What follows belongs to an exercise in optimizing a design on an open flow for small area and a short achievable clock period; a production flow would make more cautious choices.
Only simulation tests tie the RTL to the original design; equivalence was not proved.
The series may have gaps, and a smaller design here may also do less where the tests do not look.
No activity file was given, so power comes from the tool's default toggle rates.

[flow/run.sh]
#!/bin/bash
# synth_recipe.tcl (not shown) runs the flow's synth.tcl, then flattens the netlist and writes it again
# the make line also repeats each setting of config.mk as NAME=value (left out here)
make -C /OpenROAD-flow-scripts/flow DESIGN_CONFIG=/design/flow/config.mk WORK_HOME=/design/flow/orfs CLKGATE_MAP_FILE= SYNTH_SCRIPT=/design/flow/synth_recipe.tcl finish
[flow/config.mk]
export PLATFORM = sky130hd
export DESIGN_NAME = mips
export DESIGN_NICKNAME = mips
export VERILOG_FILES = /design/flow/design.v
export SDC_FILE = /design/flow/constraint.sdc
export NUM_CORES = 4
export LEC_CHECK = 0
export CAP_MARGIN = 20
export CORE_MARGIN = 2
export CORE_UTILIZATION = 40
export SLEW_MARGIN = 20
[flow/constraint.sdc]
create_clock -name core_clock -period 16.0 [get_ports {clk}]
set_input_delay 3.2000 -clock core_clock [delete_from_list [all_inputs] [get_ports {clk}]]
set_output_delay 3.2000 -clock core_clock [all_outputs]
set_load 0.01 [all_outputs]
[flow/design.v]
typedef logic[31:0] word_t;
typedef logic[4:0] reg_addr_t;
typedef struct packed {
    logic pcsrcD;
    word_t pc_branchD;
    word_t instrD;
} sign_fetch_t; 
typedef struct packed{
    logic regwrite;
    logic memtoreg; 
    logic memwrite; 
    logic[2:0] alucontrol; 
    logic alusrc; 
    logic regdst; 
    logic branch; 
    logic pcsrc;  
    logic jump;
}control_sign_t;    
typedef struct packed {
    word_t instr;
    word_t pc_plus4;
}fetch_data_t;
typedef struct packed{
    word_t RD1_data,RD2_data;
    word_t signimm;
    reg_addr_t rs_addr,rt_addr,rd_addr;
    word_t pc_branch;
    logic zero;
    word_t instr;
    word_t signimm_sl2;
}decode_data_t;
typedef struct packed {
    word_t aluout;
    word_t srcAE;
    word_t srcBE;
    word_t writedata;
    word_t writereg;
    reg_addr_t rs_addr,rt_addr,rd_addr;
    word_t instr;
} execute_data_t;
typedef struct packed {
    word_t aluout;
    word_t writedata;
    word_t writereg;
    word_t readdata;
    word_t instr;
}memory_data_t;
typedef struct packed {
    reg_addr_t writereg;
    word_t result;
    word_t instr;
}wb_data_t;
typedef struct packed {
    logic forwardAD,forwardBD;
    logic[1:0] forwardAE,forwardBE;
    logic stallF,stallD,flushE;
} hazard_sign_t;
`timescale 1ns / 1ps
module adder(
	input wire[31:0] a,b,
	output wire[31:0] y
    );
	assign y = a + b;
endmodule
module alu (
    input wire [2:0] op,
    input wire [31:0] num1,
    input wire [31:0] num2,
    output wire [31:0] ans,  
    output wire zero
);
    assign ans = ({32{op == 3'b010}} & (num1 + num2))
                |({32{op == 3'b110}} & (num1 - num2))
                |({32{op == 3'b000}} & (num1 & num2))
                |({32{op == 3'b001}} & (num1 | num2))
                |({32{op == 3'b111}} & ((num1<num2)?32'h0000_0001:32'h0000_0000));   
    assign zero = (op == 3'b110&num1==num2)?1:0;           
endmodule
module alu_decode (
    input wire [1:0] aluop,
    input wire [5:0] funct,
    output wire [2:0] alucontrol
);
    assign alucontrol =
    (aluop == 2'b10 && funct == 6'b100000)?(3'b010): 
    (aluop == 2'b10 && funct == 6'b100010)?(3'b110): 
    (aluop == 2'b10 && funct == 6'b100100)?(3'b000): 
    (aluop == 2'b10 && funct == 6'b100101)?(3'b001): 
    (aluop == 2'b10 && funct == 6'b101010)?(3'b111): 
    (aluop == 2'b00 )?(3'b010):                      
    (aluop == 2'b01 )?(3'b110):                      
    (3'b000);            
endmodule
module main_decode (
    input wire [5:0] op,
    output wire regdst,regwrite,memtoreg,memwrite,alusrc,branch,jump,
    output wire [1:0] aluop
);
    wire [8:0] s;
    assign s = 
    (op==0)?(9'b1100_0010_0): 
    (op==6'b100011)?(9'b1010_0100_0): 
    (op==6'b101011)?(9'b0010_1000_0): 
    (op==6'b000100)?(9'b0001_0001_0): 
    (op==6'b001000)?(9'b1010_0000_0): 
    (op==6'b000010)?(9'b0000_0000_1):  
    (9'b0000_0000_0);                    
    assign jump = s[0];
    assign aluop = s[2:1];
    assign memtoreg = s[3];
    assign memwrite = s[4];
    assign branch = s[5];
    assign alusrc = s[6];
    assign regdst = s[7];
    assign regwrite = s[8];
endmodule
module controller (
    input word_t instrD,
    output control_sign_t decode_sign,
    input wire zero
);
  wire [1:0]  aluop;
  logic regwrite,memtoreg,memwrite,alusrc,regdst,branch,jump;
  logic [2:0] alucontrol;
  always_comb begin 
    decode_sign.regwrite = regwrite;
    decode_sign.memtoreg = memtoreg;
    decode_sign.memwrite = memwrite;
    decode_sign.alucontrol = alucontrol;
    decode_sign.alusrc = alusrc;
    decode_sign.regdst = regdst;
    decode_sign.branch = branch;
    decode_sign.pcsrc = branch&zero;
    decode_sign.jump = jump;    
  end
    main_decode main_decode_gata (
      .op (instrD[31:26] ),
      .regdst (regdst ),
      .regwrite (regwrite ),
      .memtoreg (memtoreg ),
      .memwrite (memwrite ),
      .alusrc (alusrc ),
      .branch (branch ),
      .jump (jump ),
      .aluop ( aluop)
    );
    alu_decode alu_decode_dut (
      .aluop (aluop ),
      .funct (instrD[5:0] ),
      .alucontrol  ( alucontrol)
    );
endmodule
module mux (
    input  wire [31:0] a_1,b_0,
    input wire sel,
    output wire [31:0] out
);
assign out = (sel == 1) ? a_1:b_0;
endmodule
module mux3_1 (
    input wire [31:0] a_00,b_01,c_10,
    input wire [1:0] sel,
    output wire [31:0] out
);
    assign out = ({32{sel == 2'b00}} & (a_00))
                |({32{sel == 2'b01}} & (b_01))
                |({32{sel == 2'b10}} & (c_10));
endmodule
module pc_plus4(
    input wire [31:0] pc_new,
    output wire [31:0] pc_plus4F
);
assign  pc_plus4F = pc_new + 4;
endmodule
module pc_reg (
    input wire clk,rst,
    input wire [31:0] pc ,
    output reg [31:0] pc_new
);
always @(negedge clk ) begin
    if (rst) begin
        pc_new = 0;
    end
    else begin
        pc_new = pc;
    end
end
endmodule
module regfile(
	input wire clk,
	input wire we3,
	input wire[4:0] ra1,ra2,wa3, 
	input wire[31:0] wd3,
	output wire[31:0] rd1,rd2 
    );
	reg [31:0] rf[31:0];
	always @(negedge clk) begin
		if(we3) begin
			 rf[wa3] <= wd3;
		end
	end
	assign rd1 = (ra1 != 0) ? rf[ra1] : 0; 
	assign rd2 = (ra2 != 0) ? rf[ra2] : 0;
endmodule
module sign_extention #(
    parameter width = 16
) (
    input wire [width-1:0] num,
    output wire [31:0] se_num
);
    assign se_num = {{(32-width){num[width-1]}},num};
endmodule
module f_d_reg (
    input wire clk,
    input wire rst,
    input wire stallD,
    input wire clear,
    input fetch_data_t data_in,
    output fetch_data_t data_out
);
always_ff @( posedge clk ) begin 
    if(rst) begin
        data_out<=0;
    end 
    else if(clear) begin
        data_out<=0;
    end 
    else if(~stallD) begin
        data_out<=data_in;
    end
end
endmodule
module d_e_reg (
    input wire clk,
    input wire rst,
    input wire en,
    input wire clear,
    input decode_data_t data_in,
    input control_sign_t sign_in,
    output control_sign_t sign_out,
    output decode_data_t data_out
);
always_ff @( posedge clk ) begin 
    if(rst) begin
        data_out<=0;
        sign_out<=0;
    end 
    else if(clear) begin
        data_out<=0;
        sign_out<=0;
    end 
    else if(en) begin
        data_out<=data_in;
        sign_out<=sign_in;
    end
end
endmodule
module e_m_reg (
    input wire clk,
    input wire rst,
    input wire en,
    input wire clear,
    input execute_data_t data_in,
    input control_sign_t sign_in,
    output control_sign_t sign_out,
    output execute_data_t data_out
);
always_ff @( posedge clk ) begin 
    if(rst) begin
        data_out<=0;
        sign_out<=0;
    end 
    else if(clear) begin
        data_out<=0;
        sign_out<=0;
    end 
    else if(en) begin
        data_out<=data_in;
        sign_out<=sign_in;
    end
end
endmodule
module m_w_reg (
    input wire clk,
    input wire rst,
    input wire en,
    input wire clear,
    input control_sign_t sign_in,
    output control_sign_t sign_out,
    input memory_data_t data_in,
    output memory_data_t data_out
);
always_ff @( posedge clk ) begin 
    if(rst) begin
        data_out<=0;
        sign_out<=0;
    end 
    else if(clear) begin
        data_out<=0;
        sign_out<=0;
    end 
    else if(en) begin
        data_out<=data_in;
        sign_out<=sign_in;
    end
end
endmodule
module fetch (
    input wire clk,
    input wire rst,
    input word_t instrF,
    output word_t pc,
    output fetch_data_t fetch_data,
    input decode_data_t decode_data,
    input control_sign_t decode_sign
);
word_t pc_plus4F;
word_t pc_new;
word_t PC2F,PC1F;
word_t jump_addr_F;
pc_reg pc_gate (.clk (clk ),.rst (rst ),.pc (PC2F ),.pc_new  ( pc_new));                    
pc_plus4 pc_plus4F_gate (.pc_new (pc_new ),.pc_plus4F ( pc_plus4F));                   
mux mux_pcsrcD (.a_1 (decode_data.pc_branch ),.b_0 (pc_plus4F ),.sel (decode_sign.pcsrc ),.out  ( PC1F));     
assign jump_addr_F = {{pc_plus4F[31:28]},{decode_data.instr[25:0]},{2'b00}};                         
mux mux_jump (.a_1 (jump_addr_F),.b_0 (PC1F ),.sel (decode_sign.jump ),.out  ( PC2F));                
assign pc = pc_new;
always_comb begin 
    fetch_data.pc_plus4 = pc_plus4F;
    fetch_data.instr = instrF;
end
endmodule
module decode (
    input clk,
    input fetch_data_t decode_data_in,
    input logic forwardAD, forwardBD,
    input control_sign_t decode_sign,
    input wb_data_t wb_data,
    input execute_data_t execute_data,
    input control_sign_t wb_sign,
    output decode_data_t decode_data
);
assign decode_data.instr = decode_data_in.instr;
assign decode_data.rs_addr = decode_data_in.instr[25:21];
assign decode_data.rt_addr = decode_data_in.instr[20:16];
assign decode_data.rd_addr = decode_data_in.instr[15:11];
regfile regfile_dut (
  .clk (clk ),
  .we3 (wb_sign.regwrite ),
  .ra1 (decode_data.rs_addr ),
  .ra2 (decode_data.rt_addr ),
  .wa3 (wb_data.writereg ),
  .wd3 ( wb_data.result),
  .rd1 (decode_data.RD1_data),
  .rd2 (decode_data.RD2_data)
);
word_t RD1D_equal,RD2D_equal;
mux mux2_1_RD1D (.a_1 (execute_data.aluout ),.b_0 (decode_data.RD1_data ),.sel (forwardAD ), .out  ( RD1D_equal ));
mux mux2_1_RD2D (.a_1 (execute_data.aluout),.b_0 (decode_data.RD2_data  ),.sel (forwardBD ), .out  ( RD2D_equal ));
assign decode_data.zero = (RD1D_equal==RD2D_equal);
sign_extention #(16) sign_extention_dut (.num (decode_data_in.instr[15:0]),.se_num  (decode_data.signimm));
assign decode_data.signimm_sl2 = decode_data.signimm<<2;
adder adder_dut (.a (decode_data.signimm_sl2  ),.b (decode_data_in.pc_plus4-4),.y  (decode_data.pc_branch));
endmodule
module execute (
    input logic[1:0] forwardAE,forwardBE,
    input control_sign_t execute_sign,
    input decode_data_t execute_data_in,
    input memory_data_t memory_data,
    input wb_data_t wb_data,
    output execute_data_t execute_data
);
assign execute_data.instr=execute_data_in.instr;
always_comb begin 
  execute_data.rs_addr =execute_data_in.rs_addr;
  execute_data.rt_addr =execute_data_in.rt_addr;
  execute_data.rd_addr =execute_data_in.rd_addr;
end
mux3_1 mux3_1_srcAE (
  .a_00 (execute_data_in.RD1_data ),
  .b_01 (wb_data.result),
  .c_10 (memory_data.aluout ),
  .sel (forwardAE ),
  .out  ( execute_data.srcAE)
);
mux3_1 mux3_1_writedataE (
  .a_00 (execute_data_in.RD2_data ),
  .b_01 (wb_data.result ),
  .c_10 (memory_data.aluout ),
  .sel (forwardBE ),
  .out  (execute_data.writedata)
);
mux mux_srcBE (
    .a_1 (execute_data_in.signimm ),
    .b_0 (execute_data.writedata ),
    .sel (execute_sign.alusrc ),
    .out  ( execute_data.srcBE )
);
mux mux_regdst (
    .a_1 ({27'b0, execute_data_in.rd_addr}), 
    .b_0 ({27'b0, execute_data_in.rt_addr}),
    .sel (execute_sign.regdst ),
    .out  ( execute_data.writereg)
);
alu alu_dut (
    .op (execute_sign.alucontrol ),
    .num1 (execute_data.srcAE ),
    .num2 (execute_data.srcBE ),
    .ans  ( execute_data.aluout),
    .zero ()
);
endmodule
module memory (
    input control_sign_t memory_sign,
    input execute_data_t memory_data_in,
    output memory_data_t memory_data,
    input word_t readdataM
);
assign memory_data.instr =memory_data_in.instr;
    always_comb begin 
        memory_data.aluout = memory_data_in.aluout;
        memory_data.writedata = memory_data_in.writedata;
        memory_data.writereg = memory_data_in.writereg;
        memory_data.readdata = readdataM;
    end
endmodule
module writeback (
    input memory_data_t wb_data_in,
    input control_sign_t wb_sign,
    output wb_data_t wb_data
);
assign wb_data.instr=wb_data_in.instr;
mux mux_memtoreg (
  .a_1 (wb_data_in.readdata ),
  .b_0 (wb_data_in.aluout ),
  .sel (wb_sign.memtoreg ),
  .out  ( wb_data.result)
);
always_comb begin 
    wb_data.writereg = wb_data_in.writereg;
end
endmodule
module hazard (
    input  wire rst,
    input decode_data_t decode_data,
    input execute_data_t execute_data,
    input memory_data_t memory_data,
    input wb_data_t wb_data,
    input control_sign_t decode_sign,execute_sign,memory_sign,wb_sign,
    output hazard_sign_t hazard_sign
);
    assign hazard_sign.forwardAE = (memory_sign.regwrite & (execute_data.rs_addr == memory_data.writereg) & (execute_data.rs_addr !=0)) ? 2'b10:        
                        (wb_sign.regwrite& (execute_data.rs_addr == wb_data.writereg) & (execute_data.rs_addr !=0))? 2'b01:2'b00;  
    assign hazard_sign.forwardBE = (memory_sign.regwrite & (execute_data.rt_addr == memory_data.writereg) & (execute_data.rt_addr !=0)) ? 2'b10:
                        (wb_sign.regwrite & (execute_data.rt_addr == wb_data.writereg) & (execute_data.rt_addr !=0))? 2'b01:2'b00;  
    assign hazard_sign.forwardAD = (execute_sign.regwrite & (decode_data.rs_addr == execute_data.writereg) & (decode_data.rs_addr != 0)) ; 
    assign hazard_sign.forwardBD = (execute_sign.regwrite & (decode_data.rt_addr == execute_data.writereg) & (decode_data.rt_addr != 0)) ; 
    wire lwstall , branch_stall;
    assign lwstall = (execute_sign.memtoreg & ((execute_data.rt_addr == decode_data.rt_addr)| (execute_data.rt_addr == decode_data.rs_addr))); 
    assign branch_stall = (decode_sign.branch & execute_sign.regwrite & (execute_data.writereg == decode_data.rs_addr)|(execute_data.writereg == decode_data.rt_addr))| 
                        (decode_sign.branch & memory_sign.memtoreg & (memory_data.writereg == decode_data.rs_addr)|(memory_data.writereg == decode_data.rt_addr));   
    assign hazard_sign.stallF = rst ? 1'b0 : (lwstall | branch_stall);
    assign hazard_sign.stallD = rst ? 1'b0 : (lwstall | branch_stall);
    assign hazard_sign.flushE = rst ? 1'b0 : (lwstall | branch_stall);
endmodule
module datapath (
    input wire clk,rst,
    output wire [31:0]pc,
    input word_t readdataM,
    input word_t instrF,
    output memory_data_t memory_data,
    output decode_data_t decode_data,
    input control_sign_t decode_sign,
    output control_sign_t memory_sign
);
control_sign_t execute_sign,wb_sign;
hazard_sign_t hazard_sign;
fetch_data_t decode_data_in,fetch_data; 
decode_data_t execute_data_in;
execute_data_t execute_data,memory_data_in;
memory_data_t wb_data_in;
wb_data_t wb_data;
fetch  fetch (
  . clk(clk),
  . rst(rst),
  . pc(pc),
  . instrF(instrF),
  . fetch_data(fetch_data),
  . decode_data(decode_data),
  . decode_sign(decode_sign)
);
logic stallD;
assign stallD = (hazard_sign.stallD & decode_sign.pcsrc );
f_d_reg f_d_reg_dut (
  .clk (clk ),
  .rst (rst ),
  .stallD (stallD ),
  .clear (1'b0 ),
  .data_in (fetch_data ),
  .data_out  ( decode_data_in)
);
decode decode_dut (
  .clk(clk),
  .decode_data_in (decode_data_in ),
  .forwardAD (hazard_sign.forwardAD ),
  .forwardBD (hazard_sign.forwardBD ),
  .decode_sign (decode_sign ),
  .execute_data (execute_data ),
  .decode_data  ( decode_data ),
  .wb_data(wb_data),
  .wb_sign(wb_sign)
);
logic flushE;
assign flushE = hazard_sign.flushE & decode_sign.pcsrc;   
d_e_reg d_e_reg_dut (
  .clk (clk ),
  .rst (rst ),
  .en (1'b1 ),
  .clear ( flushE),
  .data_in (decode_data ),
  .sign_in (decode_sign ),
  .sign_out (execute_sign ),
  .data_out  ( execute_data_in)
);
execute execute_dut (
  .forwardAE (hazard_sign.forwardAE ),
  .forwardBE (hazard_sign.forwardBE ),
  .execute_sign (execute_sign ),
  .execute_data_in (execute_data_in ),
  .memory_data (memory_data ),
  .wb_data (wb_data ),
  .execute_data  ( execute_data)
);
e_m_reg e_m_reg_dut (
  .clk (clk ),
  .rst (rst ),
  .en (1'b1 ),
  .clear (1'b0 ),
  .sign_in (execute_sign ),
  .sign_out (memory_sign ),
  .data_in (execute_data ),
  .data_out  ( memory_data_in)
);
memory memory_dut (
  .readdataM(readdataM),
  .memory_sign(memory_sign),
  .memory_data_in (memory_data_in ),
  .memory_data  ( memory_data)
);
m_w_reg m_w_reg_dut (
  .clk (clk ),
  .rst (rst ),
  .en (1'b1 ),
  .clear (1'b0 ),
  .sign_in (memory_sign ),
  .sign_out (wb_sign ),
  .data_in (memory_data ),
  .data_out  ( wb_data_in)
);
writeback writeback_dut (
  .wb_data_in (wb_data_in ),
  .wb_sign (wb_sign ),
  .wb_data  ( wb_data)
);
hazard hazard_dut (
  .rst (rst ),
  .decode_data (decode_data ),
  .execute_data (execute_data ),
  .memory_data (memory_data ),
  .wb_data (wb_data ),
  .decode_sign (decode_sign ),
  .execute_sign (execute_sign ),
  .memory_sign (memory_sign ),
  .wb_sign (wb_sign ),
  .hazard_sign  ( hazard_sign)
);
endmodule
`timescale 1ns / 1ps
module mips(
input wire clk,rst,
output word_t pc,
input word_t instrF,
input word_t readdataM, 
output logic memwriteM,
output word_t aluout,writedata
);
control_sign_t decode_sign;
decode_data_t decode_data;
fetch_data_t fetch_data;
memory_data_t memory_data;
control_sign_t memory_sign;
controller controller_dut (
  .instrD (decode_data.instr ),
  .zero (decode_data.zero ),
  .decode_sign  ( decode_sign)
);
always_comb begin 
	memwriteM = memory_sign.memwrite;
	aluout = memory_data.aluout;
	writedata = memory_data.writedata;
end
datapath datapath_dut (
  .clk (clk ),
  .rst (rst ),
  .pc (pc ),
  .instrF(instrF),
  .readdataM(readdataM),
  .memory_data (memory_data ),
  .decode_data (decode_data ),
  .decode_sign  ( decode_sign),
  .memory_sign(memory_sign)
);
endmodule
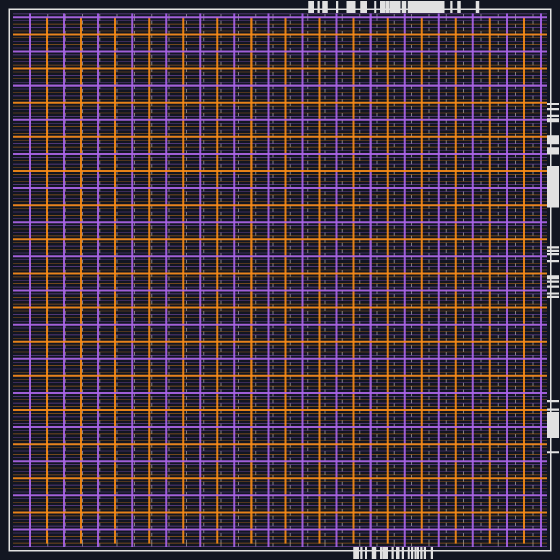
**Above:** run 1 (floorplan with the power grid).
Pins as bars on the die edge. Tap cells in gray.
VDD -> orange
VSS -> purple
met1 rails = 157
signal pins = 163
die extent in y: 430 um
Core Region: 181000 um^2
highest ir drop seen on vdd: 84.1 uV
Die Span X: 430 um

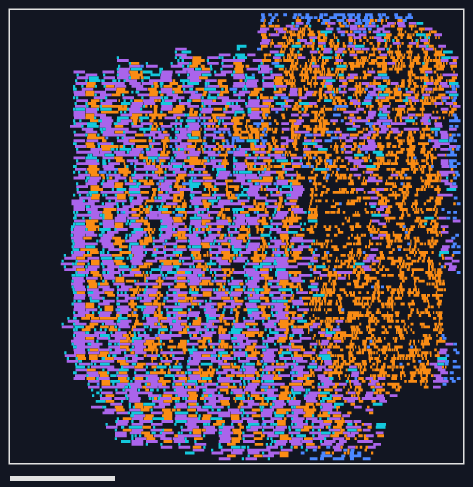
**Above:** run 1 (cell classes on the final placement).
Scale bar: 100 um.
sequential cells -> purple  # cells 1361, share of their area 45%
remaining buffers and delay cells -> blue  # cells 336, share of their area 3.9%
combinational and other logic -> orange  # cells 3761, share of their area 40%
clock drivers and dummy loads -> cyan  # cells 1334, share of their area 11%
post-layout utilization of the core: 47.5%
share of cell area taken by flip-flops and latches: 43.8%
cell area after layout: 85800 um^2

==> run summary, run 1 <==
----------------------------------------------------
[Floorplanning]
  Floorplan row count ... 156
  Number of well taps ... 2370
  Initial Utilization ... 40.2%
  Area of the die ... 185000 um^2
  I/O pin count ... 163

[Logic synthesis]
  Flop and latch count out of synthesis ... 1361
  Number of unique standard cell types used by synthesis ... 104
  Most common cell in the synthesized netlist ... sky130_fd_sc_hd__edfxtp_1
  Cell taking the most area after synthesis ... sky130_fd_sc_hd__edfxtp_1
  Top post-synthesis cells by count ... sky130_fd_sc_hd__edfxtp_1, sky130_fd_sc_hd__mux4_2, sky130_fd_sc_hd__nand2_1, sky130_fd_sc_hd__dfxtp_1, sky130_fd_sc_hd__mux2i_1
  Post-synthesis instance area ... 72600 um^2
  Primary flip-flop cell chosen by synthesis mapping ... sky130_fd_sc_hd__edfxtp_1
  Yosys warns ... 12
  Area share of the leading cell type in the synthesized netlist ... 42.3%
  Cells after Synth ... 5585
  Number of enable-type register cells in the synthesized netlist ... 1024
  Mapped Avg Cell Area ... 13.0 um^2
  Top cells by area, synth ... sky130_fd_sc_hd__edfxtp_1, sky130_fd_sc_hd__mux4_2, sky130_fd_sc_hd__dfxtp_1
  Proportion of register bits with asynchronous set or reset after synthesis ... 0%
  Share of the yosys chip area belonging to registers ... 51.6%

[Setup path]
  Slowest cell on the critical path ... sky130_fd_sc_hd__a2111oi_1
  Crit path max fanout ... 34
  Depth of the worst register-to-register path ... 20
  Startpoint type of the worst setup path ... flip-flop
  Worst setup EP type ... flip-flop
  RR Startpoint ... datapath_dut.m_w_reg_dut.sign_out[9]
  CP Buf/Inv Count ... 2
  End of the worst register-to-register path ... datapath_dut.fetch.pc_gate.pc_new[28]
  Crit Path Category ... reg -> reg
  Flop-to-flop setup slack ... 0.17 ns
  Delay of the slowest cell on the worst path ... 0.80 ns
  Crit-path most repeated cell ... sky130_fd_sc_hd__mux2i_1
  Arrival time of the worst setup path ... 8.49 ns
  Cell Chain, Critical Path ... buf_12, mux2_2, mux2i_1, o21ai_0, mux2i_1, ha_1, nor2b_1, or4_1, o211a_1, o211ai_1, a21oi_1, o32ai_1, mux2i_1, nor4_1, a2111oi_1, a22oi_1, and4_1, buf_12, nand3_2, mux2_2
  CP required ... 8.66 ns
  Largest delay share family, worst path ... compound AO/OA/AOI/OAI gates

[Power and ir drop]
  Sequential power ... 3.93 mW
  Max power group ... clock
  Seq pwr share ... 39.2%
  P_int ... 6.86 mW
  Sw Share ... 31.8%
  Power density over the cells ... 117 nW/um^2
  NetSw ... 3.19 mW
  Combinational fraction of design power ... 13.7%
  Clock group share of total power ... 47.1%
  Power Combinational ... 1.38 mW
  Leak pwr ... 33.5 nW
  Power in the clock group ... 4.73 mW

[Global route]
  Initial antenna violation count ... 12
  GRT Total Usage ... 28.9%
  Maximum number of pins on one net before global-route repair ... 104
  GR Overflow Total ... 0
  Wire length of the first global-routing pass ... 387 mm
  Via count of the first global-routing pass ... 56200

[CTS]
  Inserted Clock Buffers ... 151
  Clock net sink count ... 1361
  Number of buffers between clock root and the deepest sink ... 3
  CTS tree ... built
  Post-CTS setup-driven buffer insertion count ... 0
  Hold-fix buffer count after cts ... 0
  H-tree depth reported by CTS ... 4
  Resize count post-CTS ... 0
  CTS clock-pin slew for the worst setup and hold paths ... 0.06 ns
  Clock root cell ... sky130_fd_sc_hd__clkbuf_16

[Route]
  Routed WL ... 274 mm
  Detail-routed net length per standard cell ... 29.9 um
  Total vias in the final route ... 56500
  Initial DRC count ... 7235
  Total iterations of the first detailed-routing run ... 6
  Number of nets with antenna violations after detailed routing ... 0
  Number of remaining DRC errors ... 0
  Via-per-instance ratio ... 6.16

[Timing]
  Unrepaired setup endpoints after global routing ... false
  Slew at the pin closest to its max-slew limit ... 1.22 ns
  Final-report max-slew violation count ... 0
  Number of setup violations in the final report ... 0
  Number of failing hold endpoints at the final stage ... 0
  Post-route worst hold slack ... 0.445 ns
  Slew HR ... 18.8%
  Setup TNS Final ... 0 ns

[Cells and area]
  Share of final-layout standard cells stronger than drive strength 1 ... 16.3%
  Number of ordinary inverters in the final layout ... 216
  Most common cell after layout, fill and taps aside ... sky130_fd_sc_hd__inv_1
  Multi-input combinational cell area ... 32100 um^2
  Clock Buffer Count ... 176
  Non-clock buffer count in the final layout ... 336
  Share of the final layout cell area in multi-input gates ... 37.4%
  Buffering overhead ... 3.74%
  Register area ... 37500 um^2
  Final-layout clock-cell area share ... 10.7%
  Filler Cells Inserted ... 16200
  Synth-to-Final Area Change ... 18.1%
  Most used cells in the layout excluding fill and tap cells ... sky130_fd_sc_hd__inv_1, sky130_fd_sc_hd__edfxtp_1, sky130_fd_sc_hd__mux4_2
  Antenna fix cells ... 4
  Number of combinational gates with multiple inputs ... 3545
  Nets ... 6890
  Number of sequential cells in the layout ... 1361
  Max-area cell class ... registers

[Status]
  Status ... complete, no violations

[Flow run]
  Number of max-capacitance violations reported ... 0

[Hold path]
  HP Start ... datapath_dut.d_e_reg_dut.sign_out[8]
  Hold/Removal Path Class ... reg -> reg
  Min-Delay Endpoint ... datapath_dut.e_m_reg_dut.sign_out[8]
  Worst hold stages ... 1

[Placement]
  Post-placement cell area ... 76600 um^2
  Hpwl dp ... 175 mm
  Weighted congestion reported at the end of routability-driven placement ... 0.990
  Number of input and output port buffers inserted ... 162

----------------------------------------------------
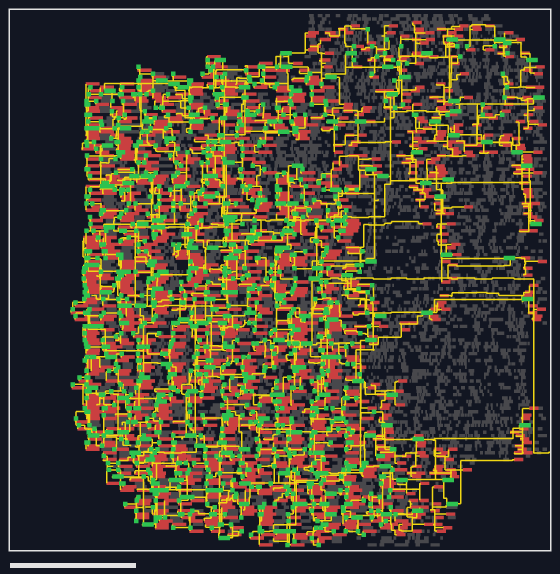
**Above:** run 1 (clock network drawn from the DEF).
Scale bar: 100 um.
clock wires -> yellow  # length 23.1 mm
clock drivers -> green  # count 1207
flip-flops -> red  # count 1361
routed clock nets = 1208
clock insertion delay at the later pin of the skew report: 0.83 ns
setup skew after layout: 0.0664 ns

## run 1: worst max path at each step
stage                                            end  cells after the start                                   start  slack, ns
6_report       datapath_dut.fetch.pc_gate.pc_new[28]                     20    datapath_dut.m_w_reg_dut.sign_out[9]       0.17
5_1_grt        datapath_dut.fetch.pc_gate.pc_new[28]                     22  datapath_dut.d_e_reg_dut.data_out[103]       0.07
4_1_cts        datapath_dut.fetch.pc_gate.pc_new[28]                     20    datapath_dut.m_w_reg_dut.sign_out[9]       0.30
3_5_place_dp   datapath_dut.fetch.pc_gate.pc_new[28]                     20    datapath_dut.m_w_reg_dut.sign_out[9]       0.38
3_3_place_gp   datapath_dut.fetch.pc_gate.pc_new[28]                     24  datapath_dut.d_e_reg_dut.data_out[103]       0.51
2_1_floorplan   datapath_dut.fetch.pc_gate.pc_new[5]                     26  datapath_dut.d_e_reg_dut.data_out[104]       1.47
## run 1: kinds of logic (layout without fill, tap and decap cells)
kind of cell    after synthesis  in the layout  synth area share, %
fa+ha+maj                   157            157                 2.74
compound gates              918            918                 8.76
flops                      1361           1361                 51.6
other cells                   0              4                    0
buf+inv                     679           1886                 4.71
simple gates               1426           1426                 9.88
xor+xnor                    114            114                 1.37
mux                         930            930                 20.9
## run 1: routing by layer
layer	vias up	wire, um	track usage [%]
li1	23800	-	-
met1	28300	103000	36.5
met2	3636	127000	45.0
met3	717	28600	7.46
met4	2	15500	17.1
met5	-	16	0
## run 1: state kept, by name, indices dropped and copies added, names as in the netlist, named ones only
| register | count |
|---|---|
| datapath_dut.decode_dut.regfile_dut.rf | 1024 |
| datapath_dut.d_e_reg_dut.data_out | 90 |
| datapath_dut.e_m_reg_dut.data_out | 69 |
| datapath_dut.m_w_reg_dut.data_out | 69 |
| datapath_dut.f_d_reg_dut.data_out | 64 |
| datapath_dut.fetch.pc_gate.pc_new | 30 |
| datapath_dut.d_e_reg_dut.sign_out | 8 |
| datapath_dut.e_m_reg_dut.sign_out | 3 |
| datapath_dut.m_w_reg_dut.sign_out | 2 |
## run 1: per-stage QoR
stage / instances / utilization (%) / power (mW) / setup WS (ns)
after global routing: 9162 / 47.5 / 10.5 / 0.0677
after detailed placement: 7829 / 42.4 / 5.71 / 0.383
after CTS: 9162 / 47.5 / 10.1 / 0.302
after global placement: 7829 / 42.4 / 5.71 / 0.513
final: 9166 / 47.5 / 10.0 / 0.168
after floorplan: 5585 / - / 5.21 / 1.47
**Run 1: worst path highlighted**

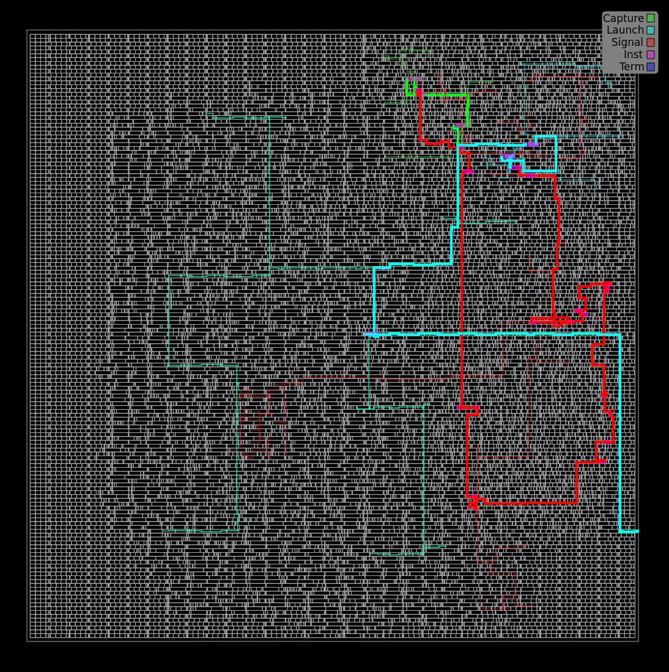

--- run 2 (changed files replaced; the others as in run 1) ---
removed: flow/run.sh
==> flow/design.v <==
`timescale 1ns / 1ps
module mips(
  input  wire        clk, rst,
  output wire [31:0] pc,
  input  wire [31:0] instrF,
  input  wire [31:0] readdataM,
  output wire        memwriteM,
  output wire [31:0] aluout, writedata
);
  reg  [31:2] P4;            
  reg  [31:0] instrD;        
  reg  [31:2] tgtD;          
  reg  [31:0] postA, postB;  
  reg  [31:0] K;             
  reg         eqAB;          
  reg         fwdAD, fwdBD;  
  reg         fwd1, fwd2;    
  reg  [31:0] pE, gE;
  reg  [31:0] writedataE;
  reg         arithE, orE, sltE, cinE;    
  reg         ltE;           
  reg         regwriteE, memtoregE, memwriteE;
  reg  [4:0]  wrE;
  reg  [31:0] aluoutM, writedataM;
  reg         memwriteM_r, memtoregM, wenM;
  reg  [4:0]  wrM;
  reg  [32*32-1:32] rf;      
  wire [5:0]  opD    = instrD[31:26];
  wire [4:0]  rsD    = instrD[25:21];
  wire [4:0]  rtD    = instrD[20:16];
  wire [4:0]  rdD    = instrD[15:11];
  wire [5:0]  functD = instrD[5:0];
  wire rtypeD  = (opD == 6'b000000);
  wire lwD     = (opD == 6'b100011);
  wire swD     = (opD == 6'b101011);
  wire beqD    = (opD == 6'b000100);
  wire addiD   = (opD == 6'b001000);
  wire jD      = (opD == 6'b000010);
  wire f_add = (functD == 6'b100000);
  wire f_sub = (functD == 6'b100010);
  wire f_or  = (functD == 6'b100101);
  wire f_slt = (functD == 6'b101010);
  wire regwriteD = rtypeD | lwD | addiD;
  wire alusrcD   = lwD | swD | addiD;
  wire [4:0] wrD = rtypeD ? rdD : rtD;
  wire sltD   = rtypeD & f_slt;
  wire orD    = rtypeD & f_or;
  wire arithD = ~rtypeD | f_add | f_sub;
  wire cinD   = beqD | (rtypeD & (f_sub | f_slt));
  wire [31:0] signimmD = {{16{instrD[15]}}, instrD[15:0]};
  wire [31:0] sumE = pE + {gE[30:0], cinE};
  wire [31:0] logicE = orE  ? (pE | gE) :
                       sltE ? {31'b0, ltE} :
                              gE;
  wire [31:0] aluoutE = arithE ? sumE : logicE;
  wire [31:0] xe = pE ^ K;
  wire [31:0] ge = gE | (pE & ~K);
  wire [31:0] eqbit = arithE ? ~(xe ^ {ge[30:0], cinE}) : ~(logicE ^ K);
  wire eqK = &eqbit;
  wire zero_pre = fwd1 ? eqK : (fwd2 | eqAB);
  wire pcsrcD = beqD & zero_pre;
  wire [31:2] jumpD = {P4[31:28], instrD[25:0]};
  wire [31:2] seqD = jD ? jumpD : P4;
  wire [31:2] Pk = pcsrcD ? (tgtD & {30{~rst}}) : (seqD & {30{~rst}});
  assign pc = {Pk, 2'b00};
  wire [31:0] cmpA = fwdAD ? aluoutE : postA;
  wire [31:0] cmpB = fwdBD ? aluoutE : postB;
  wire zero_post = (cmpA == cmpB);
  wire lwstall = memtoregE & ((wrE == rtD) | (wrE == rsD));
  wire bstall  = (regwriteE & (wrE == rsD)) | (wrE == rtD) |
                 (memtoregM & (wrM == rsD)) | (wrM == rtD);
  wire stall = beqD & zero_post & (lwstall | bstall);
  wire [31:0] resultM = memtoregM ? readdataM : aluoutM;
  wire fwdMA = wenM & (wrM == rsD);
  wire fwdMB = wenM & (wrM == rtD);
  wire [31:0] srcA_n = fwdAD ? aluoutE : fwdMA ? resultM : postA;
  wire [31:0] srcW_n = fwdBD ? aluoutE : fwdMB ? resultM : postB;
  wire [31:0] srcB_n = alusrcD ? signimmD : (cinD ? ~srcW_n : srcW_n);
  wire [4:0] rsF = instrF[25:21] & {5{~rst}};
  wire [4:0] rtF = instrF[20:16] & {5{~rst}};
  reg  [31:0] rdAF, rdBF;
  integer i;
  always @* begin
    rdAF = 32'b0;
    rdBF = 32'b0;
    for (i = 1; i < 32; i = i + 1) begin
      rdAF = rdAF | ({32{rsF == i[4:0]}} & rf[32*i +: 32]);
      rdBF = rdBF | ({32{rtF == i[4:0]}} & rf[32*i +: 32]);
    end
  end
  wire wenD = regwriteD & (wrD != 5'd0);
  wire hold = stall & ~rst;
  wire [4:0] rsN = hold ? rsD : rsF;
  wire [4:0] rtN = hold ? rtD : rtF;
  wire [31:0] preA_n = hold ? postA : rdAF;
  wire [31:0] preB_n = hold ? postB : rdBF;
  wire hitA_n = wenM & ~rst & (wrM == rsN);
  wire hitB_n = wenM & ~rst & (wrM == rtN);
  wire fwdAD_n = ~rst & ~stall & wenD & (instrF[25:21] == wrD);
  wire fwdBD_n = ~rst & ~stall & wenD & (instrF[20:16] == wrD);
  always @(posedge clk) begin
    P4 <= Pk + 30'd1;
    if (!stall) tgtD <= Pk + {{14{instrF[15]}}, instrF[15:0]};
    postA <= hitA_n ? resultM : preA_n;
    postB <= hitB_n ? resultM : preB_n;
    K <= fwdAD_n ? preB_n : preA_n;
    eqAB <= (preA_n == preB_n);
    fwdAD <= fwdAD_n;
    fwdBD <= fwdBD_n;
    fwd1 <= fwdAD_n ^ fwdBD_n;
    fwd2 <= fwdAD_n & fwdBD_n;
    if (rst) instrD <= 32'b0;
    else if (!stall) instrD <= instrF;
    writedataE <= srcW_n;
    if (rst | stall) begin
      pE <= 32'b0;
      gE <= 32'b0;
      ltE <= 1'b0;
      arithE <= 1'b0; orE <= 1'b0; sltE <= 1'b0; cinE <= 1'b0;
      regwriteE <= 1'b0; memtoregE <= 1'b0; memwriteE <= 1'b0;
      wrE <= 5'b0;
    end else begin
      pE <= srcA_n ^ srcB_n;
      gE <= srcA_n & srcB_n;
      ltE <= srcA_n < srcW_n;
      arithE <= arithD; orE <= orD; sltE <= sltD; cinE <= cinD;
      regwriteE <= regwriteD; memtoregE <= lwD; memwriteE <= swD;
      wrE <= wrD;
    end
    writedataM <= writedataE;
    if (rst) begin
      aluoutM <= 32'b0;
      memwriteM_r <= 1'b0; memtoregM <= 1'b0; wenM <= 1'b0;
      wrM <= 5'b0;
    end else begin
      aluoutM <= aluoutE;
      memwriteM_r <= memwriteE; memtoregM <= memtoregE;
      wenM <= regwriteE & (wrE != 5'd0);
      wrM <= wrE;
    end
  end
  genvar g;
  generate
    for (g = 1; g < 32; g = g + 1) begin : rfw
      always @(posedge clk)
        if (~rst & wenM & (wrM == g)) rf[32*g +: 32] <= resultM;
    end
  endgenerate
  assign memwriteM = memwriteM_r;
  assign aluout = aluoutM;
  assign writedata = writedataM;
endmodule
==> flow/flow/run.sh <==
#!/bin/bash
# Standard ORFS layout (standard.sh, unchanged synthesis) with two
# changes to how the layout is made:
#  - repair_timing is asked for a larger setup margin, so that it keeps
#    improving the paths to the pc outputs once the 16 ns constraint is met;
#  - the port buffers are buf_2 cells instead of the default delay buffers
#    (every port still gets its buffer; repair_timing resizes them as needed).
set -euo pipefail
bash standard.sh SETUP_SLACK_MARGIN=9 "BUFFER_PORTS_ARGS=-buffer_cell sky130_fd_sc_hd__buf_2" finish > make_finish.log 2>&1
==> flow/standard.sh <==
#!/bin/bash
# synth_recipe.tcl (not shown) runs the flow's synth.tcl, then flattens the netlist and writes it again
# the make line also repeats each setting of config.mk as NAME=value (left out here)
make -C /OpenROAD-flow-scripts/flow DESIGN_CONFIG=/design/flow/config.mk WORK_HOME=/design/flow/orfs CLKGATE_MAP_FILE= SYNTH_SCRIPT=/design/flow/synth_recipe.tcl "${@:-finish}"
==> flow/config.mk <==
export PLATFORM = sky130hd
export DESIGN_NAME = mips
export DESIGN_NICKNAME = mips
export VERILOG_FILES = /design/flow/design.v
export SDC_FILE = /design/flow/constraint.sdc
export NUM_CORES = 4
export LEC_CHECK = 0
export CAP_MARGIN = 20
export CORE_MARGIN = 2
export CORE_UTILIZATION = 40
export CTS_CLUSTER_DIAMETER = 60
export CTS_CLUSTER_SIZE = 30
export SLEW_MARGIN = 20
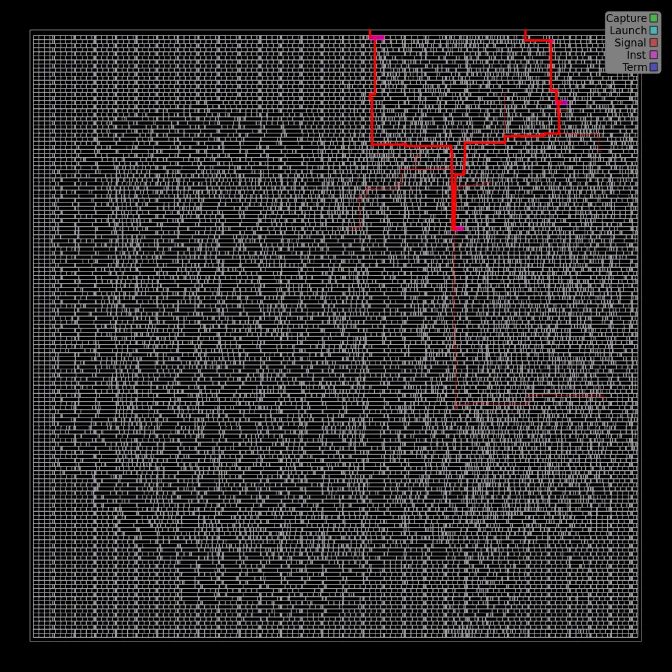
**Above:** run 2 (worst path highlighted).
Final min period: 7.12 ns
Final Non-Filler Cells: 8006
Setup TNS Final: 0 ns

==> run summary, run 2 <==
----------------------------------------------------
[Status]
  Status ... complete, no violations

[CTS]
  H-tree depth reported by CTS ... 3 (-1)
  CTS tree ... built
  Clock root cell ... sky130_fd_sc_hd__clkbuf_16
  Inserted Clock Buffers ... 109 (-28%)
  Clock net sink count ... 1366 (+0.37%)
  Clock insertion delay at the later pin of the skew report ... 0.78 ns (-0.05 ns)
  CTS clock-pin slew for the worst setup and hold paths ... 0.07 ns (about the same)
  Number of buffers between clock root and the deepest sink ... 3 (unchanged)
  Hold-fix buffer count after cts ... 0 (unchanged)

[Global route]
  GR Overflow Total ... 0 (unchanged)
  Via count of the first global-routing pass ... 51500 (-8.5%)
  GRT Total Usage ... 32.8% (+3.8 points)
  Maximum number of pins on one net before global-route repair ... 73 (-30%)
  Initial antenna violation count ... 9 (-3)
  Wire length of the first global-routing pass ... 393 mm (+1.7%)

[Logic synthesis]
  Share of the yosys chip area belonging to registers ... 57.3% (+5.7 points)
  Area share of the leading cell type in the synthesized netlist ... 46.8% (+4.4 points)
  Number of unique standard cell types used by synthesis ... 99 (-4.8%)
  Post-synthesis instance area ... 65600 um^2 (-9.7%)
  Top post-synthesis cells by count ... sky130_fd_sc_hd__edfxtp_1, sky130_fd_sc_hd__a22oi_1, sky130_fd_sc_hd__nor2_1, sky130_fd_sc_hd__dfxtp_1, sky130_fd_sc_hd__clkbuf_1
  Yosys warns ... 1 (-11)
  Flop and latch count out of synthesis ... 1366 (+0.37%)
  Mapped Avg Cell Area ... 11.8 um^2 (-9.6%)
  Proportion of register bits with asynchronous set or reset after synthesis ... 0% (unchanged)
  Primary flip-flop cell chosen by synthesis mapping ... sky130_fd_sc_hd__edfxtp_1
  Top cells by area, synth ... sky130_fd_sc_hd__edfxtp_1, sky130_fd_sc_hd__dfxtp_1, sky130_fd_sc_hd__a22oi_1
  Number of enable-type register cells in the synthesized netlist ... 1022 (-0.20%)
  Cell taking the most area after synthesis ... sky130_fd_sc_hd__edfxtp_1
  Most common cell in the synthesized netlist ... sky130_fd_sc_hd__edfxtp_1
  Cells after Synth ... 5581 (-0.072%)

[Route]
  Met1 WL ... 103 mm (about the same)
  Via-per-instance ratio ... 6.89 (+12%)
  Wire length on met2 ... 121 mm (-4.1%)
  Uppermost routed layer ... met5
  Total vias in the final route ... 55200 (-2.4%)
  Number of remaining DRC errors ... 0 (unchanged)
  Total iterations of the first detailed-routing run ... 12 (+6)
  Met3 Wirelength ... 40.5 mm (+42%)
  Number of nets with antenna violations after detailed routing ... 0 (unchanged)
  Detail-routed net length per standard cell ... 35.8 um (+20%)
  Initial DRC count ... 10000 (+38%)
  Routed WL ... 286 mm (+4.6%)

[Setup path]
  Arrival time of the worst setup path ... 3.92 ns (-4.57 ns)
  Crit path max fanout ... 17 (-50%)
  Largest delay share family, worst path ... buffers and inverters
  Crit Path Category ... in -> out
  CP required ... 12.80 ns (+4.14 ns)
  Startpoint type of the worst setup path ... input pin
  Slowest cell on the critical path ... sky130_fd_sc_hd__o311a_4
  CP Buf/Inv Count ... 3 (+1)
  Worst setup EP type ... primary output
  Cell Chain, Critical Path ... buf_16, clkinv_8, o311a_4, buf_2
  Delay of the slowest cell on the worst path ... 0.25 ns (-0.55 ns)

[Timing]
  Number of setup violations in the final report ... 0 (unchanged)
  Final-report max-slew violation count ... 0 (unchanged)
  Slew HR ... 16.1% (-2.7 points)
  Post-route fraction of the period consumed by the critical path ... 44.5%
  Slew at the pin closest to its max-slew limit ... 1.25 ns (+0.0323 ns)
  Number of failing hold endpoints at the final stage ... 0 (unchanged)
  Setup skew after layout ... 0.0635 ns (-0.00287 ns)
  Maximum clock frequency ... 140 MHz
  Unrepaired setup endpoints after global routing ... true

[Placement]
  Number of input and output port buffers inserted ... 160 (-1.2%)
  Number of instances in the placed design ... 7723 (-1.4%)
  Post-placement cell area ... 69800 um^2 (-8.9%)
  Weighted congestion reported at the end of routability-driven placement ... 0.960 (-3.0%)
  Hpwl dp ... 172 mm (-1.4%)

[Cells and area]
  Synth-to-Final Area Change ... 15.7%
  Most used cells in the layout excluding fill and tap cells ... sky130_fd_sc_hd__edfxtp_1, sky130_fd_sc_hd__a22oi_1, sky130_fd_sc_hd__dfxtp_1
  Filler Cells Inserted ... 14500 (-10%)
  Nets ... 5956 (-14%)
  Register area ... 37600 um^2 (+0.24%)
  Share of final-layout standard cells stronger than drive strength 1 ... 15.3% (-0.99 points)
  Largest register FFs ... 992 (-3.1%)
  Largest register by flop count ... rf
  Most common cell after layout, fill and taps aside ... sky130_fd_sc_hd__edfxtp_1
  Multi-input combinational cell area ... 27700 um^2 (-14%)

[Floorplanning]
  I/O pin count ... 163 (unchanged)
  Die Span X ... 409 um (-4.9%)
  Initial Utilization ... 40.3% (+0.074 points)
  Area of the die ... 167000 um^2 (-9.6%)
  Die extent in y ... 409 um (-4.9%)
  Floorplan row count ... 148 (-5.1%)

[Power and ir drop]
  Highest ir drop seen on vdd ... 88.4 uV (+5.1%)
  Overall power ... 8.30 mW (-17%)
  Power density over the cells ... 109 nW/um^2 (-6.6%)
  Leak pwr ... 26.5 nW (-21%)

[Flow run]
  Number of max-capacitance violations reported ... 0 (unchanged)

[Hold path]
  Hold/Removal Path Class ... reg -> reg

----------------------------------------------------
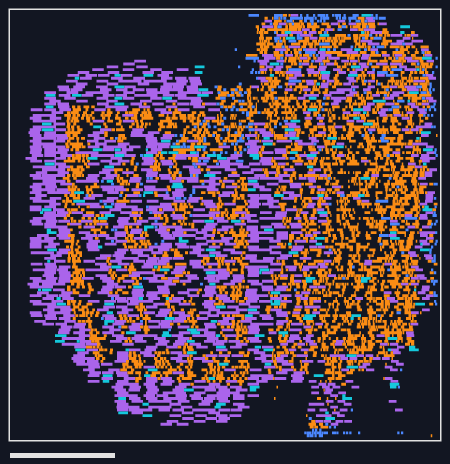
**Above:** run 2 (cell classes on the final placement).
Scale bar: 100 um.
combinational and other logic -> orange  # cells 3861, share of their area 39%
remaining buffers and delay cells -> blue  # cells 394, share of their area 4.2%
sequential cells -> purple  # cells 1366, share of their area 51%
clock drivers and dummy loads -> cyan  # cells 206, share of their area 5.7%
cell area after layout: 75900 um^2
share of cell area taken by flip-flops and latches: 49.6%
Core Region: 163000 um^2
post-layout utilization of the core: 46.6%

[run 2: cell count changes after synthesis, moves of 89 or more]
cell                       before  now
sky130_fd_sc_hd__a22oi_1       82  525
sky130_fd_sc_hd__nand3_1      112  232
sky130_fd_sc_hd__mux4_2       434    0
sky130_fd_sc_hd__a22o_1        19  223
sky130_fd_sc_hd__mux2_2       133    6
sky130_fd_sc_hd__nand2_1      339  246
sky130_fd_sc_hd__a221oi_1      15  224
sky130_fd_sc_hd__buf_4        112    5
sky130_fd_sc_hd__clkbuf_1     182  271
sky130_fd_sc_hd__xnor2_1       59  210
[run 2: worst paths after layout]
check	from	endpoint	slack, ns	cells past startpoint
max	rst	pc[10]	8.88	4
min	writedataE[13]	writedataM[13]	0.32	0
max reg2reg	gE[9]	K[24]	9.20	19
min reg2reg	writedataE[13]	writedataM[13]	0.32	0
[run 2: metrics by stage]
stage          worst slack (ns)  hold WS [ns]
2_1_floorplan              8.77         0.310
3_3_place_gp               7.88         0.310
3_5_place_dp               7.90         0.312
4_1_cts                    8.88         0.328
5_1_grt                    8.86         0.331
6_report                   8.88         0.325
[run 2: area by class of cell]
cell class	count	share of cell area, %
diodes	4	0.0132
inverters	166	0.860
well taps	2175	3.58
multi-input cells	3694	36.4
clock buffers	114	3.70
repair inverters	1	0.0214
flip-flops and latches	1366	49.6
clock inverters	92	1.81
repair buffers	394	4.03
[run 2: kinds of logic after synthesis]
kind of cell / count (synthesis) / share of synthesized area (%)
compound gates: 1614 / 18.4
simple gates: 1368 / 10.3
flops: 1366 / 57.3
buf+inv: 522 / 3.14
xor+xnor: 288 / 3.84
mux: 264 / 4.06
fa+ha+maj: 158 / 3.04
other cells: 1 / 0.00572
[run 2: power breakdown]
group          total [mW]  internal [mW]  switching, mW
sequential           4.06           3.94          0.121
combinational        1.13          0.396          0.734
clock                3.12           1.52           1.60
total                8.30           5.85           2.46
[run 2: routing by layer]
| layer | vias up | track usage, % |
|---|---|---|
| met2 | 4820 | 48.6 |
| li1 | 22200 | - |
| met1 | 26800 | 41.8 |
| met5 | - | 0.172 |
| met3 | 1335 | 10.9 |
| met4 | 10 | 18.6 |
[run 2: what timing repair did]
action | 4_1_cts | 5_1_grt
endpoints found under the hold margin | 0 | 0
resized for setup | 141 | 99
endpoints found under the setup margin | 49 | 138
cloned | 9 | 3
pin swaps | 31 | 33
setup buffers | 40 | 20
**Run 2: clock network drawn from the DEF**

Scale bar: 100 um.
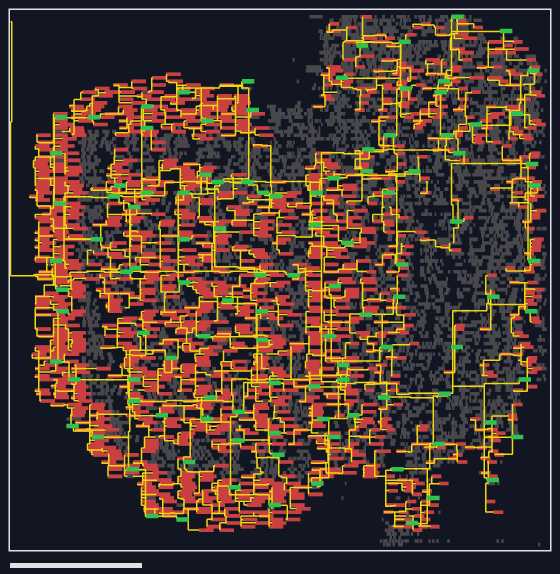

--- run 3 (diff from run 2) ---
==> flow/run.sh (new file) <==
#!/bin/bash
# synth_recipe.tcl (not shown) runs the flow's synth.tcl, then flattens the netlist and writes it again
# the make line also repeats each setting of config.mk as NAME=value (left out here)
make -C /OpenROAD-flow-scripts/flow DESIGN_CONFIG=/design/flow/config.mk WORK_HOME=/design/flow/orfs CLKGATE_MAP_FILE= SYNTH_SCRIPT=/design/flow/synth_recipe.tcl finish
--- a/flow/config.mk
+++ b/flow/config.mk
@@ -12,2 +12,3 @@
 export CTS_CLUSTER_SIZE = 30
+export SETUP_SLACK_MARGIN = 5
 export SLEW_MARGIN = 20
removed: flow/flow/run.sh
removed: flow/standard.sh
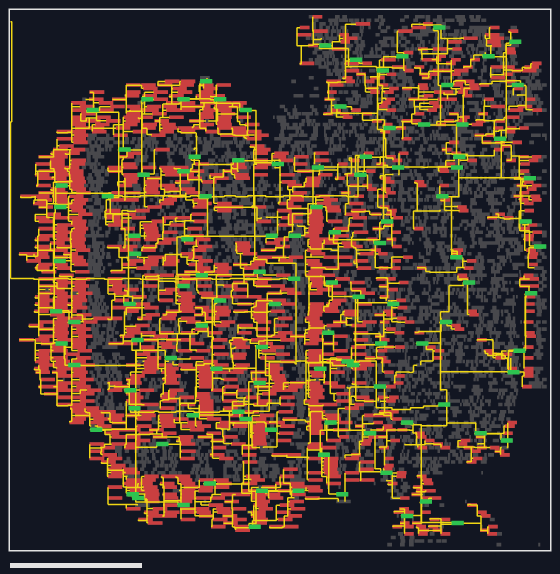
**Above:** run 3 (clock network drawn from the DEF).
Scale bar: 100 um.
clock drivers -> green  # count 110
flip-flops -> red  # count 1366
clock wires -> yellow  # length 15800 um
flops lie = spread over the die
routed clock nets = 111
power in the clock group: 3.00 mW
clock group share of total power: 36.9%
setup skew after layout: 0.0388 ns

==> run summary, run 3 <==
----------------------------------------------------
[Logic synthesis]
  Share of the synthesized netlist area taken by xor and xnor gates ... 3.84% (unchanged)
  Mapped Avg Cell Area ... 11.8 um^2 (unchanged)
  Most common cell in the synthesized netlist ... sky130_fd_sc_hd__edfxtp_1
  Proportion of register bits with asynchronous set or reset after synthesis ... 0% (unchanged)
  Synth Area in Adders ... 3.04% (unchanged)
  Cells after Synth ... 5581 (unchanged)
  Area share of the leading cell type in the synthesized netlist ... 46.8% (unchanged)
  Primary flip-flop cell chosen by synthesis mapping ... sky130_fd_sc_hd__edfxtp_1
  Combinational family with the most area after synthesis ... compound AO/OA/AOI/OAI gates
  Share of the yosys chip area belonging to registers ... 57.3% (unchanged)
  Post-synthesis instance area ... 65600 um^2 (unchanged)
  Top post-synthesis cells by count ... sky130_fd_sc_hd__edfxtp_1, sky130_fd_sc_hd__a22oi_1, sky130_fd_sc_hd__nor2_1, sky130_fd_sc_hd__dfxtp_1, sky130_fd_sc_hd__clkbuf_1
  Yosys warns ... 1 (unchanged)
  Simple-gate area share of the yosys netlist ... 10.3% (unchanged)
  Cell taking the most area after synthesis ... sky130_fd_sc_hd__edfxtp_1
  Number of unique standard cell types used by synthesis ... 99 (unchanged)
  Multiplexer share of the synthesized area ... 4.06% (unchanged)
  Number of enable-type register cells in the synthesized netlist ... 1022 (unchanged)
  Flop and latch count out of synthesis ... 1366 (unchanged)
  Top cells by area, synth ... sky130_fd_sc_hd__edfxtp_1, sky130_fd_sc_hd__dfxtp_1, sky130_fd_sc_hd__a22oi_1
  Area fraction in compound gates after synthesis ... 18.4% (unchanged)

[Floorplanning]
  Core Region ... 163000 um^2 (unchanged)
  Floorplan row count ... 148 (unchanged)
  Initial Utilization ... 40.3% (unchanged)
  Area of the die ... 167000 um^2 (unchanged)
  I/O pin count ... 163 (unchanged)

[Timing]
  Post-route fraction of the period consumed by the critical path ... 58.1% (+14 points)
  Number of setup violations in the final report ... 0 (unchanged)
  Final-report max-slew violation count ... 0 (unchanged)
  Final min period ... 9.30 ns (+2.18 ns)
  Number of failing hold endpoints at the final stage ... 0 (unchanged)
  Unrepaired setup endpoints after global routing ... false
  Slew HR ... 11.2% (-4.8 points)
  Maximum clock frequency ... 107 MHz (-23%)
  Setup TNS Final ... 0 ns (unchanged)
  Slew at the pin closest to its max-slew limit ... 1.32 ns (+0.0716 ns)

[Hold path]
  Hold/Removal Path Class ... reg -> reg
  Worst hold stages ... 0 (unchanged)

[Setup path]
  Crit path max fanout ... 43 (+26)
  Worst setup EP type ... primary output
  Delay of the slowest cell on the worst path ... 0.85 ns (+0.60 ns)
  Crit Path Category ... reg -> out
  Flop-to-flop setup slack ... 7.94 ns (-1.26 ns)
  Cell Chain, Critical Path ... inv_1, ha_1, xnor2_1, nand4_1, or4_1, o21ai_0, a41oi_4, buf_4, nor2_2, a21oi_1, nor2_1, clkdlybuf4s50_1
  Largest delay share family, worst path ... simple AND/OR/NAND/NOR gates
  WP depth ... 12 (+8)
  Startpoint type of the worst setup path ... flip-flop
  CP required ... 12.80 ns (about the same)
  Slowest cell on the critical path ... sky130_fd_sc_hd__nor2_2
  Depth of the worst register-to-register path ... 26 (+7)
  CP Buf/Inv Count ... 3 (unchanged)
  Arrival time of the worst setup path ... 6.10 ns (+2.18 ns)

[CTS]
  Resize count post-CTS ... 0 (-100%)
  CTS tree ... built
  Number of buffers between clock root and the deepest sink ... 3 (unchanged)
  CTS clock-pin slew for the worst setup and hold paths ... 0.07 ns (about the same)
  Hold-fix buffer count after cts ... 0 (unchanged)
  H-tree depth reported by CTS ... 3 (unchanged)
  Clock root cell ... sky130_fd_sc_hd__clkbuf_16
  Inserted Clock Buffers ... 110 (+0.92%)
  Clock net sink count ... 1366 (unchanged)
  Post-CTS setup-driven buffer insertion count ... 0 (-100%)
  Clock insertion delay at the later pin of the skew report ... 0.79 ns (about the same)

[Route]
  Number of remaining DRC errors ... 0 (unchanged)
  Number of nets with antenna violations after detailed routing ... 0 (unchanged)
  Detail-routed net length per standard cell ... 35.4 um (-1.0%)
  Total iterations of the first detailed-routing run ... 14 (+2)
  Routed WL ... 281 mm (-1.9%)
  Initial DRC count ... 10600 (+5.4%)
  Total vias in the final route ... 54900 (-0.43%)
  Via-per-instance ratio ... 6.92 (+0.42%)

[Power and ir drop]
  Overall power ... 8.15 mW (-1.9%)
  Power density over the cells ... 109 nW/um^2 (-0.24%)
  Leak pwr ... 25.4 nW (-4.2%)

[Cells and area]
  Register area ... 37600 um^2 (-0.11%)
  Largest register by flop count ... rf
  Most used cells in the layout excluding fill and tap cells ... sky130_fd_sc_hd__edfxtp_1, sky130_fd_sc_hd__a22oi_1, sky130_fd_sc_hd__dfxtp_1
  Share of final-layout standard cells stronger than drive strength 1 ... 9.07% (-6.3 points)
  Largest register FFs ... 992 (unchanged)
  Multi-input combinational cell area ... 26800 um^2 (-3.3%)
  Cell area after layout ... 74700 um^2 (-1.7%)
  Synth-to-Final Area Change ... 13.8%
  Filler Cells Inserted ... 14600 (+1.2%)
  Most common cell after layout, fill and taps aside ... sky130_fd_sc_hd__edfxtp_1
  Nets ... 5884 (-1.2%)

[Placement]
  Post-placement cell area ... 70400 um^2 (+0.92%)
  Number of input and output port buffers inserted ... 160 (unchanged)
  Hpwl dp ... 173 mm (+0.41%)
  Weighted congestion reported at the end of routability-driven placement ... 1.00 (+4.1%)

[Status]
  Status ... complete, no violations

[Flow run]
  Number of max-capacitance violations reported ... 0 (unchanged)

[Global route]
  Maximum number of pins on one net before global-route repair ... 73 (unchanged)
  GRT Total Usage ... 32.3% (-0.46 points)
  GR Overflow Total ... 0 (unchanged)
  Wire length of the first global-routing pass ... 388 mm (-1.4%)
  Via count of the first global-routing pass ... 51000 (-0.89%)
  Initial antenna violation count ... 11 (+2)

----------------------------------------------------
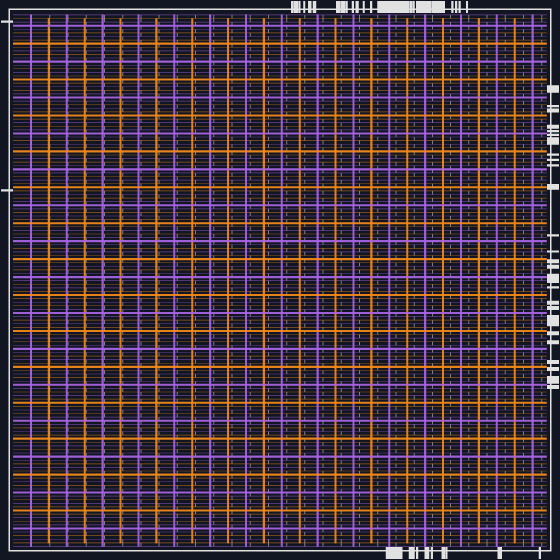
**Above:** run 3 (floorplan with the power grid).
Pins as bars on the die edge. Tap cells in gray.
VSS -> purple
VDD -> orange
rows = 148
signal pins = 163
met1 rails = 149
highest ir drop seen on vdd: 109 uV
die extent in y: 409 um
Die Span X: 409 um

## run 3: cell counts after synthesis
No cell type changed its count.
## run 3: final timing paths
kind | from | endpoint
setup / recovery | K[10] | pc[24]
hold / removal | writedataE[15] | writedataM[15]
setup reg to reg | K[10] | tgtD[31]
hold reg to reg | writedataE[15] | writedataM[15]
## run 3: layout make-up
| cell class | instances | area share [%] |
|---|---|---|
| tap | 2175 | 3.65 |
| timing repair buffer | 322 | 3.92 |
| clock buffer | 116 | 3.82 |
| clock inverter | 92 | 1.58 |
| sequential | 1366 | 50.3 |
| antenna | 7 | 0.0235 |
| inverter | 166 | 0.835 |
| multi-input combinational | 3694 | 35.8 |
## run 3: logic make-up (layout without fill, tap and decap cells)
logic type | after synthesis | in the layout
buf+inv | 522 | 696
flops | 1366 | 1366
fa+ha+maj | 158 | 158
other cells | 1 | 9
xor+xnor | 288 | 288
simple gates | 1368 | 1368
compound gates | 1614 | 1614
mux | 264 | 264
## run 3: power breakdown
group	switching, mW	total [mW]	internal [mW]	leakage, nW
registers	0.114	4.05	3.93	12.3
logic	0.707	1.09	0.385	11.2
clock network	1.56	3.00	1.45	1.95
total	2.38	8.15	5.77	25.4
## run 3: routing by layer
layer	vias up	routed length (um)	global-route usage [%]
met5	-	286	0.690
li1	22100	-	-
met3	1443	41600	11.6
met1	26400	102000	41.5
met4	20	20600	17.5
met2	4980	117000	47.2
## run 3: metrics by stage
stage	instances	hold slack, ns	utilization (%)	setup slack (ns)
after CTS	7925	0.325	45.7	6.82
after global placement	7716	0.310	43.3	7.14
after global routing	7935	0.332	45.9	6.68
final	7938	0.325	45.9	6.70
after detailed placement	7717	0.312	43.3	6.97
after floorplan	5582	0.310	-	8.17
**Run 3: worst path highlighted**

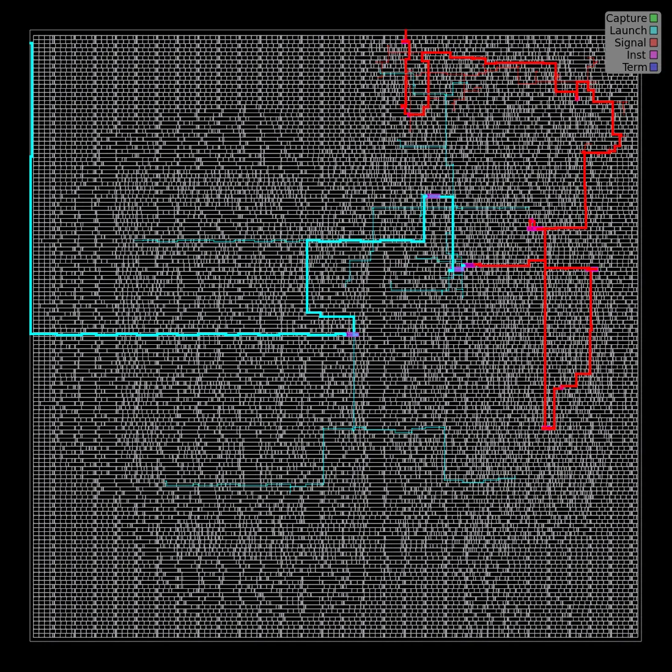

--- run 4 (diff from run 3) ---
--- a/flow/design.v
+++ b/flow/design.v
@@ -14,3 +14,3 @@
   reg  [31:0] K;             
-  reg         eqAB;          
+  reg  [3:0]  eqAB;          
   reg         fwdAD, fwdBD;  
@@ -24,2 +24,3 @@
   reg  [31:0] aluoutM, writedataM;
+  reg         rstM;          
   reg         memwriteM_r, memtoregM, wenM;
@@ -59,3 +60,3 @@
   wire eqK = &eqbit;
-  wire zero_pre = fwd1 ? eqK : (fwd2 | eqAB);
+  wire zero_pre = fwd1 ? eqK : (fwd2 | (&eqAB));
   wire pcsrcD = beqD & zero_pre;
@@ -106,3 +107,4 @@
     K <= fwdAD_n ? preB_n : preA_n;
-    eqAB <= (preA_n == preB_n);
+    eqAB <= {preA_n[31:24] == preB_n[31:24], preA_n[23:16] == preB_n[23:16],
+             preA_n[15:8] == preB_n[15:8], preA_n[7:0] == preB_n[7:0]};
     fwdAD <= fwdAD_n;
@@ -111,4 +113,5 @@
     fwd2 <= fwdAD_n & fwdBD_n;
-    if (rst) instrD <= 32'b0;
-    else if (!stall) instrD <= instrF;
+    if (rst) {instrD[31:11], instrD[5:0]} <= 27'b0;
+    else if (!stall) {instrD[31:11], instrD[5:0]} <= {instrF[31:11], instrF[5:0]};
+    if (!stall) instrD[10:6] <= instrF[10:6];
     writedataE <= srcW_n;
@@ -130,4 +133,5 @@
     writedataM <= writedataE;
+    aluoutM <= aluoutE;
+    rstM <= rst;
     if (rst) begin
-      aluoutM <= 32'b0;
       memwriteM_r <= 1'b0; memtoregM <= 1'b0; wenM <= 1'b0;
@@ -135,3 +139,2 @@
     end else begin
-      aluoutM <= aluoutE;
       memwriteM_r <= memwriteE; memtoregM <= memtoregE;
@@ -149,3 +152,3 @@
   assign memwriteM = memwriteM_r;
-  assign aluout = aluoutM;
+  assign aluout = aluoutM & {32{~rstM}};
   assign writedata = writedataM;
==> flow/flow/run.sh (new file) <==
#!/bin/bash
# Standard ORFS layout (standard.sh, unchanged synthesis) with two
# changes to how the layout is made:
#  - repair_timing is asked for a larger setup margin, so that it keeps
#    improving the paths to the pc outputs once the 16 ns constraint is met;
#  - the port buffers are buf_2 cells instead of the default delay buffers
#    (every port still gets its buffer; repair_timing resizes them as needed).
set -euo pipefail
bash standard.sh SETUP_SLACK_MARGIN=9 "BUFFER_PORTS_ARGS=-buffer_cell sky130_fd_sc_hd__buf_2" finish > make_finish.log 2>&1
==> flow/standard.sh (new file) <==
#!/bin/bash
# synth_recipe.tcl (not shown) runs the flow's synth.tcl, then flattens the netlist and writes it again
# the make line also repeats each setting of config.mk as NAME=value (left out here)
make -C /OpenROAD-flow-scripts/flow DESIGN_CONFIG=/design/flow/config.mk WORK_HOME=/design/flow/orfs CLKGATE_MAP_FILE= SYNTH_SCRIPT=/design/flow/synth_recipe.tcl "${@:-finish}"
--- a/flow/config.mk
+++ b/flow/config.mk
@@ -9,6 +9,5 @@
 export CORE_MARGIN = 2
-export CORE_UTILIZATION = 40
+export CORE_UTILIZATION = 60
 export CTS_CLUSTER_DIAMETER = 60
 export CTS_CLUSTER_SIZE = 30
-export SETUP_SLACK_MARGIN = 5
 export SLEW_MARGIN = 20
removed: flow/run.sh
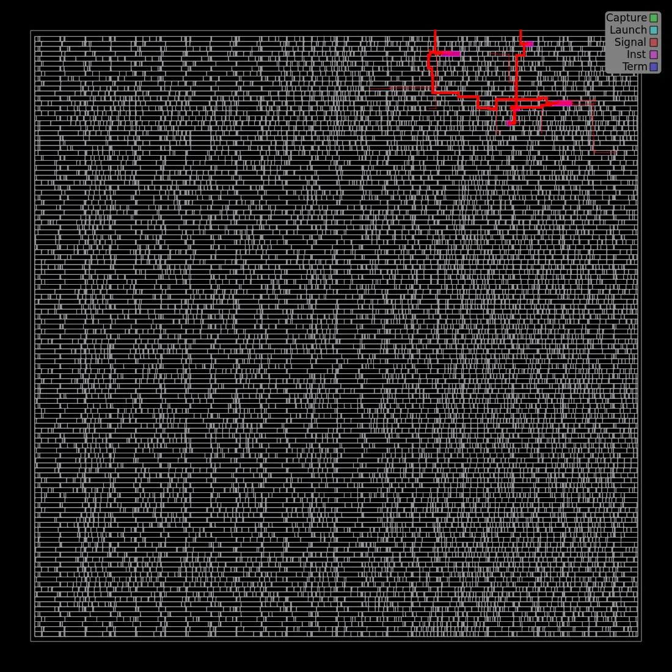
**Above:** run 4 (worst path highlighted).
post-layout utilization of the core: 68.5%
Final Non-Filler Cells: 7245
Final min period: 7.13 ns

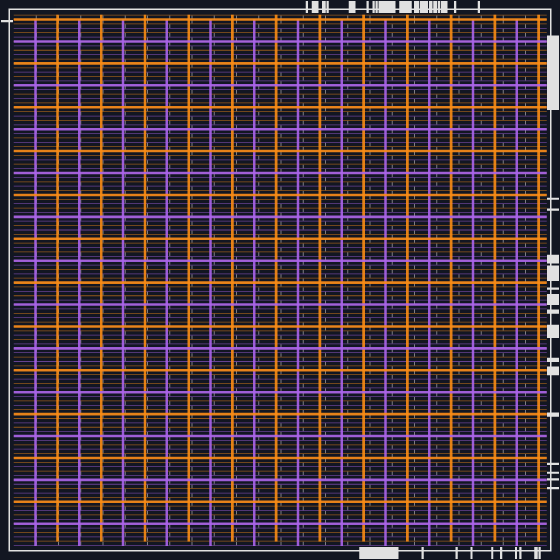
**Above:** run 4 (floorplan with the power grid).
Pins as bars on the die edge. Tap cells in gray.
VDD -> orange
VSS -> purple
signal pins = 163
tap cells = 1414
rows = 121
met4 straps = 24
met1 rails = 122
Core Region: 109000 um^2
die extent in y: 335 um

==> run summary, run 4 <==
----------------------------------------------------
[Status]
  Status ... complete, no violations

[Route]
  Number of remaining DRC errors ... 0 (unchanged)
  Total vias in the final route ... 55000 (+0.15%)
  Via-per-instance ratio ... 7.59 (+9.7%)
  Total iterations of the first detailed-routing run ... 11 (-3)
  Number of nets with antenna violations after detailed routing ... 0 (unchanged)
  Detail-routed net length per standard cell ... 36.6 um (+3.4%)
  Routed WL ... 265 mm (-5.6%)
  Initial DRC count ... 11400 (+7.5%)

[Cells and area]
  Largest register FFs ... 992 (unchanged)
  Cell area after layout ... 74500 um^2 (-0.16%)
  Largest register by flop count ... rf
  Share of final-layout standard cells stronger than drive strength 1 ... 13.9% (+4.9 points)
  Nets ... 5956 (+1.2%)
  Most common cell after layout, fill and taps aside ... sky130_fd_sc_hd__edfxtp_1
  Most used cells in the layout excluding fill and tap cells ... sky130_fd_sc_hd__edfxtp_1, sky130_fd_sc_hd__a22oi_1, sky130_fd_sc_hd__dfxtp_1
  Synth-to-Final Area Change ... 13.3%

[Setup path]
  CP required ... 12.80 ns (about the same)
  Startpoint type of the worst setup path ... input pin
  Crit path max fanout ... 7 (-84%)
  Crit Path Category ... in -> out
  CP Buf/Inv Count ... 4 (+1)
  Largest delay share family, worst path ... buffers and inverters
  Worst setup EP type ... primary output
  Crit-path most repeated cell ... sky130_fd_sc_hd__buf_16
  Arrival time of the worst setup path ... 3.93 ns (-2.17 ns)
  Slowest cell on the critical path ... sky130_fd_sc_hd__or2_4
  Cell Chain, Critical Path ... buf_16, buf_16, or2_4, inv_4, buf_6
  Delay of the slowest cell on the worst path ... 0.25 ns (-0.60 ns)

[CTS]
  Clock net sink count ... 1370 (+0.29%)
  CTS tree ... built
  H-tree depth reported by CTS ... 3 (unchanged)
  Inserted Clock Buffers ... 104 (-5.5%)
  Number of buffers between clock root and the deepest sink ... 3 (unchanged)
  Clock root cell ... sky130_fd_sc_hd__clkbuf_16
  Clock insertion delay at the later pin of the skew report ... 0.76 ns (-0.03 ns)
  CTS clock-pin slew for the worst setup and hold paths ... 0.07 ns (about the same)

[Logic synthesis]
  Combinational family with the most area after synthesis ... compound AO/OA/AOI/OAI gates
  Multiplexer share of the synthesized area ... 4.12% (+0.057 points)
  Area share of the leading cell type in the synthesized netlist ... 46.9% (+0.12 points)
  Top cells by area, synth ... sky130_fd_sc_hd__edfxtp_1, sky130_fd_sc_hd__dfxtp_1, sky130_fd_sc_hd__a22oi_1
  Area fraction in compound gates after synthesis ... 17.6% (-0.78 points)
  Post-synthesis instance area ... 65800 um^2 (+0.23%)
  Cell taking the most area after synthesis ... sky130_fd_sc_hd__edfxtp_1
  Proportion of register bits with asynchronous set or reset after synthesis ... 0% (unchanged)
  Mapped Avg Cell Area ... 11.7 um^2 (-0.19%)
  Primary flip-flop cell chosen by synthesis mapping ... sky130_fd_sc_hd__edfxtp_1
  Flop and latch count out of synthesis ... 1370 (+0.29%)
  Share of the synthesized netlist area taken by xor and xnor gates ... 3.92% (+0.079 points)
  Number of enable-type register cells in the synthesized netlist ... 1027 (+0.49%)
  Share of the yosys chip area belonging to registers ... 57.3% (+0.069 points)
  Simple-gate area share of the yosys netlist ... 11.0% (+0.72 points)
  Top post-synthesis cells by count ... sky130_fd_sc_hd__edfxtp_1, sky130_fd_sc_hd__a22oi_1, sky130_fd_sc_hd__nor2_1, sky130_fd_sc_hd__dfxtp_1, sky130_fd_sc_hd__nand2_1
  Synth Area in Adders ... 3.03% (-0.0068 points)
  Cells after Synth ... 5604 (+0.41%)
  Yosys warns ... 1 (unchanged)
  Most common cell in the synthesized netlist ... sky130_fd_sc_hd__edfxtp_1
  Number of unique standard cell types used by synthesis ... 94 (-5.1%)

[Floorplanning]
  Floorplan row count ... 121 (-18%)
  Initial Utilization ... 60.4% (+20 points)
  I/O pin count ... 163 (unchanged)
  Area of the die ... 112000 um^2 (-33%)
  Die Span X ... 335 um (-18%)

[Power and ir drop]
  Power density over the cells ... 111 nW/um^2 (+1.5%)
  Sw Share ... 30.0% (+0.77 points)
  P_int ... 5.78 mW (+0.21%)
  Leak pwr ... 26.6 nW (+4.7%)
  NetSw ... 2.47 mW (+4.0%)
  Combinational fraction of design power ... 14.0% (+0.6 points)
  Highest ir drop seen on vdd ... 151 uV (+38%)
  Seq pwr share ... 50.0% (+0.3 points)
  Clock group share of total power ... 35.9% (-1.0 points)
  Overall power ... 8.25 mW (+1.3%)

[Placement]
  Number of instances in the placed design ... 6962 (-9.8%)
  Hpwl dp ... 151 mm (-13%)
  Number of input and output port buffers inserted ... 160 (unchanged)
  Weighted congestion reported at the end of routability-driven placement ... 0.993 (-0.71%)
  Post-placement cell area ... 68700 um^2 (-2.5%)
  Worst Setup Slack post-DPL ... 7.91 ns (+0.941 ns)

[Hold path]
  Hold/Removal Path Class ... reg -> reg

[Global route]
  Wire length of the first global-routing pass ... 368 mm (-5.1%)
  Maximum number of pins on one net before global-route repair ... 73 (unchanged)
  Via count of the first global-routing pass ... 50700 (-0.63%)
  GR Overflow Total ... 0 (unchanged)
  Initial antenna violation count ... 11 (unchanged)
  GRT Total Usage ... 46.1% (+14 points)

[Timing]
  Number of setup violations in the final report ... 0 (unchanged)
  Setup skew after layout ... 0.0660 ns (+0.0272 ns)
  Unrepaired setup endpoints after global routing ... true
  Final setup margin ... 8.87 ns (+2.18 ns)
  Post-route worst hold slack ... 0.327 ns (+0.00221 ns)
  Post-route fraction of the period consumed by the critical path ... 44.5% (-14 points)
  Slew at the pin closest to its max-slew limit ... 1.37 ns (+0.0454 ns)
  Setup TNS Final ... 0 ns (unchanged)
  Maximum clock frequency ... 140 MHz (+31%)
  Final-report max-slew violation count ... 0 (unchanged)
  Number of failing hold endpoints at the final stage ... 0 (unchanged)
  Slew HR ... 8.20% (-3.0 points)

[Flow run]
  Number of max-capacitance violations reported ... 0 (unchanged)

----------------------------------------------------
==> run 4: cells by family after synthesis <==
kind of cell,after synthesis
AOI/OAI and AO/OA,1558
and+or+nand+nor,1453
DFF,1370
buffers and inverters,503
xor gates and xnor gates,293
muxes,268
adders and majority gates,158
other,1
==> run 4: repair_timing <==
item	CTS	global route
resized for setup	128	73
hold buffers	0	0
pin swaps	25	28
endpoints found under the setup margin	129	117
cloned	11	3
setup buffers	35	27
==> run 4: final timing paths <==
check,start,slack (ns),cells after the start,end
worst min register to register,writedataE[16],0.33,0,writedataM[16]
worst max-delay path,rst,8.87,5,pc[2]
worst min-delay path,writedataE[16],0.33,0,writedataM[16]
worst max register to register,pE[0],9.14,16,K[18]
==> run 4: area by class of cell <==
class                   instances  area, um^2
inverters                     160         623
diodes                          8        20.0
clock inverters                90        1390
well taps                    1414        1770
multi-input cells            3732       27400
fillers                      7884       34300
clock buffers                 107        2610
repair buffers                364        2960
flip-flops and latches       1370       37700
==> run 4: power by group through the flow <==
stage               clock network [mW]  registers (mW)  logic, mW
finish                            2.96            4.13       1.16
floorplan                            0            4.15      0.698
global route                      3.10            4.14       1.23
CTS                               2.97            4.12       1.10
detailed placement                   0            4.20       1.07
global placement                     0            4.20       1.06
==> run 4: metal layers <==
metal	track usage (%)	vias up	wire length, um
li1	-	22100	-
met1	59.7	26100	91900
met2	66.8	5307	111000
met3	17.4	1483	42000
met4	25.1	16	19900
met5	0.608	-	170
**Run 4: cell classes on the final placement**

Scale bar: 100 um.
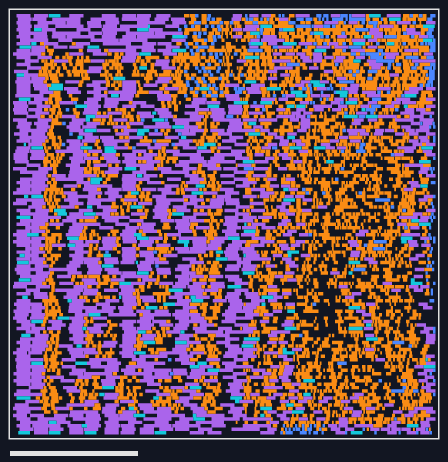

--- run 5 (diff from run 4) ---
--- a/flow/design.v
+++ b/flow/design.v
@@ -24,3 +24,4 @@
   reg  [31:0] aluoutM, writedataM;
-  reg         rstM;          
+  reg         bubbleE;       
+  reg         bubbleM;       
   reg         memwriteM_r, memtoregM, wenM;
@@ -117,7 +118,8 @@
     writedataE <= srcW_n;
+    pE <= srcA_n ^ srcB_n;
+    gE <= srcA_n & srcB_n;
+    ltE <= srcA_n < srcW_n;
+    arithE <= arithD; orE <= orD; sltE <= sltD; cinE <= cinD;
+    bubbleE <= rst | stall;
     if (rst | stall) begin
-      pE <= 32'b0;
-      gE <= 32'b0;
-      ltE <= 1'b0;
-      arithE <= 1'b0; orE <= 1'b0; sltE <= 1'b0; cinE <= 1'b0;
       regwriteE <= 1'b0; memtoregE <= 1'b0; memwriteE <= 1'b0;
@@ -125,6 +127,2 @@
     end else begin
-      pE <= srcA_n ^ srcB_n;
-      gE <= srcA_n & srcB_n;
-      ltE <= srcA_n < srcW_n;
-      arithE <= arithD; orE <= orD; sltE <= sltD; cinE <= cinD;
       regwriteE <= regwriteD; memtoregE <= lwD; memwriteE <= swD;
@@ -134,3 +132,3 @@
     aluoutM <= aluoutE;
-    rstM <= rst;
+    bubbleM <= rst | bubbleE;
     if (rst) begin
@@ -152,3 +150,3 @@
   assign memwriteM = memwriteM_r;
-  assign aluout = aluoutM & {32{~rstM}};
+  assign aluout = aluoutM & {32{~bubbleM}};
   assign writedata = writedataM;
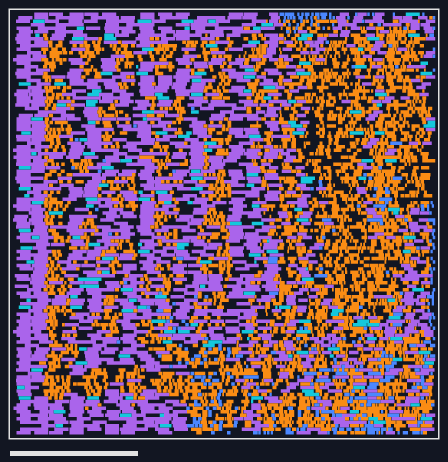
**Above:** run 5 (cell classes on the final placement).
Scale bar: 100 um.
clock drivers and dummy loads -> cyan  # cells 193, share of their area 5.6%
sequential cells -> purple  # cells 1371, share of their area 52%
combinational and other logic -> orange  # cells 3795, share of their area 38%
remaining buffers and delay cells -> blue  # cells 373, share of their area 4.2%
Core Region: 108000 um^2
share of cell area taken by flip-flops and latches: 50.7%
post-layout utilization of the core: 68.7%
cell area after layout: 74500 um^2
floorplan row count: 121

==> run summary, run 5 <==
----------------------------------------------------
[Status]
  Status ... complete, no violations

[Logic synthesis]
  Mapped Avg Cell Area ... 11.8 um^2 (+0.97%)
  Primary flip-flop cell chosen by synthesis mapping ... sky130_fd_sc_hd__edfxtp_1
  Number of unique standard cell types used by synthesis ... 101 (+7.4%)
  Yosys warns ... 1 (unchanged)
  Proportion of register bits with asynchronous set or reset after synthesis ... 0% (unchanged)
  Top cells by area, synth ... sky130_fd_sc_hd__edfxtp_1, sky130_fd_sc_hd__dfxtp_1, sky130_fd_sc_hd__a22oi_1
  Cell taking the most area after synthesis ... sky130_fd_sc_hd__edfxtp_1
  Post-synthesis instance area ... 65300 um^2 (-0.73%)
  Area share of the leading cell type in the synthesized netlist ... 47.2% (+0.34 points)
  Share of the yosys chip area belonging to registers ... 57.8% (+0.45 points)
  Top post-synthesis cells by count ... sky130_fd_sc_hd__edfxtp_1, sky130_fd_sc_hd__a22oi_1, sky130_fd_sc_hd__nor2_1, sky130_fd_sc_hd__dfxtp_1, sky130_fd_sc_hd__mux2i_1
  Number of enable-type register cells in the synthesized netlist ... 1027 (unchanged)
  Most common cell in the synthesized netlist ... sky130_fd_sc_hd__edfxtp_1
  Flop and latch count out of synthesis ... 1371 (+0.073%)
  Cells after Synth ... 5510 (-1.7%)

[Global route]
  GRT Total Usage ... 46.7% (+0.62 points)
  GR Overflow Total ... 0 (unchanged)
  Initial antenna violation count ... 13 (+2)
  Via count of the first global-routing pass ... 51100 (+0.79%)
  Wire length of the first global-routing pass ... 370 mm (+0.54%)
  Maximum number of pins on one net before global-route repair ... 64 (-12%)

[Timing]
  Setup TNS Final ... 0 ns (unchanged)
  Slew HR ... 12.7% (+4.5 points)
  Number of failing hold endpoints at the final stage ... 0 (unchanged)
  Slew at the pin closest to its max-slew limit ... 1.31 ns (-0.0594 ns)
  Setup skew after layout ... 0.0624 ns (-0.00353 ns)
  Number of setup violations in the final report ... 0 (unchanged)
  Maximum clock frequency ... 141 MHz (+0.18%)
  Unrepaired setup endpoints after global routing ... true
  Post-route worst hold slack ... 0.315 ns (-0.0124 ns)
  Post-route fraction of the period consumed by the critical path ... 44.5% (-0.081 points)
  Final-report max-slew violation count ... 0 (unchanged)

[CTS]
  CTS clock-pin slew for the worst setup and hold paths ... 0.09 ns (+0.02 ns)
  CTS tree ... built
  Inserted Clock Buffers ... 102 (-1.9%)
  Resize count post-CTS ... 178 (+39%)
  Clock insertion delay at the later pin of the skew report ... 0.78 ns (+0.02 ns)
  Post-CTS setup-driven buffer insertion count ... 24 (-31%)
  Clock net sink count ... 1371 (+0.073%)
  Hold-fix buffer count after cts ... 0 (unchanged)
  H-tree depth reported by CTS ... 3 (unchanged)
  Clock root cell ... sky130_fd_sc_hd__clkbuf_16
  Number of buffers between clock root and the deepest sink ... 3 (unchanged)

[Setup path]
  Arrival time of the worst setup path ... 3.91 ns (-0.02 ns)
  Crit Path Category ... in -> out
  Worst setup EP type ... primary output
  Crit path max fanout ... 6 (-1)
  Largest delay share family, worst path ... buffers and inverters
  Cell Chain, Critical Path ... buf_12, buf_16, or2_4, inv_4, buf_6
  Delay of the slowest cell on the worst path ... 0.27 ns (+0.02 ns)
  Slowest cell on the critical path ... sky130_fd_sc_hd__or2_4
  CP Buf/Inv Count ... 4 (unchanged)
  CP required ... 12.80 ns (about the same)
  Startpoint type of the worst setup path ... input pin

[Route]
  Total vias in the final route ... 54800 (-0.29%)
  Number of nets with antenna violations after detailed routing ... 0 (unchanged)
  Routed WL ... 268 mm (+0.97%)
  Via-per-instance ratio ... 7.67 (+0.98%)
  Number of remaining DRC errors ... 0 (unchanged)
  Total iterations of the first detailed-routing run ... 11 (unchanged)
  Initial DRC count ... 11100 (-2.6%)
  Detail-routed net length per standard cell ... 37.5 um (+2.3%)

[Placement]
  Worst Setup Slack post-DPL ... 8.14 ns (+0.232 ns)
  Weighted congestion reported at the end of routability-driven placement ... 0.976 (-1.7%)
  Number of input and output port buffers inserted ... 160 (unchanged)
  Number of instances in the placed design ... 6872 (-1.3%)
  Hpwl dp ... 153 mm (+1.6%)

[Cells and area]
  Synth-to-Final Area Change ... 14.1%
  Most used cells in the layout excluding fill and tap cells ... sky130_fd_sc_hd__edfxtp_1, sky130_fd_sc_hd__a22oi_1, sky130_fd_sc_hd__dfxtp_1
  Largest register by flop count ... rf
  Nets ... 5867 (-1.5%)
  Share of final-layout standard cells stronger than drive strength 1 ... 15.0% (+1.0 points)
  Largest register FFs ... 992 (unchanged)
  Most common cell after layout, fill and taps aside ... sky130_fd_sc_hd__edfxtp_1

[Floorplanning]
  Die extent in y ... 334 um (-0.36%)
  I/O pin count ... 163 (unchanged)
  Die Span X ... 334 um (-0.36%)
  Area of the die ... 111000 um^2 (-0.72%)
  Initial Utilization ... 60.2% (-0.19 points)

[Power and ir drop]
  Highest ir drop seen on vdd ... 132 uV (-13%)
  Leak pwr ... 26.9 nW (+0.98%)
  Power density over the cells ... 127 nW/um^2 (+14%)

[Hold path]
  Hold/Removal Path Class ... reg -> reg

[Flow run]
  Number of max-capacitance violations reported ... 0 (unchanged)

----------------------------------------------------
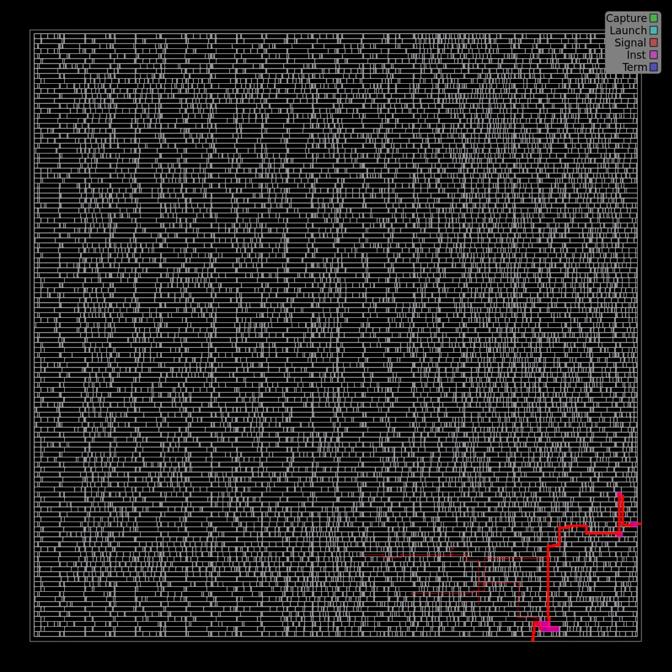
**Above:** run 5 (worst path highlighted).
Final min period: 7.11 ns
final setup margin: 8.89 ns
Final Non-Filler Cells: 7154

[run 5: changes by cell type in the layout (fill, tap and decap cells not counted), moves of 10 or more]
cell                       before  now
sky130_fd_sc_hd__a222oi_1       2   65
sky130_fd_sc_hd__a22oi_1      524  468
sky130_fd_sc_hd__and2_1        81    8
sky130_fd_sc_hd__mux2i_1      237  258
sky130_fd_sc_hd__inv_1        153  170
sky130_fd_sc_hd__a21oi_2        8   19
sky130_fd_sc_hd__or3_1         29   19
sky130_fd_sc_hd__a21oi_1      173  157
sky130_fd_sc_hd__nor2_1       234  278
sky130_fd_sc_hd__o21ai_1       11   24
sky130_fd_sc_hd__xor2_1       113  103
sky130_fd_sc_hd__nand3_1      204  149
sky130_fd_sc_hd__nand2_1      286  255
[run 5: stage by stage]
step | cell area [um^2] | power (mW)
2_1_floorplan | 65400 | 5.60
3_3_place_gp | 68200 | 6.30
3_5_place_dp | 68200 | 6.32
4_1_cts | 73600 | 9.31
5_1_grt | 74500 | 9.68
6_report | 74500 | 9.44
[run 5: layout make-up]
cell class,instances,area (um^2)
multi-input cells,3616,27100
fillers,7850,33900
inverters,179,681
flip-flops and latches,1371,37800
clock buffers,105,2580
diodes,8,20.0
well taps,1414,1770
clock inverters,88,1490
repair buffers,373,3090
[run 5: worst paths after layout]
kind / startpoint / endpoint / slack [ns] / cells past startpoint
worst min-delay path: writedataE[13] / writedataM[13] / 0.32 / 0
worst min register to register: writedataE[13] / writedataM[13] / 0.32 / 0
worst max register to register: pE[0] / postB[6] / 9.18 / 19
worst max-delay path: rst / pc[7] / 8.89 / 5
[run 5: cells by family after synthesis]
family          Yosys count  share of synthesized area (%)
compound gates         1587                           18.2
mux                     288                           4.47
xor+xnor                279                           3.74
flops                  1371                           57.8
other cells               1                        0.00574
simple gates           1302                           9.60
fa+ha+maj               158                           3.05
buf+inv                 524                           3.15
[run 5: power by group]
part	switching, mW	internal, mW
clock	1.61	1.40
sequential	0.159	4.34
combinational	1.38	0.552
total	3.15	6.29
[run 5: metal layers]
metal | up-vias | GRT usage [%] | share of wire (%)
met5 | - | 1.78 | 0.13
met4 | 28 | 28.0 | 8.0
met3 | 1516 | 18.9 | 16
met2 | 5220 | 67.4 | 42
met1 | 26200 | 58.9 | 34
li1 | 21900 | - | -
**Run 5: wiring by layer**

Scale bar: 100 um. Only two layers are drawn.
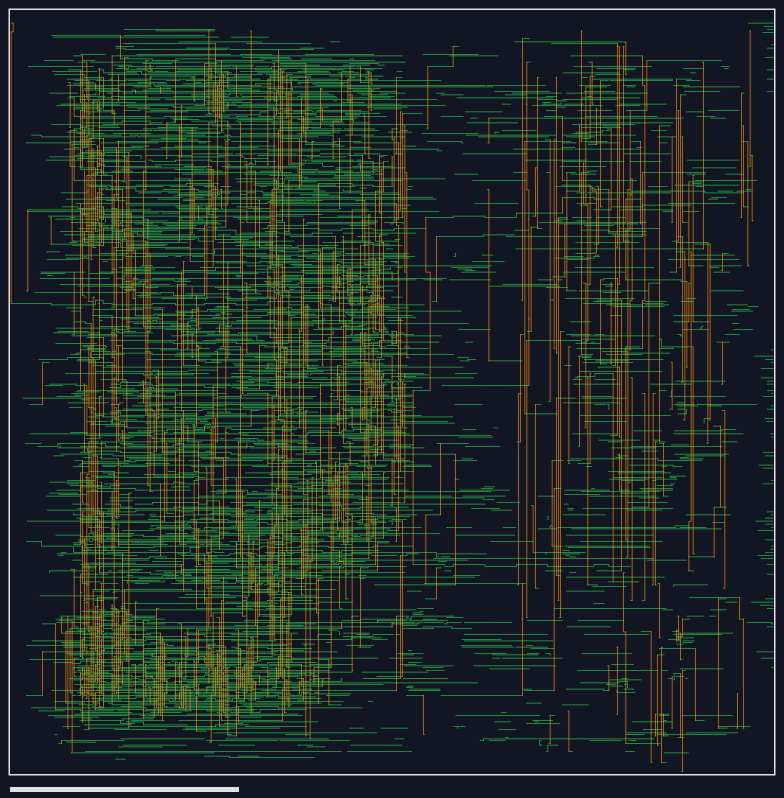

--- run 6 (diff from run 5) ---
--- a/flow/design.v
+++ b/flow/design.v
@@ -18,5 +18,4 @@
   reg  [31:0] pE, gE;
+  reg         cinE;
   reg  [31:0] writedataE;
-  reg         arithE, orE, sltE, cinE;    
-  reg         ltE;           
   reg         regwriteE, memtoregE, memwriteE;
@@ -25,2 +24,3 @@
   reg         bubbleE;       
+  reg         rstD;          
   reg         bubbleM;       
@@ -52,11 +52,6 @@
   wire [31:0] signimmD = {{16{instrD[15]}}, instrD[15:0]};
-  wire [31:0] sumE = pE + {gE[30:0], cinE};
-  wire [31:0] logicE = orE  ? (pE | gE) :
-                       sltE ? {31'b0, ltE} :
-                              gE;
-  wire [31:0] aluoutE = arithE ? sumE : logicE;
+  wire [31:0] aluoutE = pE + {gE[30:0], cinE};
   wire [31:0] xe = pE ^ K;
   wire [31:0] ge = gE | (pE & ~K);
-  wire [31:0] eqbit = arithE ? ~(xe ^ {ge[30:0], cinE}) : ~(logicE ^ K);
-  wire eqK = &eqbit;
+  wire eqK = (xe == {ge[30:0], cinE});
   wire zero_pre = fwd1 ? eqK : (fwd2 | (&eqAB));
@@ -80,4 +75,10 @@
   wire [31:0] srcB_n = alusrcD ? signimmD : (cinD ? ~srcW_n : srcW_n);
-  wire [4:0] rsF = instrF[25:21] & {5{~rst}};
-  wire [4:0] rtF = instrF[20:16] & {5{~rst}};
+  wire        lt_n = srcA_n < srcW_n;
+  wire [31:0] pE_n = arithD ? (srcA_n ^ srcB_n) :
+                     orD    ? (srcA_n | srcB_n) :
+                     sltD   ? {31'b0, lt_n} :
+                              (srcA_n & srcB_n);
+  wire [31:0] gE_n = arithD ? (srcA_n & srcB_n) : 32'b0;
+  wire [4:0] rsF = instrF[25:21];
+  wire [4:0] rtF = instrF[20:16];
   reg  [31:0] rdAF, rdBF;
@@ -118,7 +119,7 @@
     writedataE <= srcW_n;
-    pE <= srcA_n ^ srcB_n;
-    gE <= srcA_n & srcB_n;
-    ltE <= srcA_n < srcW_n;
-    arithE <= arithD; orE <= orD; sltE <= sltD; cinE <= cinD;
-    bubbleE <= rst | stall;
+    pE <= pE_n;
+    gE <= gE_n;
+    cinE <= cinD & arithD;
+    rstD <= rst;
+    bubbleE <= rst | stall | rstD;
     if (rst | stall) begin
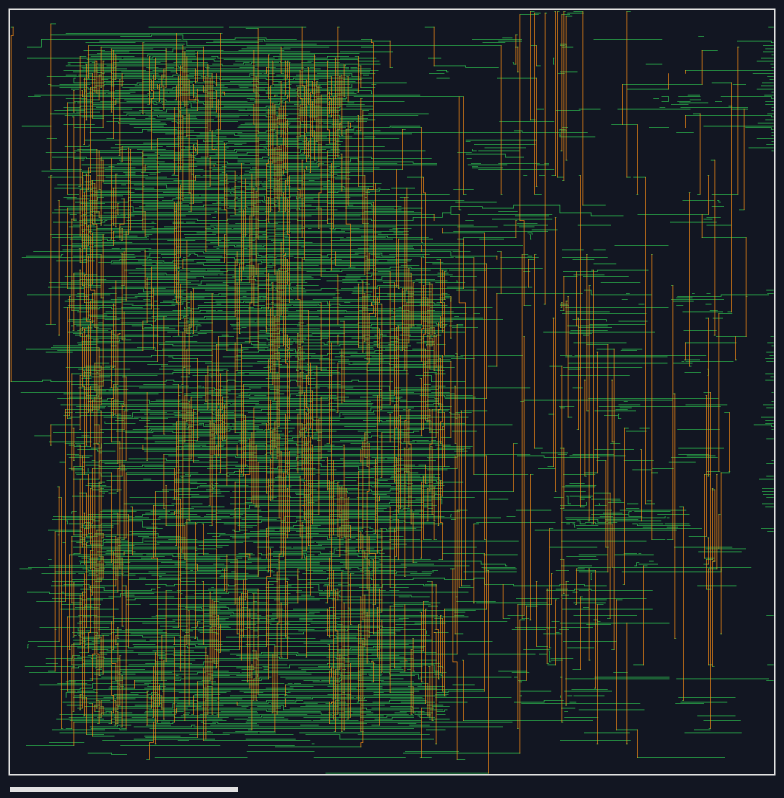
**Above:** run 6 (wiring by layer).
Scale bar: 100 um. Only two layers are drawn.
metal 3 -> green  # wire length 49.1 mm
metal 4 -> orange  # wire length 25.6 mm
GRT Total Usage: 49.0%
total vias in the final route: 55400
Routed WL: 283 mm
detail-routed net length per standard cell: 39.7 um

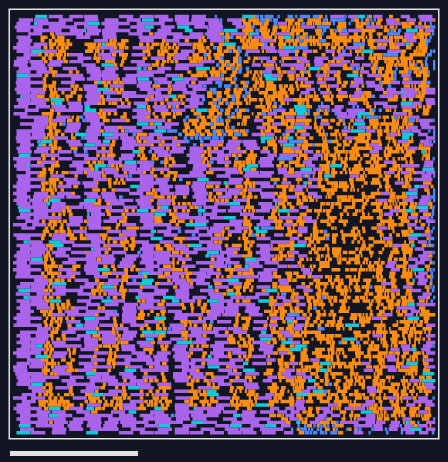
**Above:** run 6 (cell classes on the final placement).
Scale bar: 100 um.
remaining buffers and delay cells -> blue  # cells 339, share of their area 3.4%
sequential cells -> purple  # cells 1367, share of their area 52%
clock drivers and dummy loads -> cyan  # cells 201, share of their area 5.5%
combinational and other logic -> orange  # cells 3781, share of their area 39%
cell area after layout: 73900 um^2
Core Region: 109000 um^2
post-layout utilization of the core: 67.8%

==> run summary, run 6 <==
----------------------------------------------------
[Placement]
  Weighted congestion reported at the end of routability-driven placement ... 0.970 (-0.59%)
  Number of input and output port buffers inserted ... 160 (unchanged)
  Hpwl dp ... 163 mm (+6.2%)

[Logic synthesis]
  Post-synthesis instance area ... 66000 um^2 (+1.1%)
  Cells after Synth ... 5493 (-0.31%)
  Flop and latch count out of synthesis ... 1367 (-0.29%)
  Cell taking the most area after synthesis ... sky130_fd_sc_hd__edfxtp_1
  Number of unique standard cell types used by synthesis ... 107 (+5.9%)
  Mapped Avg Cell Area ... 12.0 um^2 (+1.4%)
  Primary flip-flop cell chosen by synthesis mapping ... sky130_fd_sc_hd__edfxtp_1
  Number of enable-type register cells in the synthesized netlist ... 1027 (unchanged)
  Top cells by area, synth ... sky130_fd_sc_hd__edfxtp_1, sky130_fd_sc_hd__dfxtp_1, sky130_fd_sc_hd__a22oi_1
  Area share of the leading cell type in the synthesized netlist ... 46.7% (-0.50 points)

[Setup path]
  RR Startpoint ... pE[0]
  CP required ... 12.80 ns (about the same)
  Delay of the slowest cell on the worst path ... 0.27 ns (about the same)
  End of the worst register-to-register path ... postA[25]
  Worst setup EP type ... primary output
  Cell Chain, Critical Path ... buf_16, buf_16, or2_4, inv_4, buf_6
  Startpoint type of the worst setup path ... input pin
  Crit path max fanout ... 6 (unchanged)
  Depth of the worst register-to-register path ... 18 (-1)
  Flop-to-flop setup slack ... 9.16 ns (-0.02 ns)
  CP Buf/Inv Count ... 4 (unchanged)

[Timing]
  Number of failing hold endpoints at the final stage ... 0 (unchanged)
  Setup skew after layout ... 0.104 ns (+0.0412 ns)
  Post-route fraction of the period consumed by the critical path ... 44.3% (-0.12 points)
  Post-route worst hold slack ... 0.326 ns (+0.0105 ns)
  Slew HR ... 8.51% (-4.1 points)
  Number of setup violations in the final report ... 0 (unchanged)
  Setup TNS Final ... 0 ns (unchanged)
  Maximum clock frequency ... 141 MHz (+0.27%)
  Final-report max-slew violation count ... 0 (unchanged)

[Global route]
  GR Overflow Total ... 0 (unchanged)
  Initial antenna violation count ... 27 (+14)
  Routing usage on met2 ... 69.1% (+1.8 points)
  Wire length of the first global-routing pass ... 386 mm (+4.3%)

[Cells and area]
  Share of final-layout standard cells stronger than drive strength 1 ... 14.6% (-0.39 points)
  Synth-to-Final Area Change ... 12.0%
  Filler Cells Inserted ... 7980 (+1.7%)
  Share of the final layout cell area in multi-input gates ... 36.9% (+0.50 points)
  Number of ordinary inverters in the final layout ... 205 (+15%)
  Most common cell after layout, fill and taps aside ... sky130_fd_sc_hd__edfxtp_1
  Nets ... 5851 (-0.27%)
  Number of sequential cells in the layout ... 1367 (-0.29%)
  Final-layout clock-cell area share ... 5.41% (-0.057 points)
  Max-area cell class ... registers
  Number of combinational gates with multiple inputs ... 3576 (-1.1%)
  Multi-input combinational cell area ... 27300 um^2 (+0.57%)
  Non-clock buffer count in the final layout ... 339 (-9.1%)
  Buffering overhead ... 3.28% (-0.87 points)
  Largest register by flop count ... rf
  Clock Buffer Count ... 113 (+7.6%)

[Hold path]
  HP Start ... writedataE[23]
  Hold/Removal Path Class ... reg -> reg

[CTS]
  H-tree depth reported by CTS ... 3 (unchanged)
  Clock insertion delay at the later pin of the skew report ... 0.82 ns (+0.04 ns)
  Clock root cell ... sky130_fd_sc_hd__clkbuf_16
  Number of buffers between clock root and the deepest sink ... 3 (unchanged)
  Inserted Clock Buffers ... 106 (+3.9%)
  CTS tree ... built

[Status]
  Status ... complete, no violations

[Power and ir drop]
  P_int ... 6.46 mW (+2.7%)
  Leak pwr ... 27.0 nW (+0.60%)
  Highest ir drop seen on vdd ... 124 uV (-6.1%)
  Seq pwr share ... 45.9% (-1.7 points)

[Floorplanning]
  Number of well taps ... 1414 (unchanged)
  Area of the die ... 113000 um^2 (+1.1%)
  Die extent in y ... 336 um (+0.52%)
  Floorplan row count ... 121 (unchanged)

[Route]
  Number of remaining DRC errors ... 0 (unchanged)
  Number of nets with antenna violations after detailed routing ... 0 (unchanged)
  Initial DRC count ... 12200 (+10%)

[Flow run]
  Number of max-capacitance violations reported ... 0 (unchanged)

----------------------------------------------------
==> run 6: changes by cell type after synthesis, moves of 27 or more <==
cell,delta
sky130_fd_sc_hd__nor2b_1,+35
sky130_fd_sc_hd__or4_1,+42
sky130_fd_sc_hd__o21ai_0,-72
sky130_fd_sc_hd__a221oi_1,-27
sky130_fd_sc_hd__mux2_4,+28
sky130_fd_sc_hd__nor3_1,-66
sky130_fd_sc_hd__mux2_2,+39
sky130_fd_sc_hd__nand4_1,-68
sky130_fd_sc_hd__a22oi_1,+43
sky130_fd_sc_hd__nand2_1,-88
sky130_fd_sc_hd__nand3_1,+86
sky130_fd_sc_hd__mux2i_1,-62
sky130_fd_sc_hd__nor2_1,+57
sky130_fd_sc_hd__ha_1,+32
==> run 6: what timing repair did <==
action	CTS	global route
setup endpoints to repair	31	58
gates resized for setup	64	16
buffers inserted	20	8
gates cloned	5	2
pin swaps	20	12
==> run 6: power by group through the flow <==
stage	clock (mW)	combinational (mW)	sequential, mW
5_1_grt	3.12	2.42	4.51
3_3_place_gp	0	2.11	4.57
6_report	2.99	2.31	4.50
3_5_place_dp	0	2.15	4.57
4_1_cts	2.99	2.18	4.49
2_1_floorplan	0	1.40	4.51
==> run 6: worst max path at each step <==
stage                    end  cells past startpoint  startpoint
floorplan           tgtD[30]                     22         rst
global placement      pc[25]                      4         rst
detailed placement    pc[25]                      4         rst
CTS                    pc[2]                      3         rst
global route           pc[3]                      3         rst
finish                pc[27]                      5         rst
==> run 6: routing by layer <==
layer	share of wire (%)	vias up	wire length, um
met5	0.21	-	592
met4	9.1	38	25600
met3	17	1788	49100
met2	40	5707	113000
met1	33	26200	93800
li1	-	21700	-
==> run 6: per-stage QoR <==
stage                     instances  power (mW)  setup WS, ns  area [um^2]
after detailed placement       6864        6.72          7.98        69000
after global routing           7109        10.0          8.87        73900
after CTS                      7090        9.65          8.90        73700
after floorplan                5494        5.90          8.37        66200
final                          7115        9.79          8.91        73900
after global placement         6864        6.68          8.02        69000
==> run 6: cell families (layout without fill, tap and decap cells) <==
family / count (synthesis) / count (layout) / share of synthesized area [%]
xor+xnor: 272 / 272 / 3.86
simple gates: 1304 / 1304 / 9.74
buf+inv: 551 / 745 / 3.31
other cells: 1 / 15 / 0.00568
flops: 1367 / 1367 / 57.1
fa+ha+maj: 190 / 190 / 3.63
mux: 307 / 307 / 5.01
compound gates: 1501 / 1501 / 17.4
**Run 6: clock network drawn from the DEF**

Scale bar: 100 um.
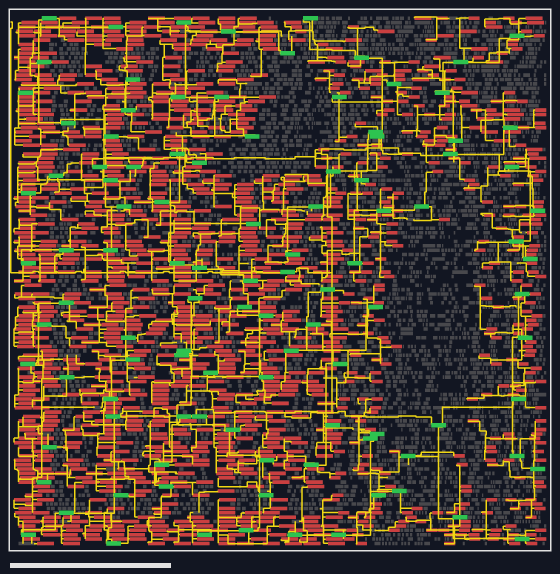

--- run 7 (diff from run 6) ---
--- a/flow/design.v
+++ b/flow/design.v
@@ -59,5 +59,5 @@
   wire [31:2] jumpD = {P4[31:28], instrD[25:0]};
-  wire [31:2] seqD = jD ? jumpD : P4;
-  wire [31:2] Pk = pcsrcD ? (tgtD & {30{~rst}}) : (seqD & {30{~rst}});
-  assign pc = {Pk, 2'b00};
+  wire [31:2] seqD = jD ? jumpD : rstD ? 30'd1 : P4;
+  wire [31:2] Pn = pcsrcD ? tgtD : seqD;
+  assign pc = {Pn & {30{~rst}}, 2'b00};
   wire [31:0] cmpA = fwdAD ? aluoutE : postA;
@@ -104,4 +104,4 @@
   always @(posedge clk) begin
-    P4 <= Pk + 30'd1;
-    if (!stall) tgtD <= Pk + {{14{instrF[15]}}, instrF[15:0]};
+    P4 <= Pn + 30'd1;
+    if (!stall) tgtD <= Pn + {{14{instrF[15]}}, instrF[15:0]};
     postA <= hitA_n ? resultM : preA_n;
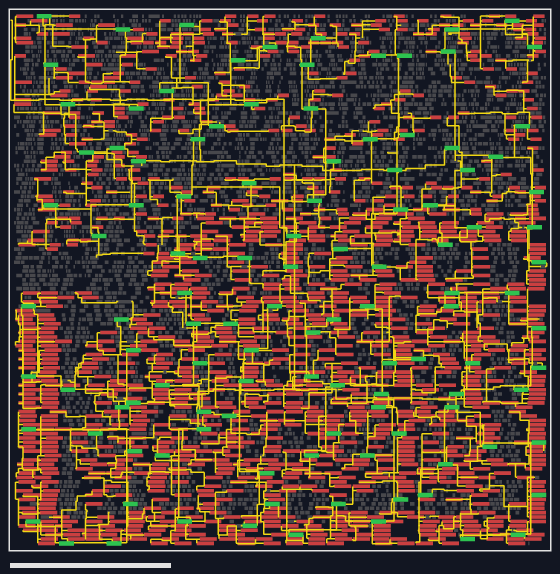
**Above:** run 7 (clock network drawn from the DEF).
Scale bar: 100 um.
clock wires -> yellow  # length 15300 um
clock drivers -> green  # count 115
flip-flops -> red  # count 1367
flops lie = spread over the die
routed clock nets = 116
setup skew after layout: 0.0604 ns
power in the clock group: 3.16 mW

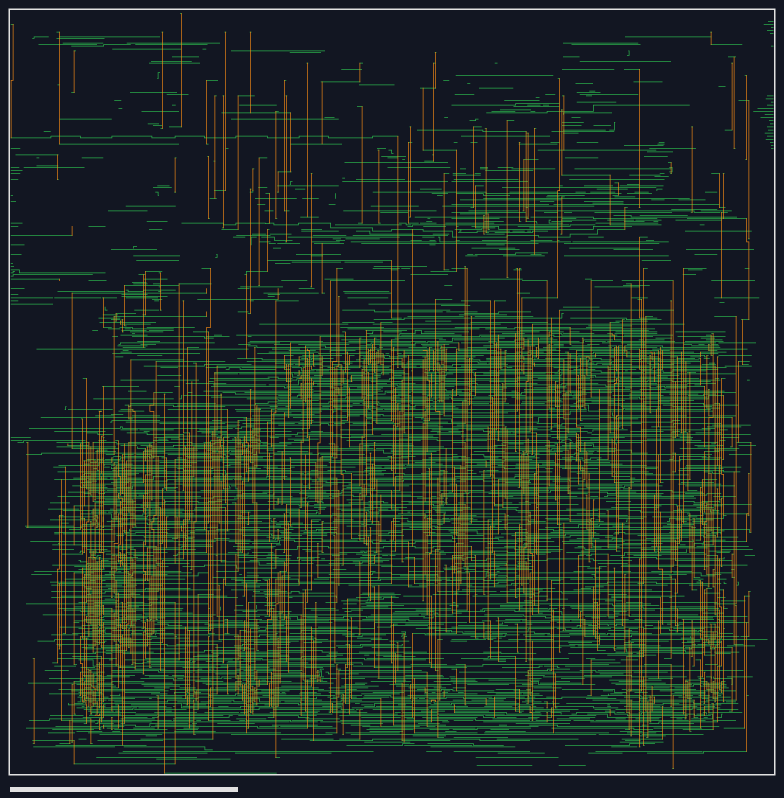
**Above:** run 7 (wiring by layer).
Scale bar: 100 um. Only two layers are drawn.
metal 4 -> orange  # wire length 23.3 mm
metal 3 -> green  # wire length 49.3 mm
Routed WL: 279 mm
detail-routed net length per standard cell: 39.7 um
GRT Total Usage: 48.5%

==> run summary, run 7 <==
----------------------------------------------------
[Status]
  Status ... complete, no violations

[Logic synthesis]
  Primary flip-flop cell chosen by synthesis mapping ... sky130_fd_sc_hd__edfxtp_1
  Top cells by area, synth ... sky130_fd_sc_hd__edfxtp_1, sky130_fd_sc_hd__dfxtp_1, sky130_fd_sc_hd__a22oi_1
  Mapped Avg Cell Area ... 12.1 um^2 (+0.48%)
  Top post-synthesis cells by count ... sky130_fd_sc_hd__edfxtp_1, sky130_fd_sc_hd__a22oi_1, sky130_fd_sc_hd__nor2_1, sky130_fd_sc_hd__dfxtp_1, sky130_fd_sc_hd__clkbuf_1
  Synth Area in Adders ... 3.65% (+0.027 points)
  Combinational family with the most area after synthesis ... compound AO/OA/AOI/OAI gates
  Simple-gate area share of the yosys netlist ... 10.0% (+0.30 points)
  Number of enable-type register cells in the synthesized netlist ... 1027 (unchanged)
  Area share of the leading cell type in the synthesized netlist ... 47.1% (+0.34 points)
  Most common cell in the synthesized netlist ... sky130_fd_sc_hd__edfxtp_1
  Cells after Synth ... 5427 (-1.2%)
  Flop and latch count out of synthesis ... 1367 (unchanged)
  Cell taking the most area after synthesis ... sky130_fd_sc_hd__edfxtp_1
  Post-synthesis instance area ... 65500 um^2 (-0.73%)
  Share of the synthesized netlist area taken by xor and xnor gates ... 3.80% (-0.065 points)
  Multiplexer share of the synthesized area ... 4.13% (-0.88 points)
  Area fraction in compound gates after synthesis ... 17.6% (+0.17 points)
  Share of the yosys chip area belonging to registers ... 57.5%
  Yosys warns ... 1
  Proportion of register bits with asynchronous set or reset after synthesis ... 0%
  Number of unique standard cell types used by synthesis ... 111 (+3.7%)

[Cells and area]
  Largest register by flop count ... rf
  Largest register FFs ... 992
  Most used cells in the layout excluding fill and tap cells ... sky130_fd_sc_hd__edfxtp_1, sky130_fd_sc_hd__a22oi_1, sky130_fd_sc_hd__dfxtp_1
  Synth-to-Final Area Change ... 11.8%
  Filler Cells Inserted ... 8050 (+0.88%)
  Share of final-layout standard cells stronger than drive strength 1 ... 15.5% (+0.93 points)
  Most common cell after layout, fill and taps aside ... sky130_fd_sc_hd__edfxtp_1
  Cell area after layout ... 73200 um^2 (-0.95%)
  Nets ... 5756 (-1.6%)

[CTS]
  Hold-fix buffer count after cts ... 0
  Inserted Clock Buffers ... 115 (+8.5%)
  Number of buffers between clock root and the deepest sink ... 3 (unchanged)
  CTS clock-pin slew for the worst setup and hold paths ... 0.06 ns
  Clock net sink count ... 1367
  Post-CTS setup-driven buffer insertion count ... 3 (-85%)
  H-tree depth reported by CTS ... 3 (unchanged)
  Clock root cell ... sky130_fd_sc_hd__clkbuf_16
  Resize count post-CTS ... 46 (-28%)
  Clock insertion delay at the later pin of the skew report ... 0.78 ns (-0.04 ns)
  CTS tree ... built

[Setup path]
  Crit-path most repeated cell ... sky130_fd_sc_hd__buf_12
  Arrival time of the worst setup path ... 3.86 ns
  Worst Setup EP ... pc[18]
  Crit path max fanout ... 11 (+5)
  CP required ... 12.80 ns (about the same)
  WP depth ... 5 (unchanged)
  Slowest cell on the critical path ... sky130_fd_sc_hd__buf_12
  End of the worst register-to-register path ... postA[31]
  Largest delay share family, worst path ... buffers and inverters
  Worst setup EP type ... primary output
  Cell Chain, Critical Path ... buf_12, buf_12, buf_12, nor2_2, buf_2
  RR Startpoint ... pE[0]
  Flop-to-flop setup slack ... 9.26 ns (+0.10 ns)
  Crit Path Category ... in -> out
  Depth of the worst register-to-register path ... 19 (+1)
  CP Buf/Inv Count ... 4 (unchanged)
  Startpoint type of the worst setup path ... input pin
  Launch point of the worst path ... rst
  Delay of the slowest cell on the worst path ... 0.15 ns (-0.12 ns)

[Route]
  Number of remaining DRC errors ... 0 (unchanged)
  Uppermost routed layer ... met5
  Total vias in the final route ... 55400 (-0.10%)
  Via-per-instance ratio ... 7.87
  Met1 WL ... 95.2 mm (+1.4%)
  Total iterations of the first detailed-routing run ... 15
  Wire length on met2 ... 111 mm (-2.0%)
  Initial DRC count ... 13000 (+6.5%)
  Met3 Wirelength ... 49.3 mm (+0.43%)
  Number of nets with antenna violations after detailed routing ... 0 (unchanged)

[Power and ir drop]
  Overall power ... 9.83 mW (+0.36%)
  Highest ir drop seen on vdd ... 125 uV (+0.51%)
  Seq pwr share ... 45.8% (about the same)
  Clock group share of total power ... 32.2%
  P_int ... 6.56 mW (+1.5%)
  Sw Share ... 33.3%
  Leak pwr ... 26.3 nW (-2.5%)
  Power density over the cells ... 134 nW/um^2
  NetSw ... 3.27 mW
  Combinational fraction of design power ... 22.1%

[Timing]
  Slew HR ... 12.8% (+4.3 points)
  Unrepaired setup endpoints after global routing ... true
  Final min period ... 7.06 ns
  Number of failing hold endpoints at the final stage ... 0 (unchanged)
  Setup TNS Final ... 0 ns (unchanged)
  Final setup margin ... 8.94 ns (+0.0369 ns)
  Post-route fraction of the period consumed by the critical path ... 44.1% (-0.23 points)
  Number of setup violations in the final report ... 0 (unchanged)
  Final-report max-slew violation count ... 0 (unchanged)
  Maximum clock frequency ... 142 MHz (+0.52%)
  Slew at the pin closest to its max-slew limit ... 1.30 ns

[Floorplanning]
  Die Span X ... 334 um
  Initial Utilization ... 60.3%
  Area of the die ... 112000 um^2 (-0.72%)
  Floorplan row count ... 121 (unchanged)
  Core Region ... 109000 um^2 (-0.42%)
  I/O pin count ... 163
  Die extent in y ... 334 um (-0.36%)

[Global route]
  GR Overflow Total ... 0 (unchanged)
  Wire length of the first global-routing pass ... 381 mm (-1.1%)
  Initial antenna violation count ... 15 (-44%)
  Via count of the first global-routing pass ... 50900
  Maximum number of pins on one net before global-route repair ... 97

[Flow run]
  Number of max-capacitance violations reported ... 0 (unchanged)

[Hold path]
  Worst hold stages ... 0
  Hold/Removal Path Class ... reg -> reg

[Placement]
  Worst Setup Slack post-DPL ... 8.26 ns (+0.280 ns)
  Post-placement cell area ... 68400 um^2 (-0.89%)
  Number of input and output port buffers inserted ... 160 (unchanged)
  Weighted congestion reported at the end of routability-driven placement ... 0.997 (+2.8%)
  Hpwl dp ... 161 mm (-0.94%)

----------------------------------------------------
run 7: cell count changes after synthesis, moves of 40 or more:
cell,before,now
sky130_fd_sc_hd__nand3_1,236,113
sky130_fd_sc_hd__mux2i_1,209,92
sky130_fd_sc_hd__nand4_1,76,169
sky130_fd_sc_hd__a22oi_1,511,420
sky130_fd_sc_hd__nor3_1,60,150
sky130_fd_sc_hd__nor2_1,457,369
sky130_fd_sc_hd__nand2_1,169,225
sky130_fd_sc_hd__a221oi_1,196,243
sky130_fd_sc_hd__a22o_1,194,240
sky130_fd_sc_hd__or4_1,49,4
sky130_fd_sc_hd__and2_1,14,55
sky130_fd_sc_hd__nor2b_1,98,58
run 7: worst min-delay path by stage:
| stage | start | endpoint | slack (ns) |
|---|---|---|---|
| floorplan | writedataE[0] | writedataM[0] | 0.31 |
| global placement | writedataE[16] | writedataM[16] | 0.31 |
| detailed placement | writedataE[19] | writedataM[19] | 0.31 |
| CTS | writedataE[26] | writedataM[26] | 0.33 |
| global route | writedataE[26] | writedataM[26] | 0.33 |
| finish | writedataE[17] | writedataM[17] | 0.33 |
run 7: metal layers:
| metal | vias to the layer above | global-route usage (%) |
|---|---|---|
| li1 | 21400 | - |
| met1 | 26300 | 62.4 |
| met2 | 5937 | 67.3 |
| met3 | 1702 | 21.2 |
| met4 | 30 | 28.9 |
| met5 | - | 1.78 |
run 7: power groups by stage:
stage / combinational (mW) / clock (mW) / sequential (mW)
final: 2.17 / 3.16 / 4.50
after global routing: 2.27 / 3.28 / 4.51
after CTS: 2.06 / 3.15 / 4.49
after detailed placement: 2.05 / 0 / 4.57
after global placement: 2.02 / 0 / 4.57
after floorplan: 1.32 / 0 / 4.51
run 7: area by class of cell:
type | count | area (um^2) | area share, %
clock inverters | 95 | 1320 | 1.80
repair buffers | 314 | 2120 | 2.90
well taps | 1414 | 1770 | 2.42
inverters | 194 | 732 | 1.00
flip-flops and latches | 1367 | 37700 | 51.4
diodes | 14 | 35.0 | 0.0478
multi-input cells | 3508 | 26600 | 36.4
clock buffers | 125 | 2980 | 4.06
run 7: metrics by stage:
stage	util [%]	cells	hold WS, ns
after floorplan	-	5428	0.310
after global placement	63.0	6785	0.311
after CTS	67.2	7012	0.328
final	67.5	7031	0.327
after global routing	67.4	7022	0.331
after detailed placement	63.0	6785	0.312
**Run 7: worst path highlighted**

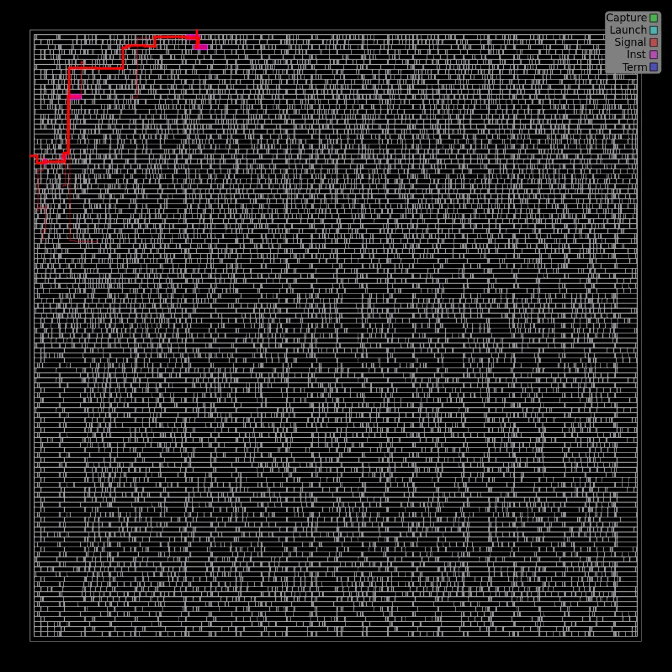

--- run 8 (diff from run 7) ---
--- a/flow/config.mk
+++ b/flow/config.mk
@@ -9,3 +9,3 @@
 export CORE_MARGIN = 2
-export CORE_UTILIZATION = 60
+export CORE_UTILIZATION = 50
 export CTS_CLUSTER_DIAMETER = 60
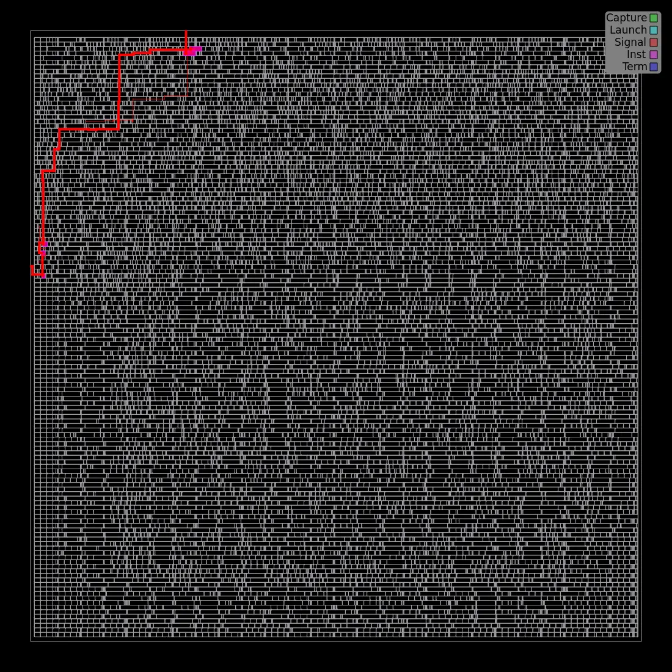
**Above:** run 8 (worst path highlighted).
Final min period: 7.05 ns
post-layout utilization of the core: 56.8%
final setup margin: 8.95 ns

==> run summary, run 8 <==
----------------------------------------------------
[Status]
  Status ... complete, no violations

[CTS]
  Clock net sink count ... 1367 (unchanged)
  Inserted Clock Buffers ... 118 (+2.6%)
  CTS clock-pin slew for the worst setup and hold paths ... 0.06 ns (about the same)
  Clock root cell ... sky130_fd_sc_hd__clkbuf_16
  Number of buffers between clock root and the deepest sink ... 3 (unchanged)
  CTS tree ... built
  Clock insertion delay at the later pin of the skew report ... 0.78 ns (about the same)
  H-tree depth reported by CTS ... 3 (unchanged)

[Logic synthesis]
  Share of the synthesized netlist area taken by xor and xnor gates ... 3.80% (unchanged)
  Proportion of register bits with asynchronous set or reset after synthesis ... 0% (unchanged)
  Combinational family with the most area after synthesis ... compound AO/OA/AOI/OAI gates
  Post-synthesis instance area ... 65500 um^2 (unchanged)
  Simple-gate area share of the yosys netlist ... 10.0% (unchanged)
  Mapped Avg Cell Area ... 12.1 um^2 (unchanged)
  Number of enable-type register cells in the synthesized netlist ... 1027 (unchanged)
  Share of the yosys chip area belonging to registers ... 57.5% (unchanged)
  Yosys warns ... 1 (unchanged)
  Most common cell in the synthesized netlist ... sky130_fd_sc_hd__edfxtp_1
  Top cells by area, synth ... sky130_fd_sc_hd__edfxtp_1, sky130_fd_sc_hd__dfxtp_1, sky130_fd_sc_hd__a22oi_1
  Multiplexer share of the synthesized area ... 4.13% (unchanged)
  Cell taking the most area after synthesis ... sky130_fd_sc_hd__edfxtp_1
  Area share of the leading cell type in the synthesized netlist ... 47.1% (unchanged)
  Top post-synthesis cells by count ... sky130_fd_sc_hd__edfxtp_1, sky130_fd_sc_hd__a22oi_1, sky130_fd_sc_hd__nor2_1, sky130_fd_sc_hd__dfxtp_1, sky130_fd_sc_hd__clkbuf_1
  Number of unique standard cell types used by synthesis ... 111 (unchanged)
  Synth Area in Adders ... 3.65% (unchanged)
  Area fraction in compound gates after synthesis ... 17.6% (unchanged)
  Flop and latch count out of synthesis ... 1367 (unchanged)
  Cells after Synth ... 5427 (unchanged)
  Primary flip-flop cell chosen by synthesis mapping ... sky130_fd_sc_hd__edfxtp_1

[Setup path]
  Crit path max fanout ... 6 (-5)
  Delay of the slowest cell on the worst path ... 0.15 ns (about the same)
  Cell Chain, Critical Path ... buf_12, buf_12, clkinvlp_4, and2_1, buf_2
  Slowest cell on the critical path ... sky130_fd_sc_hd__and2_1
  Launch point of the worst path ... rst
  End of the worst register-to-register path ... postA[31]
  WP depth ... 5 (unchanged)
  Crit Path Category ... in -> out
  Startpoint type of the worst setup path ... input pin
  Crit-path most repeated cell ... sky130_fd_sc_hd__buf_12
  RR Startpoint ... instrD[26]
  Arrival time of the worst setup path ... 3.85 ns (about the same)
  Flop-to-flop setup slack ... 9.15 ns (-0.11 ns)
  Largest delay share family, worst path ... buffers and inverters
  Worst Setup EP ... pc[30]
  Worst setup EP type ... primary output
  Depth of the worst register-to-register path ... 17 (-2)
  CP required ... 12.80 ns (about the same)
  CP Buf/Inv Count ... 4 (unchanged)

[Floorplanning]
  Initial Utilization ... 50.5% (-9.9 points)
  Core Region ... 130000 um^2 (+20%)
  Die extent in y ... 366 um (+9.4%)
  Floorplan row count ... 132 (+9.1%)
  Area of the die ... 134000 um^2 (+20%)
  Die Span X ... 366 um (+9.4%)
  I/O pin count ... 163 (unchanged)

[Power and ir drop]
  Combinational fraction of design power ... 22.2% (about the same)
  Highest ir drop seen on vdd ... 109 uV (-13%)
  Sw Share ... 32.9% (-0.35 points)
  Clock group share of total power ... 32.2% (about the same)
  P_int ... 6.62 mW (+0.91%)
  NetSw ... 3.25 mW (-0.65%)
  Power density over the cells ... 134 nW/um^2 (-0.29%)
  Leak pwr ... 26.4 nW (+0.21%)
  Seq pwr share ... 45.6% (-0.2 points)

[Route]
  Total iterations of the first detailed-routing run ... 14 (-1)
  Number of remaining DRC errors ... 0 (unchanged)
  Via-per-instance ratio ... 7.42 (-5.8%)
  Number of nets with antenna violations after detailed routing ... 0 (unchanged)
  Initial DRC count ... 12900 (-0.70%)

[Timing]
  Final-report max-slew violation count ... 0 (unchanged)
  Slew at the pin closest to its max-slew limit ... 1.28 ns (-0.0186 ns)
  Slew HR ... 14.5% (+1.7 points)
  Unrepaired setup endpoints after global routing ... true
  Post-route fraction of the period consumed by the critical path ... 44.1% (about the same)
  Number of setup violations in the final report ... 0 (unchanged)
  Number of failing hold endpoints at the final stage ... 0 (unchanged)
  Setup skew after layout ... 0.0620 ns (+0.00153 ns)
  Setup TNS Final ... 0 ns (unchanged)
  Maximum clock frequency ... 142 MHz (about the same)

[Hold path]
  Hold/Removal Path Class ... reg -> reg
  Worst hold stages ... 0 (unchanged)
  HP Start ... writedataE[26]

[Cells and area]
  Most common cell after layout, fill and taps aside ... sky130_fd_sc_hd__edfxtp_1
  Largest register FFs ... 992 (unchanged)
  Synth-to-Final Area Change ... 12.6%
  Largest register by flop count ... rf
  Most used cells in the layout excluding fill and tap cells ... sky130_fd_sc_hd__edfxtp_1, sky130_fd_sc_hd__a22oi_1, sky130_fd_sc_hd__dfxtp_1
  Nets ... 5772 (+0.28%)
  Share of final-layout standard cells stronger than drive strength 1 ... 15.7% (+0.22 points)

[Global route]
  GR Overflow Total ... 0 (unchanged)
  Maximum number of pins on one net before global-route repair ... 97 (unchanged)
  Initial antenna violation count ... 16 (+1)
  Via count of the first global-routing pass ... 51200 (+0.57%)
  Wire length of the first global-routing pass ... 394 mm (+3.2%)

[Flow run]
  Number of max-capacitance violations reported ... 0 (unchanged)

[Placement]
  Number of input and output port buffers inserted ... 160 (unchanged)
  Weighted congestion reported at the end of routability-driven placement ... 0.985 (-1.2%)
  Hpwl dp ... 169 mm (+4.7%)
  Worst Setup Slack post-DPL ... 8.24 ns (-0.0202 ns)

----------------------------------------------------
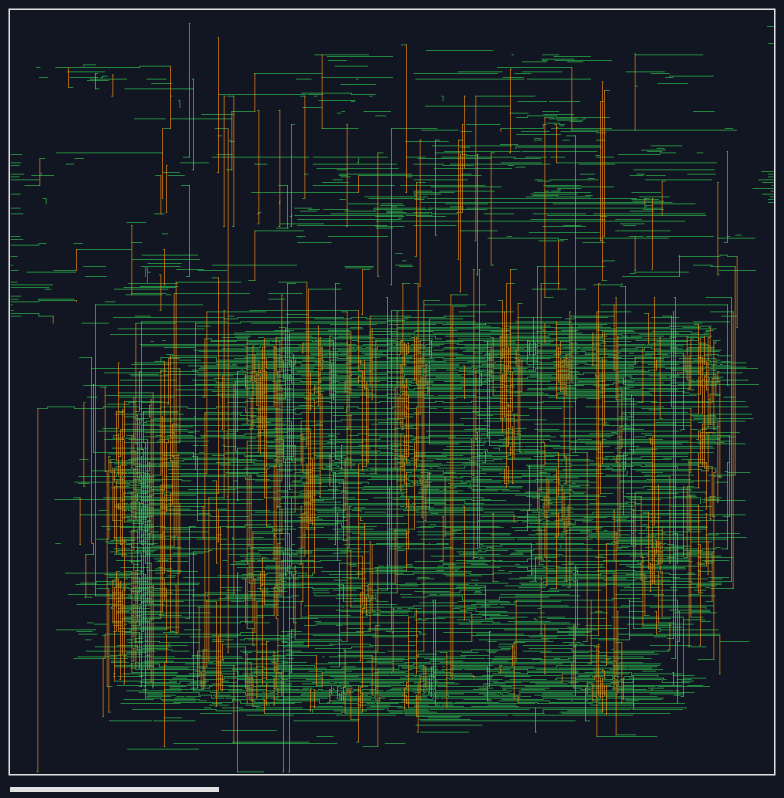
**Above:** run 8 (wiring by layer).
Scale bar: 100 um. Only two layers are drawn.
metal 4 -> orange  # wire length 21.7 mm
metal 3 -> green  # wire length 47.2 mm
Routed WL: 288 mm
total vias in the final route: 54700
detail-routed net length per standard cell: 39.1 um
GRT Total Usage: 41.5%

==> run 8: cell type report <==
class	instances	area [um^2]
repair buffers	327	2240
diodes	11	27.5
multi-input cells	3508	26600
clock inverters	97	1240
fillers	10800	56100
well taps	1742	2180
clock buffers	126	3060
inverters	194	732
flip-flops and latches	1367	37700
==> run 8: cell families after synthesis <==
kind of cell | Yosys count
buffers and inverters | 555
AND/OR/NAND/NOR | 1307
other | 1
flip-flops | 1367
multiplexers | 230
AO/OA/AOI/OAI | 1502
adder cells (fa/ha/maj) | 190
XOR/XNOR | 275
==> run 8: worst min-delay path by stage <==
stage / slack (ns) / to
finish: 0.33 / writedataM[26]
global route: 0.33 / writedataM[7]
CTS: 0.33 / writedataM[26]
detailed placement: 0.31 / writedataM[0]
global placement: 0.31 / writedataM[7]
floorplan: 0.31 / writedataM[0]
==> run 8: power groups by stage <==
stage	Sequential, mW	Combinational, mW	Clock [mW]
floorplan	4.51	1.32	0
global placement	4.58	2.06	0
detailed placement	4.58	2.08	0
CTS	4.50	2.10	3.17
global route	4.52	2.30	3.31
finish	4.50	2.19	3.17
==> run 8: metrics by stage <==
stage	area (um^2)	hold slack, ns	cells	total power [mW]	util, %
global placement	68900	0.310	7122	6.64	53.1
detailed placement	68900	0.312	7122	6.66	53.1
finish	73700	0.327	7372	9.87	56.8
floorplan	65500	0.310	5428	5.83	-
CTS	73500	0.330	7356	9.77	56.6
global route	73700	0.333	7364	10.1	56.8
==> run 8: what timing repair did <==
item,in CTS,in global routing
setup buffers,6,2
pin swaps,11,1
resized for setup,46,29
hold buffers,0,0
gates cloned,5,0
setup endpoints to repair,134,130
==> run 8: per-layer routing <==
| layer | share of wire, % | vias up | global-route usage (%) |
|---|---|---|---|
| li1 | - | 21400 | - |
| met1 | 36 | 26400 | 54.1 |
| met2 | 40 | 5432 | 58.0 |
| met3 | 16 | 1468 | 17.0 |
| met4 | 7.5 | 12 | 24.1 |
| met5 | 0.032 | - | 0.214 |

## port drivers added, routing unchanged
Ports are ideal in the flow. The routed layouts listed here were re-timed in OpenROAD. Step 1 sets driving cells, clkbuf_16 on the clock port and buf_2 on the other inputs (assumed; they add their load-dependent delay and slew). Step 2 adds t to the input delays and takes it off the output delays; t is the mean of the earliest and latest rising clock arrival at the registers after step 1. Input paths then give back, and output paths get back, about the clock's delay inside the block. a / b / c = no drivers / after step 1 / after step 2; a / b = the first two.
| run | shift t [ns] | setup slack, ns | hold WS [ns] | pins driven straight from the clock port |
|---|---|---|---|---|
| run 2 | 0.836 | 8.879 / 8.820 / 8.063 | 0.325 / 0.325 / 0.325 | 1 |
| run 3 | 0.851 | 6.697 / 6.614 / 6.772 | 0.325 / 0.325 / 0.325 | 1 |
| run 4 | 0.819 | 8.873 / 8.774 / 8.135 | 0.327 / 0.327 / 0.327 | 1 |
| run 5 | 0.819 | 8.886 / 8.823 / 8.377 | 0.315 / 0.315 / 0.315 | 1 |
| run 6 | 0.835 | 8.905 / 8.736 / 8.131 | 0.326 / 0.326 / 0.326 | 1 |
| run 7 | 0.823 | 8.942 / 8.884 / 8.490 | 0.327 / 0.327 / 0.327 | 1 |
| run 8 | 0.831 | 8.945 / 8.877 / 8.411 | 0.327 / 0.327 / 0.327 | 1 |
After both steps setup and hold are still met in every run listed. For run 2, which loses most, drivers alone change the setup slack by -0.059 ns; drivers and shift together by -0.816 ns.
